Source: an optimization exercise on an open RTL-to-GDS flow (aim: small area). Production flows keep margins and buffers that such runs may drop.
Only simulation tests tie the RTL to the original design; equivalence was not proved.

<file path="flow/run.sh">
#!/bin/bash
# synth_recipe.tcl (not shown) runs the flow's synth.tcl, then flattens the netlist and writes it again
# the make line also repeats each setting of config.mk as NAME=value (left out here)
make -C /OpenROAD-flow-scripts/flow DESIGN_CONFIG=/design/flow/config.mk WORK_HOME=/design/flow/orfs CLKGATE_MAP_FILE= SYNTH_SCRIPT=/design/flow/synth_recipe.tcl finish
</file>
<file path="flow/config.mk">
export PLATFORM = sky130hd
export DESIGN_NAME = FP_cos_32_20
export DESIGN_NICKNAME = FP_cos_32_20
export VERILOG_FILES = /design/flow/design.v
export SDC_FILE = /design/flow/constraint.sdc
export NUM_CORES = 4
export LEC_CHECK = 0
export CAP_MARGIN = 20
export CORE_MARGIN = 2
export CORE_UTILIZATION = 45
export PLACE_DENSITY = 0.6
export SLEW_MARGIN = 20
</file>
<file path="flow/constraint.sdc">
create_clock -name core_clock -period 10.0 [get_ports {clock}]
set_input_delay 2.0000 -clock core_clock [delete_from_list [all_inputs] [get_ports {clock}]]
set_output_delay 2.0000 -clock core_clock [all_outputs]
set_load 0.01 [all_outputs]
</file>
<file path="flow/design.v">
module full_subtractor(
  input  [7:0] io_in_a,
               io_in_b,
  output [7:0] io_out_s,
  output       io_out_c
);
  wire [8:0] result = {1'h0, io_in_a} - {1'h0, io_in_b};
  assign io_out_s = result[7:0];
  assign io_out_c = result[8];
endmodule
module divider_BW25(
  input         clock,
                reset,
  input  [24:0] io_in_a,
                io_in_b,
  output [24:0] io_out_s
);
  reg [49:0] a_aux_reg_0;
  reg [49:0] a_aux_reg_1;
  reg [49:0] a_aux_reg_2;
  reg [49:0] a_aux_reg_3;
  reg [49:0] a_aux_reg_4;
  reg [49:0] a_aux_reg_5;
  reg [49:0] a_aux_reg_6;
  reg [49:0] a_aux_reg_7;
  reg [49:0] a_aux_reg_8;
  reg [49:0] a_aux_reg_9;
  reg [49:0] a_aux_reg_10;
  reg [49:0] a_aux_reg_11;
  reg [49:0] a_aux_reg_12;
  reg [49:0] a_aux_reg_13;
  reg [49:0] b_aux_reg_0;
  reg [49:0] b_aux_reg_1;
  reg [49:0] b_aux_reg_2;
  reg [49:0] b_aux_reg_3;
  reg [49:0] b_aux_reg_4;
  reg [49:0] b_aux_reg_5;
  reg [49:0] b_aux_reg_6;
  reg [49:0] b_aux_reg_7;
  reg [49:0] b_aux_reg_8;
  reg [49:0] b_aux_reg_9;
  reg [49:0] b_aux_reg_10;
  reg [49:0] b_aux_reg_11;
  reg [49:0] b_aux_reg_12;
  reg [49:0] b_aux_reg_13;
  reg [24:0] result_reg_0;
  reg [24:0] result_reg_1;
  reg [24:0] result_reg_2;
  reg [24:0] result_reg_3;
  reg [24:0] result_reg_4;
  reg [24:0] result_reg_5;
  reg [24:0] result_reg_6;
  reg [24:0] result_reg_7;
  reg [24:0] result_reg_8;
  reg [24:0] result_reg_9;
  reg [24:0] result_reg_10;
  reg [24:0] result_reg_11;
  reg [24:0] result_reg_12;
  reg [24:0] result_reg_13;
  reg [24:0] result_reg_14;
  logic  t_24__h1;
  logic [49:0] _GEN__h1;
  logic  t_1_23__h1;
  logic [49:0] _GEN_0__h1;
  logic  t_2_22__h1;
  logic [49:0] _GEN_1__h1;
  logic  t_3_21__h1;
  logic [49:0] _GEN_2__h1;
  logic  t_4_20__h1;
  logic [49:0] _GEN_3__h1;
  logic  t_5_19__h1;
  logic [49:0] _GEN_4__h1;
  logic  t_6_18__h1;
  logic [49:0] _GEN_5__h1;
  logic  t_7_17__h1;
  logic [49:0] _GEN_6__h1;
  logic  t_8_16__h1;
  logic [49:0] _GEN_7__h1;
  logic  t_9_15__h1;
  logic [49:0] _GEN_8__h1;
  logic  t_10_14__h1;
  logic [49:0] _GEN_9__h1;
  logic  t_11_13__h1;
  logic [49:0] _GEN_10__h1;
  logic  t_12_12__h1;
  logic [49:0] _GEN_11__h1;
  logic  t_13_11__h1;
  always @(posedge clock) begin
    if (reset) begin
      a_aux_reg_0 <= 50'h0;
      a_aux_reg_1 <= 50'h0;
      a_aux_reg_2 <= 50'h0;
      a_aux_reg_3 <= 50'h0;
      a_aux_reg_4 <= 50'h0;
      a_aux_reg_5 <= 50'h0;
      a_aux_reg_6 <= 50'h0;
      a_aux_reg_7 <= 50'h0;
      a_aux_reg_8 <= 50'h0;
      a_aux_reg_9 <= 50'h0;
      a_aux_reg_10 <= 50'h0;
      a_aux_reg_11 <= 50'h0;
      a_aux_reg_12 <= 50'h0;
      a_aux_reg_13 <= 50'h0;
      b_aux_reg_0 <= 50'h0;
      b_aux_reg_1 <= 50'h0;
      b_aux_reg_2 <= 50'h0;
      b_aux_reg_3 <= 50'h0;
      b_aux_reg_4 <= 50'h0;
      b_aux_reg_5 <= 50'h0;
      b_aux_reg_6 <= 50'h0;
      b_aux_reg_7 <= 50'h0;
      b_aux_reg_8 <= 50'h0;
      b_aux_reg_9 <= 50'h0;
      b_aux_reg_10 <= 50'h0;
      b_aux_reg_11 <= 50'h0;
      b_aux_reg_12 <= 50'h0;
      b_aux_reg_13 <= 50'h0;
      result_reg_0 <= 25'h0;
      result_reg_1 <= 25'h0;
      result_reg_2 <= 25'h0;
      result_reg_3 <= 25'h0;
      result_reg_4 <= 25'h0;
      result_reg_5 <= 25'h0;
      result_reg_6 <= 25'h0;
      result_reg_7 <= 25'h0;
      result_reg_8 <= 25'h0;
      result_reg_9 <= 25'h0;
      result_reg_10 <= 25'h0;
      result_reg_11 <= 25'h0;
      result_reg_12 <= 25'h0;
      result_reg_13 <= 25'h0;
      result_reg_14 <= 25'h0;
    end
    else begin
      t_24__h1 = io_in_a >= io_in_b;
      _GEN__h1 = {1'h0, b_aux_reg_0[49:1]};
      t_1_23__h1 = a_aux_reg_0 >= _GEN__h1;
      _GEN_0__h1 = {1'h0, b_aux_reg_1[49:1]};
      t_2_22__h1 = a_aux_reg_1 >= _GEN_0__h1;
      _GEN_1__h1 = {1'h0, b_aux_reg_2[49:1]};
      t_3_21__h1 = a_aux_reg_2 >= _GEN_1__h1;
      _GEN_2__h1 = {1'h0, b_aux_reg_3[49:1]};
      t_4_20__h1 = a_aux_reg_3 >= _GEN_2__h1;
      _GEN_3__h1 = {1'h0, b_aux_reg_4[49:1]};
      t_5_19__h1 = a_aux_reg_4 >= _GEN_3__h1;
      _GEN_4__h1 = {1'h0, b_aux_reg_5[49:1]};
      t_6_18__h1 = a_aux_reg_5 >= _GEN_4__h1;
      _GEN_5__h1 = {1'h0, b_aux_reg_6[49:1]};
      t_7_17__h1 = a_aux_reg_6 >= _GEN_5__h1;
      _GEN_6__h1 = {1'h0, b_aux_reg_7[49:1]};
      t_8_16__h1 = a_aux_reg_7 >= _GEN_6__h1;
      _GEN_7__h1 = {1'h0, b_aux_reg_8[49:1]};
      t_9_15__h1 = a_aux_reg_8 >= _GEN_7__h1;
      _GEN_8__h1 = {1'h0, b_aux_reg_9[49:1]};
      t_10_14__h1 = a_aux_reg_9 >= _GEN_8__h1;
      _GEN_9__h1 = {1'h0, b_aux_reg_10[49:1]};
      t_11_13__h1 = a_aux_reg_10 >= _GEN_9__h1;
      _GEN_10__h1 = {1'h0, b_aux_reg_11[49:1]};
      t_12_12__h1 = a_aux_reg_11 >= _GEN_10__h1;
      _GEN_11__h1 = {1'h0, b_aux_reg_12[49:1]};
      t_13_11__h1 = a_aux_reg_12 >= _GEN_11__h1;
      a_aux_reg_0 <= t_24__h1 ? {io_in_a, 25'h0} - {io_in_b, 25'h0} : {io_in_a, 25'h0};
      a_aux_reg_1 <= t_1_23__h1 ? a_aux_reg_0 - _GEN__h1 : a_aux_reg_0;
      a_aux_reg_2 <= t_2_22__h1 ? a_aux_reg_1 - _GEN_0__h1 : a_aux_reg_1;
      a_aux_reg_3 <= t_3_21__h1 ? a_aux_reg_2 - _GEN_1__h1 : a_aux_reg_2;
      a_aux_reg_4 <= t_4_20__h1 ? a_aux_reg_3 - _GEN_2__h1 : a_aux_reg_3;
      a_aux_reg_5 <= t_5_19__h1 ? a_aux_reg_4 - _GEN_3__h1 : a_aux_reg_4;
      a_aux_reg_6 <= t_6_18__h1 ? a_aux_reg_5 - _GEN_4__h1 : a_aux_reg_5;
      a_aux_reg_7 <= t_7_17__h1 ? a_aux_reg_6 - _GEN_5__h1 : a_aux_reg_6;
      a_aux_reg_8 <= t_8_16__h1 ? a_aux_reg_7 - _GEN_6__h1 : a_aux_reg_7;
      a_aux_reg_9 <= t_9_15__h1 ? a_aux_reg_8 - _GEN_7__h1 : a_aux_reg_8;
      a_aux_reg_10 <= t_10_14__h1 ? a_aux_reg_9 - _GEN_8__h1 : a_aux_reg_9;
      a_aux_reg_11 <= t_11_13__h1 ? a_aux_reg_10 - _GEN_9__h1 : a_aux_reg_10;
      a_aux_reg_12 <= t_12_12__h1 ? a_aux_reg_11 - _GEN_10__h1 : a_aux_reg_11;
      a_aux_reg_13 <= t_13_11__h1 ? a_aux_reg_12 - _GEN_11__h1 : a_aux_reg_12;
      b_aux_reg_0 <= {io_in_b, 25'h0};
      b_aux_reg_1 <= _GEN__h1;
      b_aux_reg_2 <= _GEN_0__h1;
      b_aux_reg_3 <= _GEN_1__h1;
      b_aux_reg_4 <= _GEN_2__h1;
      b_aux_reg_5 <= _GEN_3__h1;
      b_aux_reg_6 <= _GEN_4__h1;
      b_aux_reg_7 <= _GEN_5__h1;
      b_aux_reg_8 <= _GEN_6__h1;
      b_aux_reg_9 <= _GEN_7__h1;
      b_aux_reg_10 <= _GEN_8__h1;
      b_aux_reg_11 <= _GEN_9__h1;
      b_aux_reg_12 <= _GEN_10__h1;
      b_aux_reg_13 <= _GEN_11__h1;
      result_reg_0 <= {t_24__h1, 24'h0};
      result_reg_1 <= {result_reg_0[24], t_1_23__h1, result_reg_0[22:0]};
      result_reg_2 <= {result_reg_1[24:23], t_2_22__h1, result_reg_1[21:0]};
      result_reg_3 <= {result_reg_2[24:22], t_3_21__h1, result_reg_2[20:0]};
      result_reg_4 <= {result_reg_3[24:21], t_4_20__h1, result_reg_3[19:0]};
      result_reg_5 <= {result_reg_4[24:20], t_5_19__h1, result_reg_4[18:0]};
      result_reg_6 <= {result_reg_5[24:19], t_6_18__h1, result_reg_5[17:0]};
      result_reg_7 <= {result_reg_6[24:18], t_7_17__h1, result_reg_6[16:0]};
      result_reg_8 <= {result_reg_7[24:17], t_8_16__h1, result_reg_7[15:0]};
      result_reg_9 <= {result_reg_8[24:16], t_9_15__h1, result_reg_8[14:0]};
      result_reg_10 <= {result_reg_9[24:15], t_10_14__h1, result_reg_9[13:0]};
      result_reg_11 <= {result_reg_10[24:14], t_11_13__h1, result_reg_10[12:0]};
      result_reg_12 <= {result_reg_11[24:13], t_12_12__h1, result_reg_11[11:0]};
      result_reg_13 <= {result_reg_12[24:12], t_13_11__h1, result_reg_12[10:0]};
      result_reg_14 <=
        {result_reg_13[24:11],
         a_aux_reg_13 >= {1'h0, b_aux_reg_13[49:1]},
         result_reg_13[9:0]};
    end
  end  
  assign io_out_s = result_reg_14;
endmodule
module FP_divider_32_15(
  input         clock,
                reset,
  input  [31:0] io_in_a,
                io_in_b,
  output [31:0] io_out_s
);
  wire [24:0] _divider_BW25_io_out_s;
  wire [7:0]  _postProcess_exp_subtractor_io_out_s;
  wire        _postProcess_exp_subtractor_io_out_c;
  wire [7:0]  exp_wire_1 =
    (&(io_in_b[30:23])) ? 8'hFE : io_in_b[30:23] == 8'h0 ? 8'h1 : io_in_b[30:23];
  reg         uo_check_r;
  reg         uo_check_r_1;
  reg         uo_check_r_2;
  reg         uo_check_r_3;
  reg         uo_check_r_4;
  reg         uo_check_r_5;
  reg         uo_check_r_6;
  reg         uo_check_r_7;
  reg         uo_check_r_8;
  reg         uo_check_r_9;
  reg         uo_check_r_10;
  reg         uo_check_r_11;
  reg         uo_check_r_12;
  reg         uo_check_r_13;
  reg         uo_check;
  reg         carry_flag_r;
  reg         carry_flag_r_1;
  reg         carry_flag_r_2;
  reg         carry_flag_r_3;
  reg         carry_flag_r_4;
  reg         carry_flag_r_5;
  reg         carry_flag_r_6;
  reg         carry_flag_r_7;
  reg         carry_flag_r_8;
  reg         carry_flag_r_9;
  reg         carry_flag_r_10;
  reg         carry_flag_r_11;
  reg         carry_flag_r_12;
  reg         carry_flag_r_13;
  reg         carry_flag;
  reg  [7:0]  exp_sum_r;
  reg  [7:0]  exp_sum_r_1;
  reg  [7:0]  exp_sum_r_2;
  reg  [7:0]  exp_sum_r_3;
  reg  [7:0]  exp_sum_r_4;
  reg  [7:0]  exp_sum_r_5;
  reg  [7:0]  exp_sum_r_6;
  reg  [7:0]  exp_sum_r_7;
  reg  [7:0]  exp_sum_r_8;
  reg  [7:0]  exp_sum_r_9;
  reg  [7:0]  exp_sum_r_10;
  reg  [7:0]  exp_sum_r_11;
  reg  [7:0]  exp_sum_r_12;
  reg  [7:0]  exp_sum_r_13;
  reg  [7:0]  exp_sum;
  reg         new_sign_reg_r;
  reg         new_sign_reg_r_1;
  reg         new_sign_reg_r_2;
  reg         new_sign_reg_r_3;
  reg         new_sign_reg_r_4;
  reg         new_sign_reg_r_5;
  reg         new_sign_reg_r_6;
  reg         new_sign_reg_r_7;
  reg         new_sign_reg_r_8;
  reg         new_sign_reg_r_9;
  reg         new_sign_reg_r_10;
  reg         new_sign_reg_r_11;
  reg         new_sign_reg_r_12;
  reg         new_sign_reg_r_13;
  reg         new_sign_reg;
  wire [8:0]  _GEN = {1'h0, exp_sum};
  wire [8:0]  _GEN_0 = {8'h0, ~(_divider_BW25_io_out_s[24])};
  wire        o_flag_reg = uo_check & (~carry_flag | _GEN - _GEN_0 > 9'hFE);
  wire        u_flag_reg = ~uo_check & (carry_flag | _GEN - _GEN_0 == 9'h0);
  always @(posedge clock) begin
    uo_check_r <= exp_wire_1 < 8'h7F;
    uo_check_r_1 <= uo_check_r;
    uo_check_r_2 <= uo_check_r_1;
    uo_check_r_3 <= uo_check_r_2;
    uo_check_r_4 <= uo_check_r_3;
    uo_check_r_5 <= uo_check_r_4;
    uo_check_r_6 <= uo_check_r_5;
    uo_check_r_7 <= uo_check_r_6;
    uo_check_r_8 <= uo_check_r_7;
    uo_check_r_9 <= uo_check_r_8;
    uo_check_r_10 <= uo_check_r_9;
    uo_check_r_11 <= uo_check_r_10;
    uo_check_r_12 <= uo_check_r_11;
    uo_check_r_13 <= uo_check_r_12;
    uo_check <= uo_check_r_13;
    carry_flag_r <= _postProcess_exp_subtractor_io_out_c;
    carry_flag_r_1 <= carry_flag_r;
    carry_flag_r_2 <= carry_flag_r_1;
    carry_flag_r_3 <= carry_flag_r_2;
    carry_flag_r_4 <= carry_flag_r_3;
    carry_flag_r_5 <= carry_flag_r_4;
    carry_flag_r_6 <= carry_flag_r_5;
    carry_flag_r_7 <= carry_flag_r_6;
    carry_flag_r_8 <= carry_flag_r_7;
    carry_flag_r_9 <= carry_flag_r_8;
    carry_flag_r_10 <= carry_flag_r_9;
    carry_flag_r_11 <= carry_flag_r_10;
    carry_flag_r_12 <= carry_flag_r_11;
    carry_flag_r_13 <= carry_flag_r_12;
    carry_flag <= carry_flag_r_13;
    exp_sum_r <= _postProcess_exp_subtractor_io_out_s;
    exp_sum_r_1 <= exp_sum_r;
    exp_sum_r_2 <= exp_sum_r_1;
    exp_sum_r_3 <= exp_sum_r_2;
    exp_sum_r_4 <= exp_sum_r_3;
    exp_sum_r_5 <= exp_sum_r_4;
    exp_sum_r_6 <= exp_sum_r_5;
    exp_sum_r_7 <= exp_sum_r_6;
    exp_sum_r_8 <= exp_sum_r_7;
    exp_sum_r_9 <= exp_sum_r_8;
    exp_sum_r_10 <= exp_sum_r_9;
    exp_sum_r_11 <= exp_sum_r_10;
    exp_sum_r_12 <= exp_sum_r_11;
    exp_sum_r_13 <= exp_sum_r_12;
    exp_sum <= exp_sum_r_13;
    new_sign_reg_r <= io_in_a[31] ^ io_in_b[31];
    new_sign_reg_r_1 <= new_sign_reg_r;
    new_sign_reg_r_2 <= new_sign_reg_r_1;
    new_sign_reg_r_3 <= new_sign_reg_r_2;
    new_sign_reg_r_4 <= new_sign_reg_r_3;
    new_sign_reg_r_5 <= new_sign_reg_r_4;
    new_sign_reg_r_6 <= new_sign_reg_r_5;
    new_sign_reg_r_7 <= new_sign_reg_r_6;
    new_sign_reg_r_8 <= new_sign_reg_r_7;
    new_sign_reg_r_9 <= new_sign_reg_r_8;
    new_sign_reg_r_10 <= new_sign_reg_r_9;
    new_sign_reg_r_11 <= new_sign_reg_r_10;
    new_sign_reg_r_12 <= new_sign_reg_r_11;
    new_sign_reg_r_13 <= new_sign_reg_r_12;
    new_sign_reg <= new_sign_reg_r_13;
  end  
  full_subtractor postProcess_exp_subtractor (
    .io_in_a
      ((&(io_in_a[30:23])) ? 8'hFE : io_in_a[30:23] == 8'h0 ? 8'h1 : io_in_a[30:23]),
    .io_in_b  (exp_wire_1 - 8'h7F),
    .io_out_s (_postProcess_exp_subtractor_io_out_s),
    .io_out_c (_postProcess_exp_subtractor_io_out_c)
  );
  divider_BW25 divider_BW25 (
    .clock    (clock),
    .reset    (reset),
    .io_in_a  ({1'h1, io_in_a[22:0], 1'h0}),
    .io_in_b  ({1'h1, io_in_b[22:0], 1'h0}),
    .io_out_s (_divider_BW25_io_out_s)
  );
  assign io_out_s =
    {new_sign_reg,
     o_flag_reg
       ? 8'hFE
       : u_flag_reg ? 8'h1 : _divider_BW25_io_out_s[24] ? exp_sum : exp_sum - 8'h1,
     o_flag_reg
       ? 23'h7FFFFF
       : u_flag_reg
           ? 23'h0
           : _divider_BW25_io_out_s[24]
               ? _divider_BW25_io_out_s[23:1]
               : _divider_BW25_io_out_s[22:0]};
endmodule
module LZC_enc2(
  input  [1:0] io_in_r,
  output [1:0] io_out_e
);
  assign io_out_e = io_in_r == 2'h0 ? 2'h2 : {1'h0, io_in_r == 2'h1};
endmodule
module LZC_Merge2(
  input  [1:0] io_in_h,
               io_in_l,
  output [2:0] io_out_m
);
  assign io_out_m =
    {io_in_h[1] & io_in_l[1],
     io_in_h[1] ? ~(io_in_l[1]) : io_in_h[1],
     io_in_h[1] ? io_in_l[0] : io_in_h[0]};
endmodule
module LZC_Merge3(
  input  [2:0] io_in_h,
               io_in_l,
  output [3:0] io_out_m
);
  assign io_out_m =
    {io_in_h[2] & io_in_l[2],
     io_in_h[2] ? ~(io_in_l[2]) : io_in_h[2],
     io_in_h[2] ? io_in_l[1:0] : io_in_h[1:0]};
endmodule
module LZC_Merge4(
  input  [3:0] io_in_h,
               io_in_l,
  output [4:0] io_out_m
);
  assign io_out_m =
    {io_in_h[3] & io_in_l[3],
     io_in_h[3] ? ~(io_in_l[3]) : io_in_h[3],
     io_in_h[3] ? io_in_l[2:0] : io_in_h[2:0]};
endmodule
module LZC_Merge5(
  input  [4:0] io_in_h,
               io_in_l,
  output [5:0] io_out_m
);
  assign io_out_m =
    {io_in_h[4] & io_in_l[4],
     io_in_h[4] ? ~(io_in_l[4]) : io_in_h[4],
     io_in_h[4] ? io_in_l[3:0] : io_in_h[3:0]};
endmodule
module LZC32_2(
  input  [31:0] io_in_d,
  output [5:0]  io_out_c
);
  wire [4:0] _LZC_Merge4_1_io_out_m;
  wire [4:0] _LZC_Merge4_io_out_m;
  wire [3:0] _LZC_Merge3_3_io_out_m;
  wire [3:0] _LZC_Merge3_2_io_out_m;
  wire [3:0] _LZC_Merge3_1_io_out_m;
  wire [3:0] _LZC_Merge3_io_out_m;
  wire [2:0] _LZC_Merge2_7_io_out_m;
  wire [2:0] _LZC_Merge2_6_io_out_m;
  wire [2:0] _LZC_Merge2_5_io_out_m;
  wire [2:0] _LZC_Merge2_4_io_out_m;
  wire [2:0] _LZC_Merge2_3_io_out_m;
  wire [2:0] _LZC_Merge2_2_io_out_m;
  wire [2:0] _LZC_Merge2_1_io_out_m;
  wire [2:0] _LZC_Merge2_io_out_m;
  wire [1:0] _LZC_enc2_15_io_out_e;
  wire [1:0] _LZC_enc2_14_io_out_e;
  wire [1:0] _LZC_enc2_13_io_out_e;
  wire [1:0] _LZC_enc2_12_io_out_e;
  wire [1:0] _LZC_enc2_11_io_out_e;
  wire [1:0] _LZC_enc2_10_io_out_e;
  wire [1:0] _LZC_enc2_9_io_out_e;
  wire [1:0] _LZC_enc2_8_io_out_e;
  wire [1:0] _LZC_enc2_7_io_out_e;
  wire [1:0] _LZC_enc2_6_io_out_e;
  wire [1:0] _LZC_enc2_5_io_out_e;
  wire [1:0] _LZC_enc2_4_io_out_e;
  wire [1:0] _LZC_enc2_3_io_out_e;
  wire [1:0] _LZC_enc2_2_io_out_e;
  wire [1:0] _LZC_enc2_1_io_out_e;
  wire [1:0] _LZC_enc2_io_out_e;
  LZC_enc2 LZC_enc2 (
    .io_in_r  (io_in_d[1:0]),
    .io_out_e (_LZC_enc2_io_out_e)
  );
  LZC_enc2 LZC_enc2_1 (
    .io_in_r  (io_in_d[3:2]),
    .io_out_e (_LZC_enc2_1_io_out_e)
  );
  LZC_enc2 LZC_enc2_2 (
    .io_in_r  (io_in_d[5:4]),
    .io_out_e (_LZC_enc2_2_io_out_e)
  );
  LZC_enc2 LZC_enc2_3 (
    .io_in_r  (io_in_d[7:6]),
    .io_out_e (_LZC_enc2_3_io_out_e)
  );
  LZC_enc2 LZC_enc2_4 (
    .io_in_r  (io_in_d[9:8]),
    .io_out_e (_LZC_enc2_4_io_out_e)
  );
  LZC_enc2 LZC_enc2_5 (
    .io_in_r  (io_in_d[11:10]),
    .io_out_e (_LZC_enc2_5_io_out_e)
  );
  LZC_enc2 LZC_enc2_6 (
    .io_in_r  (io_in_d[13:12]),
    .io_out_e (_LZC_enc2_6_io_out_e)
  );
  LZC_enc2 LZC_enc2_7 (
    .io_in_r  (io_in_d[15:14]),
    .io_out_e (_LZC_enc2_7_io_out_e)
  );
  LZC_enc2 LZC_enc2_8 (
    .io_in_r  (io_in_d[17:16]),
    .io_out_e (_LZC_enc2_8_io_out_e)
  );
  LZC_enc2 LZC_enc2_9 (
    .io_in_r  (io_in_d[19:18]),
    .io_out_e (_LZC_enc2_9_io_out_e)
  );
  LZC_enc2 LZC_enc2_10 (
    .io_in_r  (io_in_d[21:20]),
    .io_out_e (_LZC_enc2_10_io_out_e)
  );
  LZC_enc2 LZC_enc2_11 (
    .io_in_r  (io_in_d[23:22]),
    .io_out_e (_LZC_enc2_11_io_out_e)
  );
  LZC_enc2 LZC_enc2_12 (
    .io_in_r  (io_in_d[25:24]),
    .io_out_e (_LZC_enc2_12_io_out_e)
  );
  LZC_enc2 LZC_enc2_13 (
    .io_in_r  (io_in_d[27:26]),
    .io_out_e (_LZC_enc2_13_io_out_e)
  );
  LZC_enc2 LZC_enc2_14 (
    .io_in_r  (io_in_d[29:28]),
    .io_out_e (_LZC_enc2_14_io_out_e)
  );
  LZC_enc2 LZC_enc2_15 (
    .io_in_r  (io_in_d[31:30]),
    .io_out_e (_LZC_enc2_15_io_out_e)
  );
  LZC_Merge2 LZC_Merge2 (
    .io_in_h  (_LZC_enc2_15_io_out_e),
    .io_in_l  (_LZC_enc2_14_io_out_e),
    .io_out_m (_LZC_Merge2_io_out_m)
  );
  LZC_Merge2 LZC_Merge2_1 (
    .io_in_h  (_LZC_enc2_13_io_out_e),
    .io_in_l  (_LZC_enc2_12_io_out_e),
    .io_out_m (_LZC_Merge2_1_io_out_m)
  );
  LZC_Merge2 LZC_Merge2_2 (
    .io_in_h  (_LZC_enc2_11_io_out_e),
    .io_in_l  (_LZC_enc2_10_io_out_e),
    .io_out_m (_LZC_Merge2_2_io_out_m)
  );
  LZC_Merge2 LZC_Merge2_3 (
    .io_in_h  (_LZC_enc2_9_io_out_e),
    .io_in_l  (_LZC_enc2_8_io_out_e),
    .io_out_m (_LZC_Merge2_3_io_out_m)
  );
  LZC_Merge2 LZC_Merge2_4 (
    .io_in_h  (_LZC_enc2_7_io_out_e),
    .io_in_l  (_LZC_enc2_6_io_out_e),
    .io_out_m (_LZC_Merge2_4_io_out_m)
  );
  LZC_Merge2 LZC_Merge2_5 (
    .io_in_h  (_LZC_enc2_5_io_out_e),
    .io_in_l  (_LZC_enc2_4_io_out_e),
    .io_out_m (_LZC_Merge2_5_io_out_m)
  );
  LZC_Merge2 LZC_Merge2_6 (
    .io_in_h  (_LZC_enc2_3_io_out_e),
    .io_in_l  (_LZC_enc2_2_io_out_e),
    .io_out_m (_LZC_Merge2_6_io_out_m)
  );
  LZC_Merge2 LZC_Merge2_7 (
    .io_in_h  (_LZC_enc2_1_io_out_e),
    .io_in_l  (_LZC_enc2_io_out_e),
    .io_out_m (_LZC_Merge2_7_io_out_m)
  );
  LZC_Merge3 LZC_Merge3 (
    .io_in_h  (_LZC_Merge2_io_out_m),
    .io_in_l  (_LZC_Merge2_1_io_out_m),
    .io_out_m (_LZC_Merge3_io_out_m)
  );
  LZC_Merge3 LZC_Merge3_1 (
    .io_in_h  (_LZC_Merge2_2_io_out_m),
    .io_in_l  (_LZC_Merge2_3_io_out_m),
    .io_out_m (_LZC_Merge3_1_io_out_m)
  );
  LZC_Merge3 LZC_Merge3_2 (
    .io_in_h  (_LZC_Merge2_4_io_out_m),
    .io_in_l  (_LZC_Merge2_5_io_out_m),
    .io_out_m (_LZC_Merge3_2_io_out_m)
  );
  LZC_Merge3 LZC_Merge3_3 (
    .io_in_h  (_LZC_Merge2_6_io_out_m),
    .io_in_l  (_LZC_Merge2_7_io_out_m),
    .io_out_m (_LZC_Merge3_3_io_out_m)
  );
  LZC_Merge4 LZC_Merge4 (
    .io_in_h  (_LZC_Merge3_io_out_m),
    .io_in_l  (_LZC_Merge3_1_io_out_m),
    .io_out_m (_LZC_Merge4_io_out_m)
  );
  LZC_Merge4 LZC_Merge4_1 (
    .io_in_h  (_LZC_Merge3_2_io_out_m),
    .io_in_l  (_LZC_Merge3_3_io_out_m),
    .io_out_m (_LZC_Merge4_1_io_out_m)
  );
  LZC_Merge5 LZC_Merge5 (
    .io_in_h  (_LZC_Merge4_io_out_m),
    .io_in_l  (_LZC_Merge4_1_io_out_m),
    .io_out_m (io_out_c)
  );
endmodule
module FP_floor_32(
  input         clock,
  input  [31:0] io_in_data,
  output [31:0] io_out_frac
);
  wire [5:0]   _LZC32_2_io_out_c;
  wire [7:0]   _exp_diff_T = io_in_data[30:23] - 8'h7F;
  wire [30:0]  _shifted_frac_T_4 = {8'h1, io_in_data[22:0]} >> ~_exp_diff_T + 8'h1;
  wire [285:0] _shifted_frac_T_5 = {263'h1, io_in_data[22:0]} << _exp_diff_T;
  wire [22:0]  shifted_frac =
    io_in_data[30:23] < 8'h7F ? _shifted_frac_T_4[22:0] : _shifted_frac_T_5[22:0];
  wire [22:0]  _temp_frac_T_5 = io_in_data[31] ? 23'h0 - shifted_frac : shifted_frac;
  reg  [85:0]  out_frac;
  reg  [7:0]   out_exp;
  logic [5:0] _out_exp_T__h5;
  always @(posedge clock) begin
    _out_exp_T__h5 = _LZC32_2_io_out_c + 6'h1;
    out_frac <= {63'h0, _temp_frac_T_5} << _out_exp_T__h5;
    out_exp <= 8'h7F - {2'h0, _out_exp_T__h5};
  end  
  LZC32_2 LZC32_2 (
    .io_in_d  ({_temp_frac_T_5, 9'h1FF}),
    .io_out_c (_LZC32_2_io_out_c)
  );
  assign io_out_frac = {1'h0, out_exp, out_frac[22:0]};
endmodule
module full_adder_1(
  input  [7:0] io_in_a,
               io_in_b,
  output [7:0] io_out_s,
  output       io_out_c
);
  wire [8:0] result = {1'h0, io_in_a} + {1'h0, io_in_b};
  assign io_out_s = result[7:0];
  assign io_out_c = result[8];
endmodule
module multiplier(
  input  [23:0] io_in_a,
                io_in_b,
  output [47:0] io_out_s
);
  assign io_out_s = {24'h0, io_in_a} * {24'h0, io_in_b};
endmodule
module FP_mult_32_3_v2(
  input         clock,
  input  [31:0] io_in_a,
  output [31:0] io_out_s
);
  wire [47:0] _multiplier_io_out_s;
  wire [7:0]  _exp_adder_io_out_s;
  wire        _exp_adder_io_out_c;
  reg  [31:0] in_a;
  reg  [7:0]  exp_adder_outs_sr;
  reg         exp_adder_outc_sr;
  reg         new_sign_sr_2;
  reg  [23:0] whole_frac_sr_3_0;
  reg  [47:0] frac_mult_out_sr;
  reg  [7:0]  exp_adder_outs_sr_2;
  reg         carry_flag;
  reg         new_sign_sr_3;
  wire        _o_flag_reg_T_3 =
    carry_flag | {1'h0, exp_adder_outs_sr_2} + {8'h0, frac_mult_out_sr[47]} > 9'hFE;
  always @(posedge clock) begin
    in_a <= io_in_a;
    exp_adder_outs_sr <= _exp_adder_io_out_s;
    exp_adder_outc_sr <= _exp_adder_io_out_c;
    new_sign_sr_2 <= in_a[31];
    whole_frac_sr_3_0 <= {1'h1, in_a[22:0]};
    frac_mult_out_sr <= _multiplier_io_out_s;
    exp_adder_outs_sr_2 <= exp_adder_outs_sr;
    carry_flag <= exp_adder_outc_sr;
    new_sign_sr_3 <= new_sign_sr_2;
  end  
  full_adder_1 exp_adder (
    .io_in_a  ((&(in_a[30:23])) ? 8'hFE : in_a[30:23] == 8'h0 ? 8'h1 : in_a[30:23]),
    .io_in_b  (8'h2),
    .io_out_s (_exp_adder_io_out_s),
    .io_out_c (_exp_adder_io_out_c)
  );
  multiplier multiplier (
    .io_in_a  (whole_frac_sr_3_0),
    .io_in_b  (24'hC90FDA),
    .io_out_s (_multiplier_io_out_s)
  );
  assign io_out_s =
    {new_sign_sr_3,
     _o_flag_reg_T_3
       ? 8'hFE
       : frac_mult_out_sr[47] ? exp_adder_outs_sr_2 + 8'h1 : exp_adder_outs_sr_2,
     _o_flag_reg_T_3
       ? 23'h7FFFFF
       : frac_mult_out_sr[47] ? frac_mult_out_sr[46:24] : frac_mult_out_sr[45:23]};
endmodule
module FloatTOFixed_1(
  input         clock,
  input  [31:0] io_in_float,
  output [32:0] io_out_fixed
);
  reg [31:0] result_reg;
  reg        sign_sr;
  reg [32:0] io_out_fixed_r;
  logic [8:0] exp_diff__h6;
  logic [542:0] _result_reg_T_2__h6;
  always @(posedge clock) begin
    exp_diff__h6 = {1'h0, io_in_float[30:23]} - 9'h7F;
    _result_reg_T_2__h6 = {520'h1, io_in_float[22:0]} << exp_diff__h6;
    result_reg <=
      exp_diff__h6[8] ? {9'h1, io_in_float[22:0]} >> ~exp_diff__h6 + 9'h1 : _result_reg_T_2__h6[31:0];
    sign_sr <= io_in_float[31];
    io_out_fixed_r <= {sign_sr, sign_sr ? ~result_reg + 32'h1 : result_reg};
  end  
  assign io_out_fixed = io_out_fixed_r;
endmodule
module cordic_32_20(
  input         clock,
                reset,
  input  [32:0] io_in_d,
  output [32:0] io_out_x,
                io_out_y
);
  reg  [32:0]      xir_0;
  reg  [32:0]      xir_1;
  reg  [32:0]      xir_2;
  reg  [32:0]      xir_3;
  reg  [32:0]      xir_4;
  reg  [32:0]      xir_5;
  reg  [32:0]      xir_6;
  reg  [32:0]      xir_7;
  reg  [32:0]      xir_8;
  reg  [32:0]      xir_9;
  reg  [32:0]      xir_10;
  reg  [32:0]      xir_11;
  reg  [32:0]      xir_12;
  reg  [32:0]      xir_13;
  reg  [32:0]      xir_14;
  reg  [32:0]      xir_15;
  reg  [32:0]      xir_16;
  reg  [32:0]      xir_17;
  reg  [32:0]      xir_18;
  reg  [32:0]      xir_19;
  reg  [32:0]      yir_0;
  reg  [32:0]      yir_1;
  reg  [32:0]      yir_2;
  reg  [32:0]      yir_3;
  reg  [32:0]      yir_4;
  reg  [32:0]      yir_5;
  reg  [32:0]      yir_6;
  reg  [32:0]      yir_7;
  reg  [32:0]      yir_8;
  reg  [32:0]      yir_9;
  reg  [32:0]      yir_10;
  reg  [32:0]      yir_11;
  reg  [32:0]      yir_12;
  reg  [32:0]      yir_13;
  reg  [32:0]      yir_14;
  reg  [32:0]      yir_15;
  reg  [32:0]      yir_16;
  reg  [32:0]      yir_17;
  reg  [32:0]      yir_18;
  reg  [32:0]      yir_19;
  reg  [32:0]      zir_0;
  reg  [32:0]      zir_1;
  reg  [32:0]      zir_2;
  reg  [32:0]      zir_3;
  reg  [32:0]      zir_4;
  reg  [32:0]      zir_5;
  reg  [32:0]      zir_6;
  reg  [32:0]      zir_7;
  reg  [32:0]      zir_8;
  reg  [32:0]      zir_9;
  reg  [32:0]      zir_10;
  reg  [32:0]      zir_11;
  reg  [32:0]      zir_12;
  reg  [32:0]      zir_13;
  reg  [32:0]      zir_14;
  reg  [32:0]      zir_15;
  reg  [32:0]      zir_16;
  reg  [32:0]      zir_17;
  reg  [32:0]      zir_18;
  reg  [1:0]       quad_detected_r;
  reg  [1:0]       quad_detected_r_1;
  reg  [1:0]       quad_detected_r_2;
  reg  [1:0]       quad_detected_r_3;
  reg  [1:0]       quad_detected_r_4;
  reg  [1:0]       quad_detected_r_5;
  reg  [1:0]       quad_detected_r_6;
  reg  [1:0]       quad_detected_r_7;
  reg  [1:0]       quad_detected_r_8;
  reg  [1:0]       quad_detected_r_9;
  reg  [1:0]       quad_detected_r_10;
  reg  [1:0]       quad_detected_r_11;
  reg  [1:0]       quad_detected_r_12;
  reg  [1:0]       quad_detected_r_13;
  reg  [1:0]       quad_detected_r_14;
  reg  [1:0]       quad_detected_r_15;
  reg  [1:0]       quad_detected_r_16;
  reg  [1:0]       quad_detected_r_17;
  reg  [1:0]       quad_detected_r_18;
  reg  [1:0]       quad_detected;
  reg              sign_detected_r;
  reg              sign_detected_r_1;
  reg              sign_detected_r_2;
  reg              sign_detected_r_3;
  reg              sign_detected_r_4;
  reg              sign_detected_r_5;
  reg              sign_detected_r_6;
  reg              sign_detected_r_7;
  reg              sign_detected_r_8;
  reg              sign_detected_r_9;
  reg              sign_detected_r_10;
  reg              sign_detected_r_11;
  reg              sign_detected_r_12;
  reg              sign_detected_r_13;
  reg              sign_detected_r_14;
  reg              sign_detected_r_15;
  reg              sign_detected_r_16;
  reg              sign_detected_r_17;
  reg              sign_detected_r_18;
  reg              sign_detected;
  wire [3:0][32:0] _GEN = {{xir_19}, {33'h0 - xir_19}, {33'h0 - xir_19}, {xir_19}};
  wire [3:0][32:0] _GEN_0 =
    sign_detected
      ? {{yir_19}, {yir_19}, {33'h0 - yir_19}, {33'h0 - yir_19}}
      : {{33'h0 - yir_19}, {33'h0 - yir_19}, {yir_19}, {yir_19}};
  logic  cond_1__h7;
  logic  cond_2__h7;
  logic  cond_3__h7;
  logic  cond_5__h7;
  logic  cond_6__h7;
  logic  cond_7__h7;
  logic [2:0] _quad_detector_T_2__h7;
  logic [32:0] ziw_0__h7;
  logic [32:0] _xir_1_T_1__h7;
  logic [31:0] _xir_1_T_5__h7;
  logic [32:0] _yir_1_T__h7;
  logic [31:0] _yir_1_T_5__h7;
  logic [32:0] _xir_2_T_1__h7;
  logic [30:0] _xir_2_T_5__h7;
  logic [32:0] _yir_2_T__h7;
  logic [30:0] _yir_2_T_5__h7;
  logic [32:0] _xir_3_T_1__h7;
  logic [29:0] _xir_3_T_5__h7;
  logic [32:0] _yir_3_T__h7;
  logic [29:0] _yir_3_T_5__h7;
  logic [32:0] _xir_4_T_1__h7;
  logic [28:0] _xir_4_T_5__h7;
  logic [32:0] _yir_4_T__h7;
  logic [28:0] _yir_4_T_5__h7;
  logic [32:0] _xir_5_T_1__h7;
  logic [27:0] _xir_5_T_5__h7;
  logic [32:0] _yir_5_T__h7;
  logic [27:0] _yir_5_T_5__h7;
  logic [32:0] _xir_6_T_1__h7;
  logic [26:0] _xir_6_T_5__h7;
  logic [32:0] _yir_6_T__h7;
  logic [26:0] _yir_6_T_5__h7;
  logic [32:0] _xir_7_T_1__h7;
  logic [25:0] _xir_7_T_5__h7;
  logic [32:0] _yir_7_T__h7;
  logic [25:0] _yir_7_T_5__h7;
  logic [32:0] _xir_8_T_1__h7;
  logic [24:0] _xir_8_T_5__h7;
  logic [32:0] _yir_8_T__h7;
  logic [24:0] _yir_8_T_5__h7;
  logic [32:0] _xir_9_T_1__h7;
  logic [23:0] _xir_9_T_5__h7;
  logic [32:0] _yir_9_T__h7;
  logic [23:0] _yir_9_T_5__h7;
  logic [32:0] _xir_10_T_1__h7;
  logic [22:0] _xir_10_T_5__h7;
  logic [32:0] _yir_10_T__h7;
  logic [22:0] _yir_10_T_5__h7;
  logic [32:0] _xir_11_T_1__h7;
  logic [21:0] _xir_11_T_5__h7;
  logic [32:0] _yir_11_T__h7;
  logic [21:0] _yir_11_T_5__h7;
  logic [32:0] _xir_12_T_1__h7;
  logic [20:0] _xir_12_T_5__h7;
  logic [32:0] _yir_12_T__h7;
  logic [20:0] _yir_12_T_5__h7;
  logic [32:0] _xir_13_T_1__h7;
  logic [19:0] _xir_13_T_5__h7;
  logic [32:0] _yir_13_T__h7;
  logic [19:0] _yir_13_T_5__h7;
  logic [32:0] _xir_14_T_1__h7;
  logic [18:0] _xir_14_T_5__h7;
  logic [32:0] _yir_14_T__h7;
  logic [18:0] _yir_14_T_5__h7;
  logic [32:0] _xir_15_T_1__h7;
  logic [17:0] _xir_15_T_5__h7;
  logic [32:0] _yir_15_T__h7;
  logic [17:0] _yir_15_T_5__h7;
  logic [32:0] _xir_16_T_1__h7;
  logic [16:0] _xir_16_T_5__h7;
  logic [32:0] _yir_16_T__h7;
  logic [16:0] _yir_16_T_5__h7;
  logic [32:0] _xir_17_T_1__h7;
  logic [15:0] _xir_17_T_5__h7;
  logic [32:0] _yir_17_T__h7;
  logic [15:0] _yir_17_T_5__h7;
  logic [32:0] _xir_18_T_1__h7;
  logic [14:0] _xir_18_T_5__h7;
  logic [32:0] _yir_18_T__h7;
  logic [14:0] _yir_18_T_5__h7;
  logic [32:0] _xir_19_T_1__h7;
  logic [13:0] _xir_19_T_5__h7;
  logic [32:0] _yir_19_T__h7;
  logic [13:0] _yir_19_T_5__h7;
  always @(posedge clock) begin
    cond_1__h7 = $signed(io_in_d) > 33'sh1921FB5 & $signed(io_in_d) < 33'sh25B2F90;
    cond_2__h7 = $signed(io_in_d) > 33'shC90FDA & $signed(io_in_d) < 33'sh1921FB6;
    cond_3__h7 = $signed(io_in_d) > 33'sh0 & $signed(io_in_d) < 33'shC90FDB;
    cond_5__h7 = $signed(io_in_d) > -33'sh1921FB5 & $signed(io_in_d) < -33'shC90FD9;
    cond_6__h7 = $signed(io_in_d) > -33'sh25B2F8F & $signed(io_in_d) < -33'sh1921FB4;
    cond_7__h7 = $signed(io_in_d) > -33'sh3243F6A & $signed(io_in_d) < -33'sh25B2F8E;
    _quad_detector_T_2__h7 = {cond_7__h7, cond_6__h7, cond_5__h7} | {cond_3__h7, cond_2__h7, cond_1__h7};
    if (reset) begin
      xir_0 <= 33'h0;
      xir_1 <= 33'h0;
      xir_2 <= 33'h0;
      xir_3 <= 33'h0;
      xir_4 <= 33'h0;
      xir_5 <= 33'h0;
      xir_6 <= 33'h0;
      xir_7 <= 33'h0;
      xir_8 <= 33'h0;
      xir_9 <= 33'h0;
      xir_10 <= 33'h0;
      xir_11 <= 33'h0;
      xir_12 <= 33'h0;
      xir_13 <= 33'h0;
      xir_14 <= 33'h0;
      xir_15 <= 33'h0;
      xir_16 <= 33'h0;
      xir_17 <= 33'h0;
      xir_18 <= 33'h0;
      xir_19 <= 33'h0;
      yir_0 <= 33'h0;
      yir_1 <= 33'h0;
      yir_2 <= 33'h0;
      yir_3 <= 33'h0;
      yir_4 <= 33'h0;
      yir_5 <= 33'h0;
      yir_6 <= 33'h0;
      yir_7 <= 33'h0;
      yir_8 <= 33'h0;
      yir_9 <= 33'h0;
      yir_10 <= 33'h0;
      yir_11 <= 33'h0;
      yir_12 <= 33'h0;
      yir_13 <= 33'h0;
      yir_14 <= 33'h0;
      yir_15 <= 33'h0;
      yir_16 <= 33'h0;
      yir_17 <= 33'h0;
      yir_18 <= 33'h0;
      yir_19 <= 33'h0;
      zir_0 <= 33'h0;
      zir_1 <= 33'h0;
      zir_2 <= 33'h0;
      zir_3 <= 33'h0;
      zir_4 <= 33'h0;
      zir_5 <= 33'h0;
      zir_6 <= 33'h0;
      zir_7 <= 33'h0;
      zir_8 <= 33'h0;
      zir_9 <= 33'h0;
      zir_10 <= 33'h0;
      zir_11 <= 33'h0;
      zir_12 <= 33'h0;
      zir_13 <= 33'h0;
      zir_14 <= 33'h0;
      zir_15 <= 33'h0;
      zir_16 <= 33'h0;
      zir_17 <= 33'h0;
      zir_18 <= 33'h0;
    end
    else begin
      ziw_0__h7 =
        ($signed(io_in_d) > 33'sh25B2F8F & $signed(io_in_d) < 33'sh3243F6B
           ? 33'h3243F6A - io_in_d
           : 33'h0) | (cond_1__h7 ? io_in_d - 33'h1921FB5 : 33'h0)
        | (cond_2__h7 ? 33'h1921FB5 - io_in_d : 33'h0) | (cond_3__h7 ? io_in_d : 33'h0)
        | ($signed(io_in_d) > -33'shC90FDA & $signed(io_in_d) < 33'sh1 ? io_in_d : 33'h0)
        | (cond_5__h7 ? 33'h1FE6DE04B - io_in_d : 33'h0)
        | (cond_6__h7 ? io_in_d + 33'h1921FB5 : 33'h0)
        | (cond_7__h7 ? 33'h1FCDBC096 - io_in_d : 33'h0);
      _xir_1_T_1__h7 = 33'h0 - yir_0;
      _xir_1_T_5__h7 = zir_0[32] ? yir_0[32:1] : _xir_1_T_1__h7[32:1];
      _yir_1_T__h7 = 33'h0 - xir_0;
      _yir_1_T_5__h7 = zir_0[32] ? _yir_1_T__h7[32:1] : xir_0[32:1];
      _xir_2_T_1__h7 = 33'h0 - yir_1;
      _xir_2_T_5__h7 = zir_1[32] ? yir_1[32:2] : _xir_2_T_1__h7[32:2];
      _yir_2_T__h7 = 33'h0 - xir_1;
      _yir_2_T_5__h7 = zir_1[32] ? _yir_2_T__h7[32:2] : xir_1[32:2];
      _xir_3_T_1__h7 = 33'h0 - yir_2;
      _xir_3_T_5__h7 = zir_2[32] ? yir_2[32:3] : _xir_3_T_1__h7[32:3];
      _yir_3_T__h7 = 33'h0 - xir_2;
      _yir_3_T_5__h7 = zir_2[32] ? _yir_3_T__h7[32:3] : xir_2[32:3];
      _xir_4_T_1__h7 = 33'h0 - yir_3;
      _xir_4_T_5__h7 = zir_3[32] ? yir_3[32:4] : _xir_4_T_1__h7[32:4];
      _yir_4_T__h7 = 33'h0 - xir_3;
      _yir_4_T_5__h7 = zir_3[32] ? _yir_4_T__h7[32:4] : xir_3[32:4];
      _xir_5_T_1__h7 = 33'h0 - yir_4;
      _xir_5_T_5__h7 = zir_4[32] ? yir_4[32:5] : _xir_5_T_1__h7[32:5];
      _yir_5_T__h7 = 33'h0 - xir_4;
      _yir_5_T_5__h7 = zir_4[32] ? _yir_5_T__h7[32:5] : xir_4[32:5];
      _xir_6_T_1__h7 = 33'h0 - yir_5;
      _xir_6_T_5__h7 = zir_5[32] ? yir_5[32:6] : _xir_6_T_1__h7[32:6];
      _yir_6_T__h7 = 33'h0 - xir_5;
      _yir_6_T_5__h7 = zir_5[32] ? _yir_6_T__h7[32:6] : xir_5[32:6];
      _xir_7_T_1__h7 = 33'h0 - yir_6;
      _xir_7_T_5__h7 = zir_6[32] ? yir_6[32:7] : _xir_7_T_1__h7[32:7];
      _yir_7_T__h7 = 33'h0 - xir_6;
      _yir_7_T_5__h7 = zir_6[32] ? _yir_7_T__h7[32:7] : xir_6[32:7];
      _xir_8_T_1__h7 = 33'h0 - yir_7;
      _xir_8_T_5__h7 = zir_7[32] ? yir_7[32:8] : _xir_8_T_1__h7[32:8];
      _yir_8_T__h7 = 33'h0 - xir_7;
      _yir_8_T_5__h7 = zir_7[32] ? _yir_8_T__h7[32:8] : xir_7[32:8];
      _xir_9_T_1__h7 = 33'h0 - yir_8;
      _xir_9_T_5__h7 = zir_8[32] ? yir_8[32:9] : _xir_9_T_1__h7[32:9];
      _yir_9_T__h7 = 33'h0 - xir_8;
      _yir_9_T_5__h7 = zir_8[32] ? _yir_9_T__h7[32:9] : xir_8[32:9];
      _xir_10_T_1__h7 = 33'h0 - yir_9;
      _xir_10_T_5__h7 = zir_9[32] ? yir_9[32:10] : _xir_10_T_1__h7[32:10];
      _yir_10_T__h7 = 33'h0 - xir_9;
      _yir_10_T_5__h7 = zir_9[32] ? _yir_10_T__h7[32:10] : xir_9[32:10];
      _xir_11_T_1__h7 = 33'h0 - yir_10;
      _xir_11_T_5__h7 = zir_10[32] ? yir_10[32:11] : _xir_11_T_1__h7[32:11];
      _yir_11_T__h7 = 33'h0 - xir_10;
      _yir_11_T_5__h7 = zir_10[32] ? _yir_11_T__h7[32:11] : xir_10[32:11];
      _xir_12_T_1__h7 = 33'h0 - yir_11;
      _xir_12_T_5__h7 = zir_11[32] ? yir_11[32:12] : _xir_12_T_1__h7[32:12];
      _yir_12_T__h7 = 33'h0 - xir_11;
      _yir_12_T_5__h7 = zir_11[32] ? _yir_12_T__h7[32:12] : xir_11[32:12];
      _xir_13_T_1__h7 = 33'h0 - yir_12;
      _xir_13_T_5__h7 = zir_12[32] ? yir_12[32:13] : _xir_13_T_1__h7[32:13];
      _yir_13_T__h7 = 33'h0 - xir_12;
      _yir_13_T_5__h7 = zir_12[32] ? _yir_13_T__h7[32:13] : xir_12[32:13];
      _xir_14_T_1__h7 = 33'h0 - yir_13;
      _xir_14_T_5__h7 = zir_13[32] ? yir_13[32:14] : _xir_14_T_1__h7[32:14];
      _yir_14_T__h7 = 33'h0 - xir_13;
      _yir_14_T_5__h7 = zir_13[32] ? _yir_14_T__h7[32:14] : xir_13[32:14];
      _xir_15_T_1__h7 = 33'h0 - yir_14;
      _xir_15_T_5__h7 = zir_14[32] ? yir_14[32:15] : _xir_15_T_1__h7[32:15];
      _yir_15_T__h7 = 33'h0 - xir_14;
      _yir_15_T_5__h7 = zir_14[32] ? _yir_15_T__h7[32:15] : xir_14[32:15];
      _xir_16_T_1__h7 = 33'h0 - yir_15;
      _xir_16_T_5__h7 = zir_15[32] ? yir_15[32:16] : _xir_16_T_1__h7[32:16];
      _yir_16_T__h7 = 33'h0 - xir_15;
      _yir_16_T_5__h7 = zir_15[32] ? _yir_16_T__h7[32:16] : xir_15[32:16];
      _xir_17_T_1__h7 = 33'h0 - yir_16;
      _xir_17_T_5__h7 = zir_16[32] ? yir_16[32:17] : _xir_17_T_1__h7[32:17];
      _yir_17_T__h7 = 33'h0 - xir_16;
      _yir_17_T_5__h7 = zir_16[32] ? _yir_17_T__h7[32:17] : xir_16[32:17];
      _xir_18_T_1__h7 = 33'h0 - yir_17;
      _xir_18_T_5__h7 = zir_17[32] ? yir_17[32:18] : _xir_18_T_1__h7[32:18];
      _yir_18_T__h7 = 33'h0 - xir_17;
      _yir_18_T_5__h7 = zir_17[32] ? _yir_18_T__h7[32:18] : xir_17[32:18];
      _xir_19_T_1__h7 = 33'h0 - yir_18;
      _xir_19_T_5__h7 = zir_18[32] ? yir_18[32:19] : _xir_19_T_1__h7[32:19];
      _yir_19_T__h7 = 33'h0 - xir_18;
      _yir_19_T_5__h7 = zir_18[32] ? _yir_19_T__h7[32:19] : xir_18[32:19];
      xir_0 <= 33'h4DBA76;
      xir_1 <= xir_0 + {_xir_1_T_5__h7[31], _xir_1_T_5__h7};
      xir_2 <= xir_1 + {{2{_xir_2_T_5__h7[30]}}, _xir_2_T_5__h7};
      xir_3 <= xir_2 + {{3{_xir_3_T_5__h7[29]}}, _xir_3_T_5__h7};
      xir_4 <= xir_3 + {{4{_xir_4_T_5__h7[28]}}, _xir_4_T_5__h7};
      xir_5 <= xir_4 + {{5{_xir_5_T_5__h7[27]}}, _xir_5_T_5__h7};
      xir_6 <= xir_5 + {{6{_xir_6_T_5__h7[26]}}, _xir_6_T_5__h7};
      xir_7 <= xir_6 + {{7{_xir_7_T_5__h7[25]}}, _xir_7_T_5__h7};
      xir_8 <= xir_7 + {{8{_xir_8_T_5__h7[24]}}, _xir_8_T_5__h7};
      xir_9 <= xir_8 + {{9{_xir_9_T_5__h7[23]}}, _xir_9_T_5__h7};
      xir_10 <= xir_9 + {{10{_xir_10_T_5__h7[22]}}, _xir_10_T_5__h7};
      xir_11 <= xir_10 + {{11{_xir_11_T_5__h7[21]}}, _xir_11_T_5__h7};
      xir_12 <= xir_11 + {{12{_xir_12_T_5__h7[20]}}, _xir_12_T_5__h7};
      xir_13 <= xir_12 + {{13{_xir_13_T_5__h7[19]}}, _xir_13_T_5__h7};
      xir_14 <= xir_13 + {{14{_xir_14_T_5__h7[18]}}, _xir_14_T_5__h7};
      xir_15 <= xir_14 + {{15{_xir_15_T_5__h7[17]}}, _xir_15_T_5__h7};
      xir_16 <= xir_15 + {{16{_xir_16_T_5__h7[16]}}, _xir_16_T_5__h7};
      xir_17 <= xir_16 + {{17{_xir_17_T_5__h7[15]}}, _xir_17_T_5__h7};
      xir_18 <= xir_17 + {{18{_xir_18_T_5__h7[14]}}, _xir_18_T_5__h7};
      xir_19 <= xir_18 + {{19{_xir_19_T_5__h7[13]}}, _xir_19_T_5__h7};
      yir_0 <= ziw_0__h7[32] ? 33'h1FFB2458A : 33'h4DBA76;
      yir_1 <= yir_0 + {_yir_1_T_5__h7[31], _yir_1_T_5__h7};
      yir_2 <= yir_1 + {{2{_yir_2_T_5__h7[30]}}, _yir_2_T_5__h7};
      yir_3 <= yir_2 + {{3{_yir_3_T_5__h7[29]}}, _yir_3_T_5__h7};
      yir_4 <= yir_3 + {{4{_yir_4_T_5__h7[28]}}, _yir_4_T_5__h7};
      yir_5 <= yir_4 + {{5{_yir_5_T_5__h7[27]}}, _yir_5_T_5__h7};
      yir_6 <= yir_5 + {{6{_yir_6_T_5__h7[26]}}, _yir_6_T_5__h7};
      yir_7 <= yir_6 + {{7{_yir_7_T_5__h7[25]}}, _yir_7_T_5__h7};
      yir_8 <= yir_7 + {{8{_yir_8_T_5__h7[24]}}, _yir_8_T_5__h7};
      yir_9 <= yir_8 + {{9{_yir_9_T_5__h7[23]}}, _yir_9_T_5__h7};
      yir_10 <= yir_9 + {{10{_yir_10_T_5__h7[22]}}, _yir_10_T_5__h7};
      yir_11 <= yir_10 + {{11{_yir_11_T_5__h7[21]}}, _yir_11_T_5__h7};
      yir_12 <= yir_11 + {{12{_yir_12_T_5__h7[20]}}, _yir_12_T_5__h7};
      yir_13 <= yir_12 + {{13{_yir_13_T_5__h7[19]}}, _yir_13_T_5__h7};
      yir_14 <= yir_13 + {{14{_yir_14_T_5__h7[18]}}, _yir_14_T_5__h7};
      yir_15 <= yir_14 + {{15{_yir_15_T_5__h7[17]}}, _yir_15_T_5__h7};
      yir_16 <= yir_15 + {{16{_yir_16_T_5__h7[16]}}, _yir_16_T_5__h7};
      yir_17 <= yir_16 + {{17{_yir_17_T_5__h7[15]}}, _yir_17_T_5__h7};
      yir_18 <= yir_17 + {{18{_yir_18_T_5__h7[14]}}, _yir_18_T_5__h7};
      yir_19 <= yir_18 + {{19{_yir_19_T_5__h7[13]}}, _yir_19_T_5__h7};
      zir_0 <= ziw_0__h7 + (ziw_0__h7[32] ? 33'h6487ED : 33'h1FF9B7813);
      zir_1 <= zir_0 + (zir_0[32] ? 33'h3B58CE : 33'h1FFC4A732);
      zir_2 <= zir_1 + (zir_1[32] ? 33'h1F5B75 : 33'h1FFE0A48B);
      zir_3 <= zir_2 + (zir_2[32] ? 33'hFEADD : 33'h1FFF01523);
      zir_4 <= zir_3 + (zir_3[32] ? 33'h7FD56 : 33'h1FFF802AA);
      zir_5 <= zir_4 + (zir_4[32] ? 33'h3FFAA : 33'h1FFFC0056);
      zir_6 <= zir_5 + (zir_5[32] ? 33'h1FFF5 : 33'h1FFFE000B);
      zir_7 <= zir_6 + (zir_6[32] ? 33'hFFFE : 33'h1FFFF0002);
      zir_8 <= zir_7 + (zir_7[32] ? 33'h7FFF : 33'h1FFFF8001);
      zir_9 <= zir_8 + (zir_8[32] ? 33'h3FFF : 33'h1FFFFC001);
      zir_10 <= zir_9 + (zir_9[32] ? 33'h1FFF : 33'h1FFFFE001);
      zir_11 <= zir_10 + (zir_10[32] ? 33'hFFF : 33'h1FFFFF001);
      zir_12 <= zir_11 + (zir_11[32] ? 33'h7FF : 33'h1FFFFF801);
      zir_13 <= zir_12 + (zir_12[32] ? 33'h3FF : 33'h1FFFFFC01);
      zir_14 <= zir_13 + (zir_13[32] ? 33'h1FF : 33'h1FFFFFE01);
      zir_15 <= zir_14 + (zir_14[32] ? 33'hFF : 33'h1FFFFFF01);
      zir_16 <= zir_15 + (zir_15[32] ? 33'h7F : 33'h1FFFFFF81);
      zir_17 <= zir_16 + (zir_16[32] ? 33'h3F : 33'h1FFFFFFC1);
      zir_18 <= zir_17 + (zir_17[32] ? 33'h1F : 33'h1FFFFFFE1);
    end
    quad_detected_r <=
      2'h3 - {|(_quad_detector_T_2__h7[2:1]), _quad_detector_T_2__h7[2] | _quad_detector_T_2__h7[0]};
    quad_detected_r_1 <= quad_detected_r;
    quad_detected_r_2 <= quad_detected_r_1;
    quad_detected_r_3 <= quad_detected_r_2;
    quad_detected_r_4 <= quad_detected_r_3;
    quad_detected_r_5 <= quad_detected_r_4;
    quad_detected_r_6 <= quad_detected_r_5;
    quad_detected_r_7 <= quad_detected_r_6;
    quad_detected_r_8 <= quad_detected_r_7;
    quad_detected_r_9 <= quad_detected_r_8;
    quad_detected_r_10 <= quad_detected_r_9;
    quad_detected_r_11 <= quad_detected_r_10;
    quad_detected_r_12 <= quad_detected_r_11;
    quad_detected_r_13 <= quad_detected_r_12;
    quad_detected_r_14 <= quad_detected_r_13;
    quad_detected_r_15 <= quad_detected_r_14;
    quad_detected_r_16 <= quad_detected_r_15;
    quad_detected_r_17 <= quad_detected_r_16;
    quad_detected_r_18 <= quad_detected_r_17;
    quad_detected <= quad_detected_r_18;
    sign_detected_r <= io_in_d[32];
    sign_detected_r_1 <= sign_detected_r;
    sign_detected_r_2 <= sign_detected_r_1;
    sign_detected_r_3 <= sign_detected_r_2;
    sign_detected_r_4 <= sign_detected_r_3;
    sign_detected_r_5 <= sign_detected_r_4;
    sign_detected_r_6 <= sign_detected_r_5;
    sign_detected_r_7 <= sign_detected_r_6;
    sign_detected_r_8 <= sign_detected_r_7;
    sign_detected_r_9 <= sign_detected_r_8;
    sign_detected_r_10 <= sign_detected_r_9;
    sign_detected_r_11 <= sign_detected_r_10;
    sign_detected_r_12 <= sign_detected_r_11;
    sign_detected_r_13 <= sign_detected_r_12;
    sign_detected_r_14 <= sign_detected_r_13;
    sign_detected_r_15 <= sign_detected_r_14;
    sign_detected_r_16 <= sign_detected_r_15;
    sign_detected_r_17 <= sign_detected_r_16;
    sign_detected_r_18 <= sign_detected_r_17;
    sign_detected <= sign_detected_r_18;
  end  
  assign io_out_x = _GEN[quad_detected];
  assign io_out_y = _GEN_0[quad_detected];
endmodule
module FixedTOFloat_1(
  input         clock,
  input  [32:0] io_in_fixed,
  output [31:0] io_out_float
);
  wire [5:0]  _LZC32_2_io_out_c;
  wire [31:0] _input_T_6 =
    io_in_fixed[32] ? ~(io_in_fixed[31:0]) + 32'h1 : io_in_fixed[31:0];
  reg  [31:0] inputsr;
  reg         signsr;
  reg  [5:0]  lzcout;
  reg  [31:0] io_out_float_r;
  logic [5:0] _lead_index_T__h8;
  logic  _shifted_exp_T__h8;
  logic [5:0] _shifted_exp_T_1__h8;
  logic [5:0] _shifted_exp_T_5__h8;
  logic [31:0] _shifted_frac_T_6__h8;
  logic [94:0] _shifted_frac_T_3__h8;
  always @(posedge clock) begin
    _lead_index_T__h8 = 6'h1F - lzcout;
    _shifted_exp_T__h8 = _lead_index_T__h8 < 6'h17;
    _shifted_exp_T_1__h8 = 6'h17 - _lead_index_T__h8;
    _shifted_exp_T_5__h8 = _lead_index_T__h8 - 6'h17;
    inputsr <= _input_T_6;
    signsr <= io_in_fixed[32];
    lzcout <= _LZC32_2_io_out_c;
    _shifted_frac_T_6__h8 = inputsr >> _shifted_exp_T_5__h8;
    _shifted_frac_T_3__h8 = {63'h0, inputsr} << _shifted_exp_T_1__h8;
    io_out_float_r <=
      {signsr,
       _shifted_exp_T__h8
         ? 8'h7F - {2'h0, _shifted_exp_T_1__h8}
         : {2'h0, _shifted_exp_T_5__h8} + 8'h7F,
       _shifted_exp_T__h8 ? _shifted_frac_T_3__h8[22:0] : _shifted_frac_T_6__h8[22:0]};
  end  
  LZC32_2 LZC32_2 (
    .io_in_d  (_input_T_6),
    .io_out_c (_LZC32_2_io_out_c)
  );
  assign io_out_float = io_out_float_r;
endmodule
module FP_cos_32_20(
  input         clock,
                reset,
  input  [31:0] io_in_angle,
  output [31:0] io_out_cos,
                io_out_sin
);
  wire [32:0] _cordic_32_20_io_out_x;
  wire [32:0] _cordic_32_20_io_out_y;
  wire [32:0] _FloatTOFixed_io_out_fixed;
  wire [31:0] _FP_mult_32_3_v2_io_out_s;
  wire [31:0] _FP_floor_32_io_out_frac;
  wire [31:0] _FP_divider_32_15_io_out_s;
  reg         sign;
  always @(posedge clock)
    sign <= _FP_divider_32_15_io_out_s[31];
  FP_divider_32_15 FP_divider_32_15 (
    .clock    (clock),
    .reset    (reset),
    .io_in_a  (io_in_angle),
    .io_in_b  (32'h40C90FDA),
    .io_out_s (_FP_divider_32_15_io_out_s)
  );
  FP_floor_32 FP_floor_32 (
    .clock       (clock),
    .io_in_data  ({1'h0, _FP_divider_32_15_io_out_s[30:0]}),
    .io_out_frac (_FP_floor_32_io_out_frac)
  );
  FP_mult_32_3_v2 FP_mult_32_3_v2 (
    .clock    (clock),
    .io_in_a  ({sign, _FP_floor_32_io_out_frac[30:0]}),
    .io_out_s (_FP_mult_32_3_v2_io_out_s)
  );
  FloatTOFixed_1 FloatTOFixed (
    .clock        (clock),
    .io_in_float  (_FP_mult_32_3_v2_io_out_s),
    .io_out_fixed (_FloatTOFixed_io_out_fixed)
  );
  cordic_32_20 cordic_32_20 (
    .clock    (clock),
    .reset    (reset),
    .io_in_d  (_FloatTOFixed_io_out_fixed),
    .io_out_x (_cordic_32_20_io_out_x),
    .io_out_y (_cordic_32_20_io_out_y)
  );
  FixedTOFloat_1 FixedTOFloat (
    .clock        (clock),
    .io_in_fixed  (_cordic_32_20_io_out_x),
    .io_out_float (io_out_cos)
  );
  FixedTOFloat_1 FixedTOFloat_1 (
    .clock        (clock),
    .io_in_fixed  (_cordic_32_20_io_out_y),
    .io_out_float (io_out_sin)
  );
endmodule
</file>
### Pin map

Pins as bars across the die edge, other pins in gray.
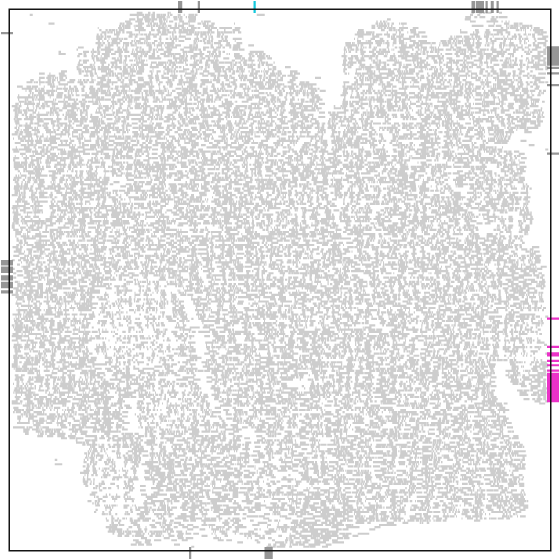
- cyan: reset (pins 1; direction input; edge north)
- magenta: io_out_sin (pins 32; direction output; edge east)
Chip Height: 676.7 um
PortBufs: 97

### Clock tree branches

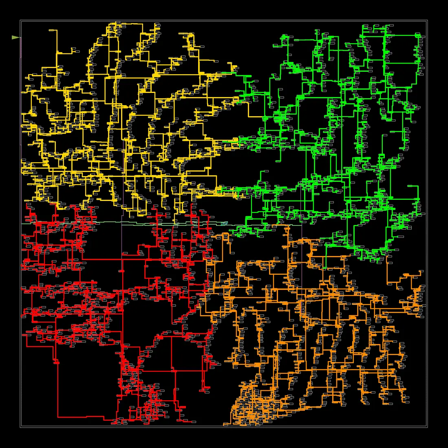
TritonCTS buffer count: 342
H-tree depth: 5
clk root buf: clkbuf_16

### Wiring by layer

Drawn at 1 px/um. Only two layers are drawn.
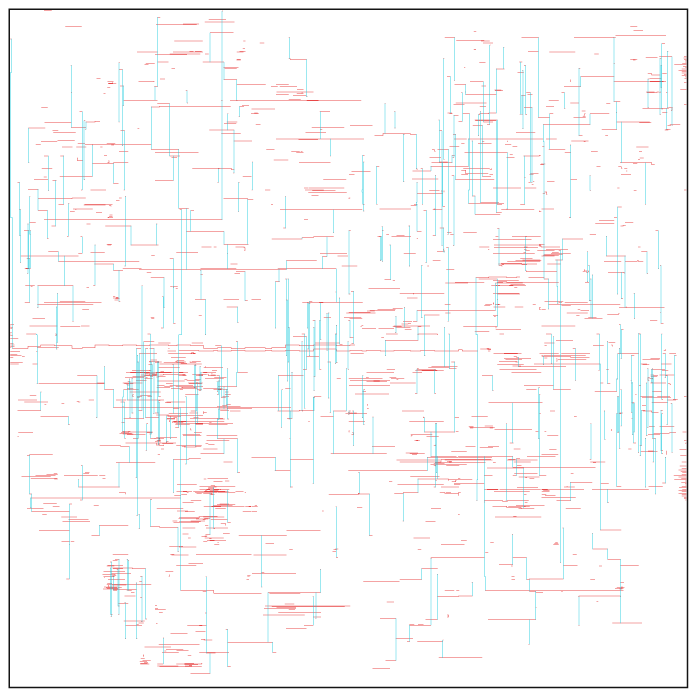
- red: met3 (wire length 19800 um)
- cyan: met4 (wire length 17200 um)

==> results_dict.tcl <==
set metrics [dict create \
    status "timing/DRC/antenna clean" \
    grt_pass1_wl_um 869800 \
    clock_path_buffers 4 \
    slew_headroom 0.2394 \
    fin_setup_tns_ps 0 \
    clk_latency_ps 980 \
    reg2reg_to "FP_floor_32.out_frac[20]" \
    use_met2 0.4074 \
    place_ws_ps 633.3 \
    reg2reg_from "FP_divider_32_15.exp_sum[0]" \
    largest-register "FP_divider_32_15.divider_BW25.a_aux_reg_13" \
    cp_top_family "compound AO/OA/AOI/OAI gates" \
    fin_area_um2 223300 \
    setup_viol 0 \
    cts_sinks 2943 \
    drc 0 \
    finalNonFillerCells 30820 \
    synth_edf_count 0 \
    dieArea_um2 457900 \
    buffers 280 \
    met3_length_um 19810 \
    yosysTopAreaCellShare 0.2893 \
    async_flop_share 0 \
    post_cts_resized 0 \
    overflow 0 \
    num-fill-cells 43810 \
    critPathMaxStageDelay_ps 670 \
    cp-endpoint "FP_floor_32.out_frac[20]" \
    path_max_fanout 28 \
    seq_area_um2 58930 \
    postCtsHoldBufs 0 \
    synth_seq_cells 2943 \
    syn_to_final_growth_pct 9.667 \
    max_freq_ghz 0.1066 \
    tapCellCount 5976 \
    worstMarginPinSlew_ps 1131 \
    routed_wl_um 545600 \
    skew_ps 50.40 \
    crit_top_cell "ha_1" \
    path_clk_slew_ps 60 \
    layout.cells.most_common "nor2_1" \
    synth_top_family_by_area "simple AND/OR/NAND/NOR gates" \
    fin_crit_ps 9382 \
    wirelength_met1_um 244500 \
    ys_top_cells_by_area "dfxtp_1, ha_1, xnor2_1, nor2_1, xor2_1" \
    critPathLaunch "FP_divider_32_15.exp_sum[0]" \
    firstDrtPassIters 6 \
    vias 170200 \
    multiInputGateArea_um2 138600 \
    track_usage 0.2287 \
    clkCellAreaFrac 0.05423 \
    clock_buffers 454 \
    final_layout_size_suffix_gt1_frac 0.04949 \
    initialDrtViolationCount 9928 \
    r2r.worst_path.cells 31 \
    io_pins 98 \
    drv_slew 0 \
    busiest_layer "met2" \
    largest_reg_flops 36 \
    yosys-top-cells-count "nor2_1, dfxtp_1, ha_1" \
    cts_tree "done" \
    synth_area_um2 203600 \
    crit_required_ps 10840 \
    setup.worst_path.start_class "flop" \
    grt_use_met1 0.2907 \
    wire_per_inst_um 17.70 \
    synth_cell_type_count 121 \
    core_area_um2 451500 \
    antenna_found_initial 16 \
    seq_share 0.2639 \
    inverters 984 \
    use_met3 0.02108 \
    rows 247 \
    synth.largest_area_cell "dfxtp_1" \
    grt_max_degree 199 \
    place_inst 30190 \
    synth.area.mux_share 0.02196 \
    r2r_slack_ps 620 \
    syn_inst 24620 \
    antenna_cells 12 \
    final_nets 27050 \
    yosys_warnings 8 \
    worst_slack_ps 618.5 \
    ys_seq_area_frac 0.2893 \
    grt_pass1_vias 162600 \
    seq_cells 2943 \
    synth-xor-area-share 0.1137 \
    synth_simple_gate_area_frac 0.2084 \
    crit_slowest_cell "o32ai_2" \
    antenna_left 0 \
    dpl_cell_area_um2 211100 \
    vias_per_cell 5.523 \
    cap_violations 0 \
    buffer_area_frac 0.01104 \
    synth_compound_area_frac 0.1755 \
    reg.largest.list "FP_divider_32_15.divider_BW25.a_aux_reg_13 x36, FP_divider_32_15.divider_BW25.a_aux_reg_12 x35, FP_divider_32_15.divider_BW25.a_aux_reg_11 x34" \
    finalHoldViolations 0 \
    synth_ff_type "dfxtp_1" \
    rsz0062_at_grt "no" \
    critPathKind "reg2reg" \
    multi_input_gates 20000 \
]

==> re-timing with driven ports <==
In the flow no input, the clock included, has a driving cell. The finished layout below was timed again as built, in two steps.
Step 1 assumes that a clkbuf_16 drives the clock port and a buf_2 every other input.
Step 2 also shifts input and output timing later by t, the mid clock arrival at the registers, as if the neighbouring blocks saw the same clock.
a / b / c = no drivers / after step 1 / after step 2; a / b = the first two.
shift t [ns]: 1.088
setup slack, ns: 0.618 / 0.618 / 0.618
worst data-port slew with drivers (ns): 0.33
After both steps setup and hold are still met in this run. The setup slack of this run moves by 0.000 ns with the drivers and by 0.000 ns with both steps.
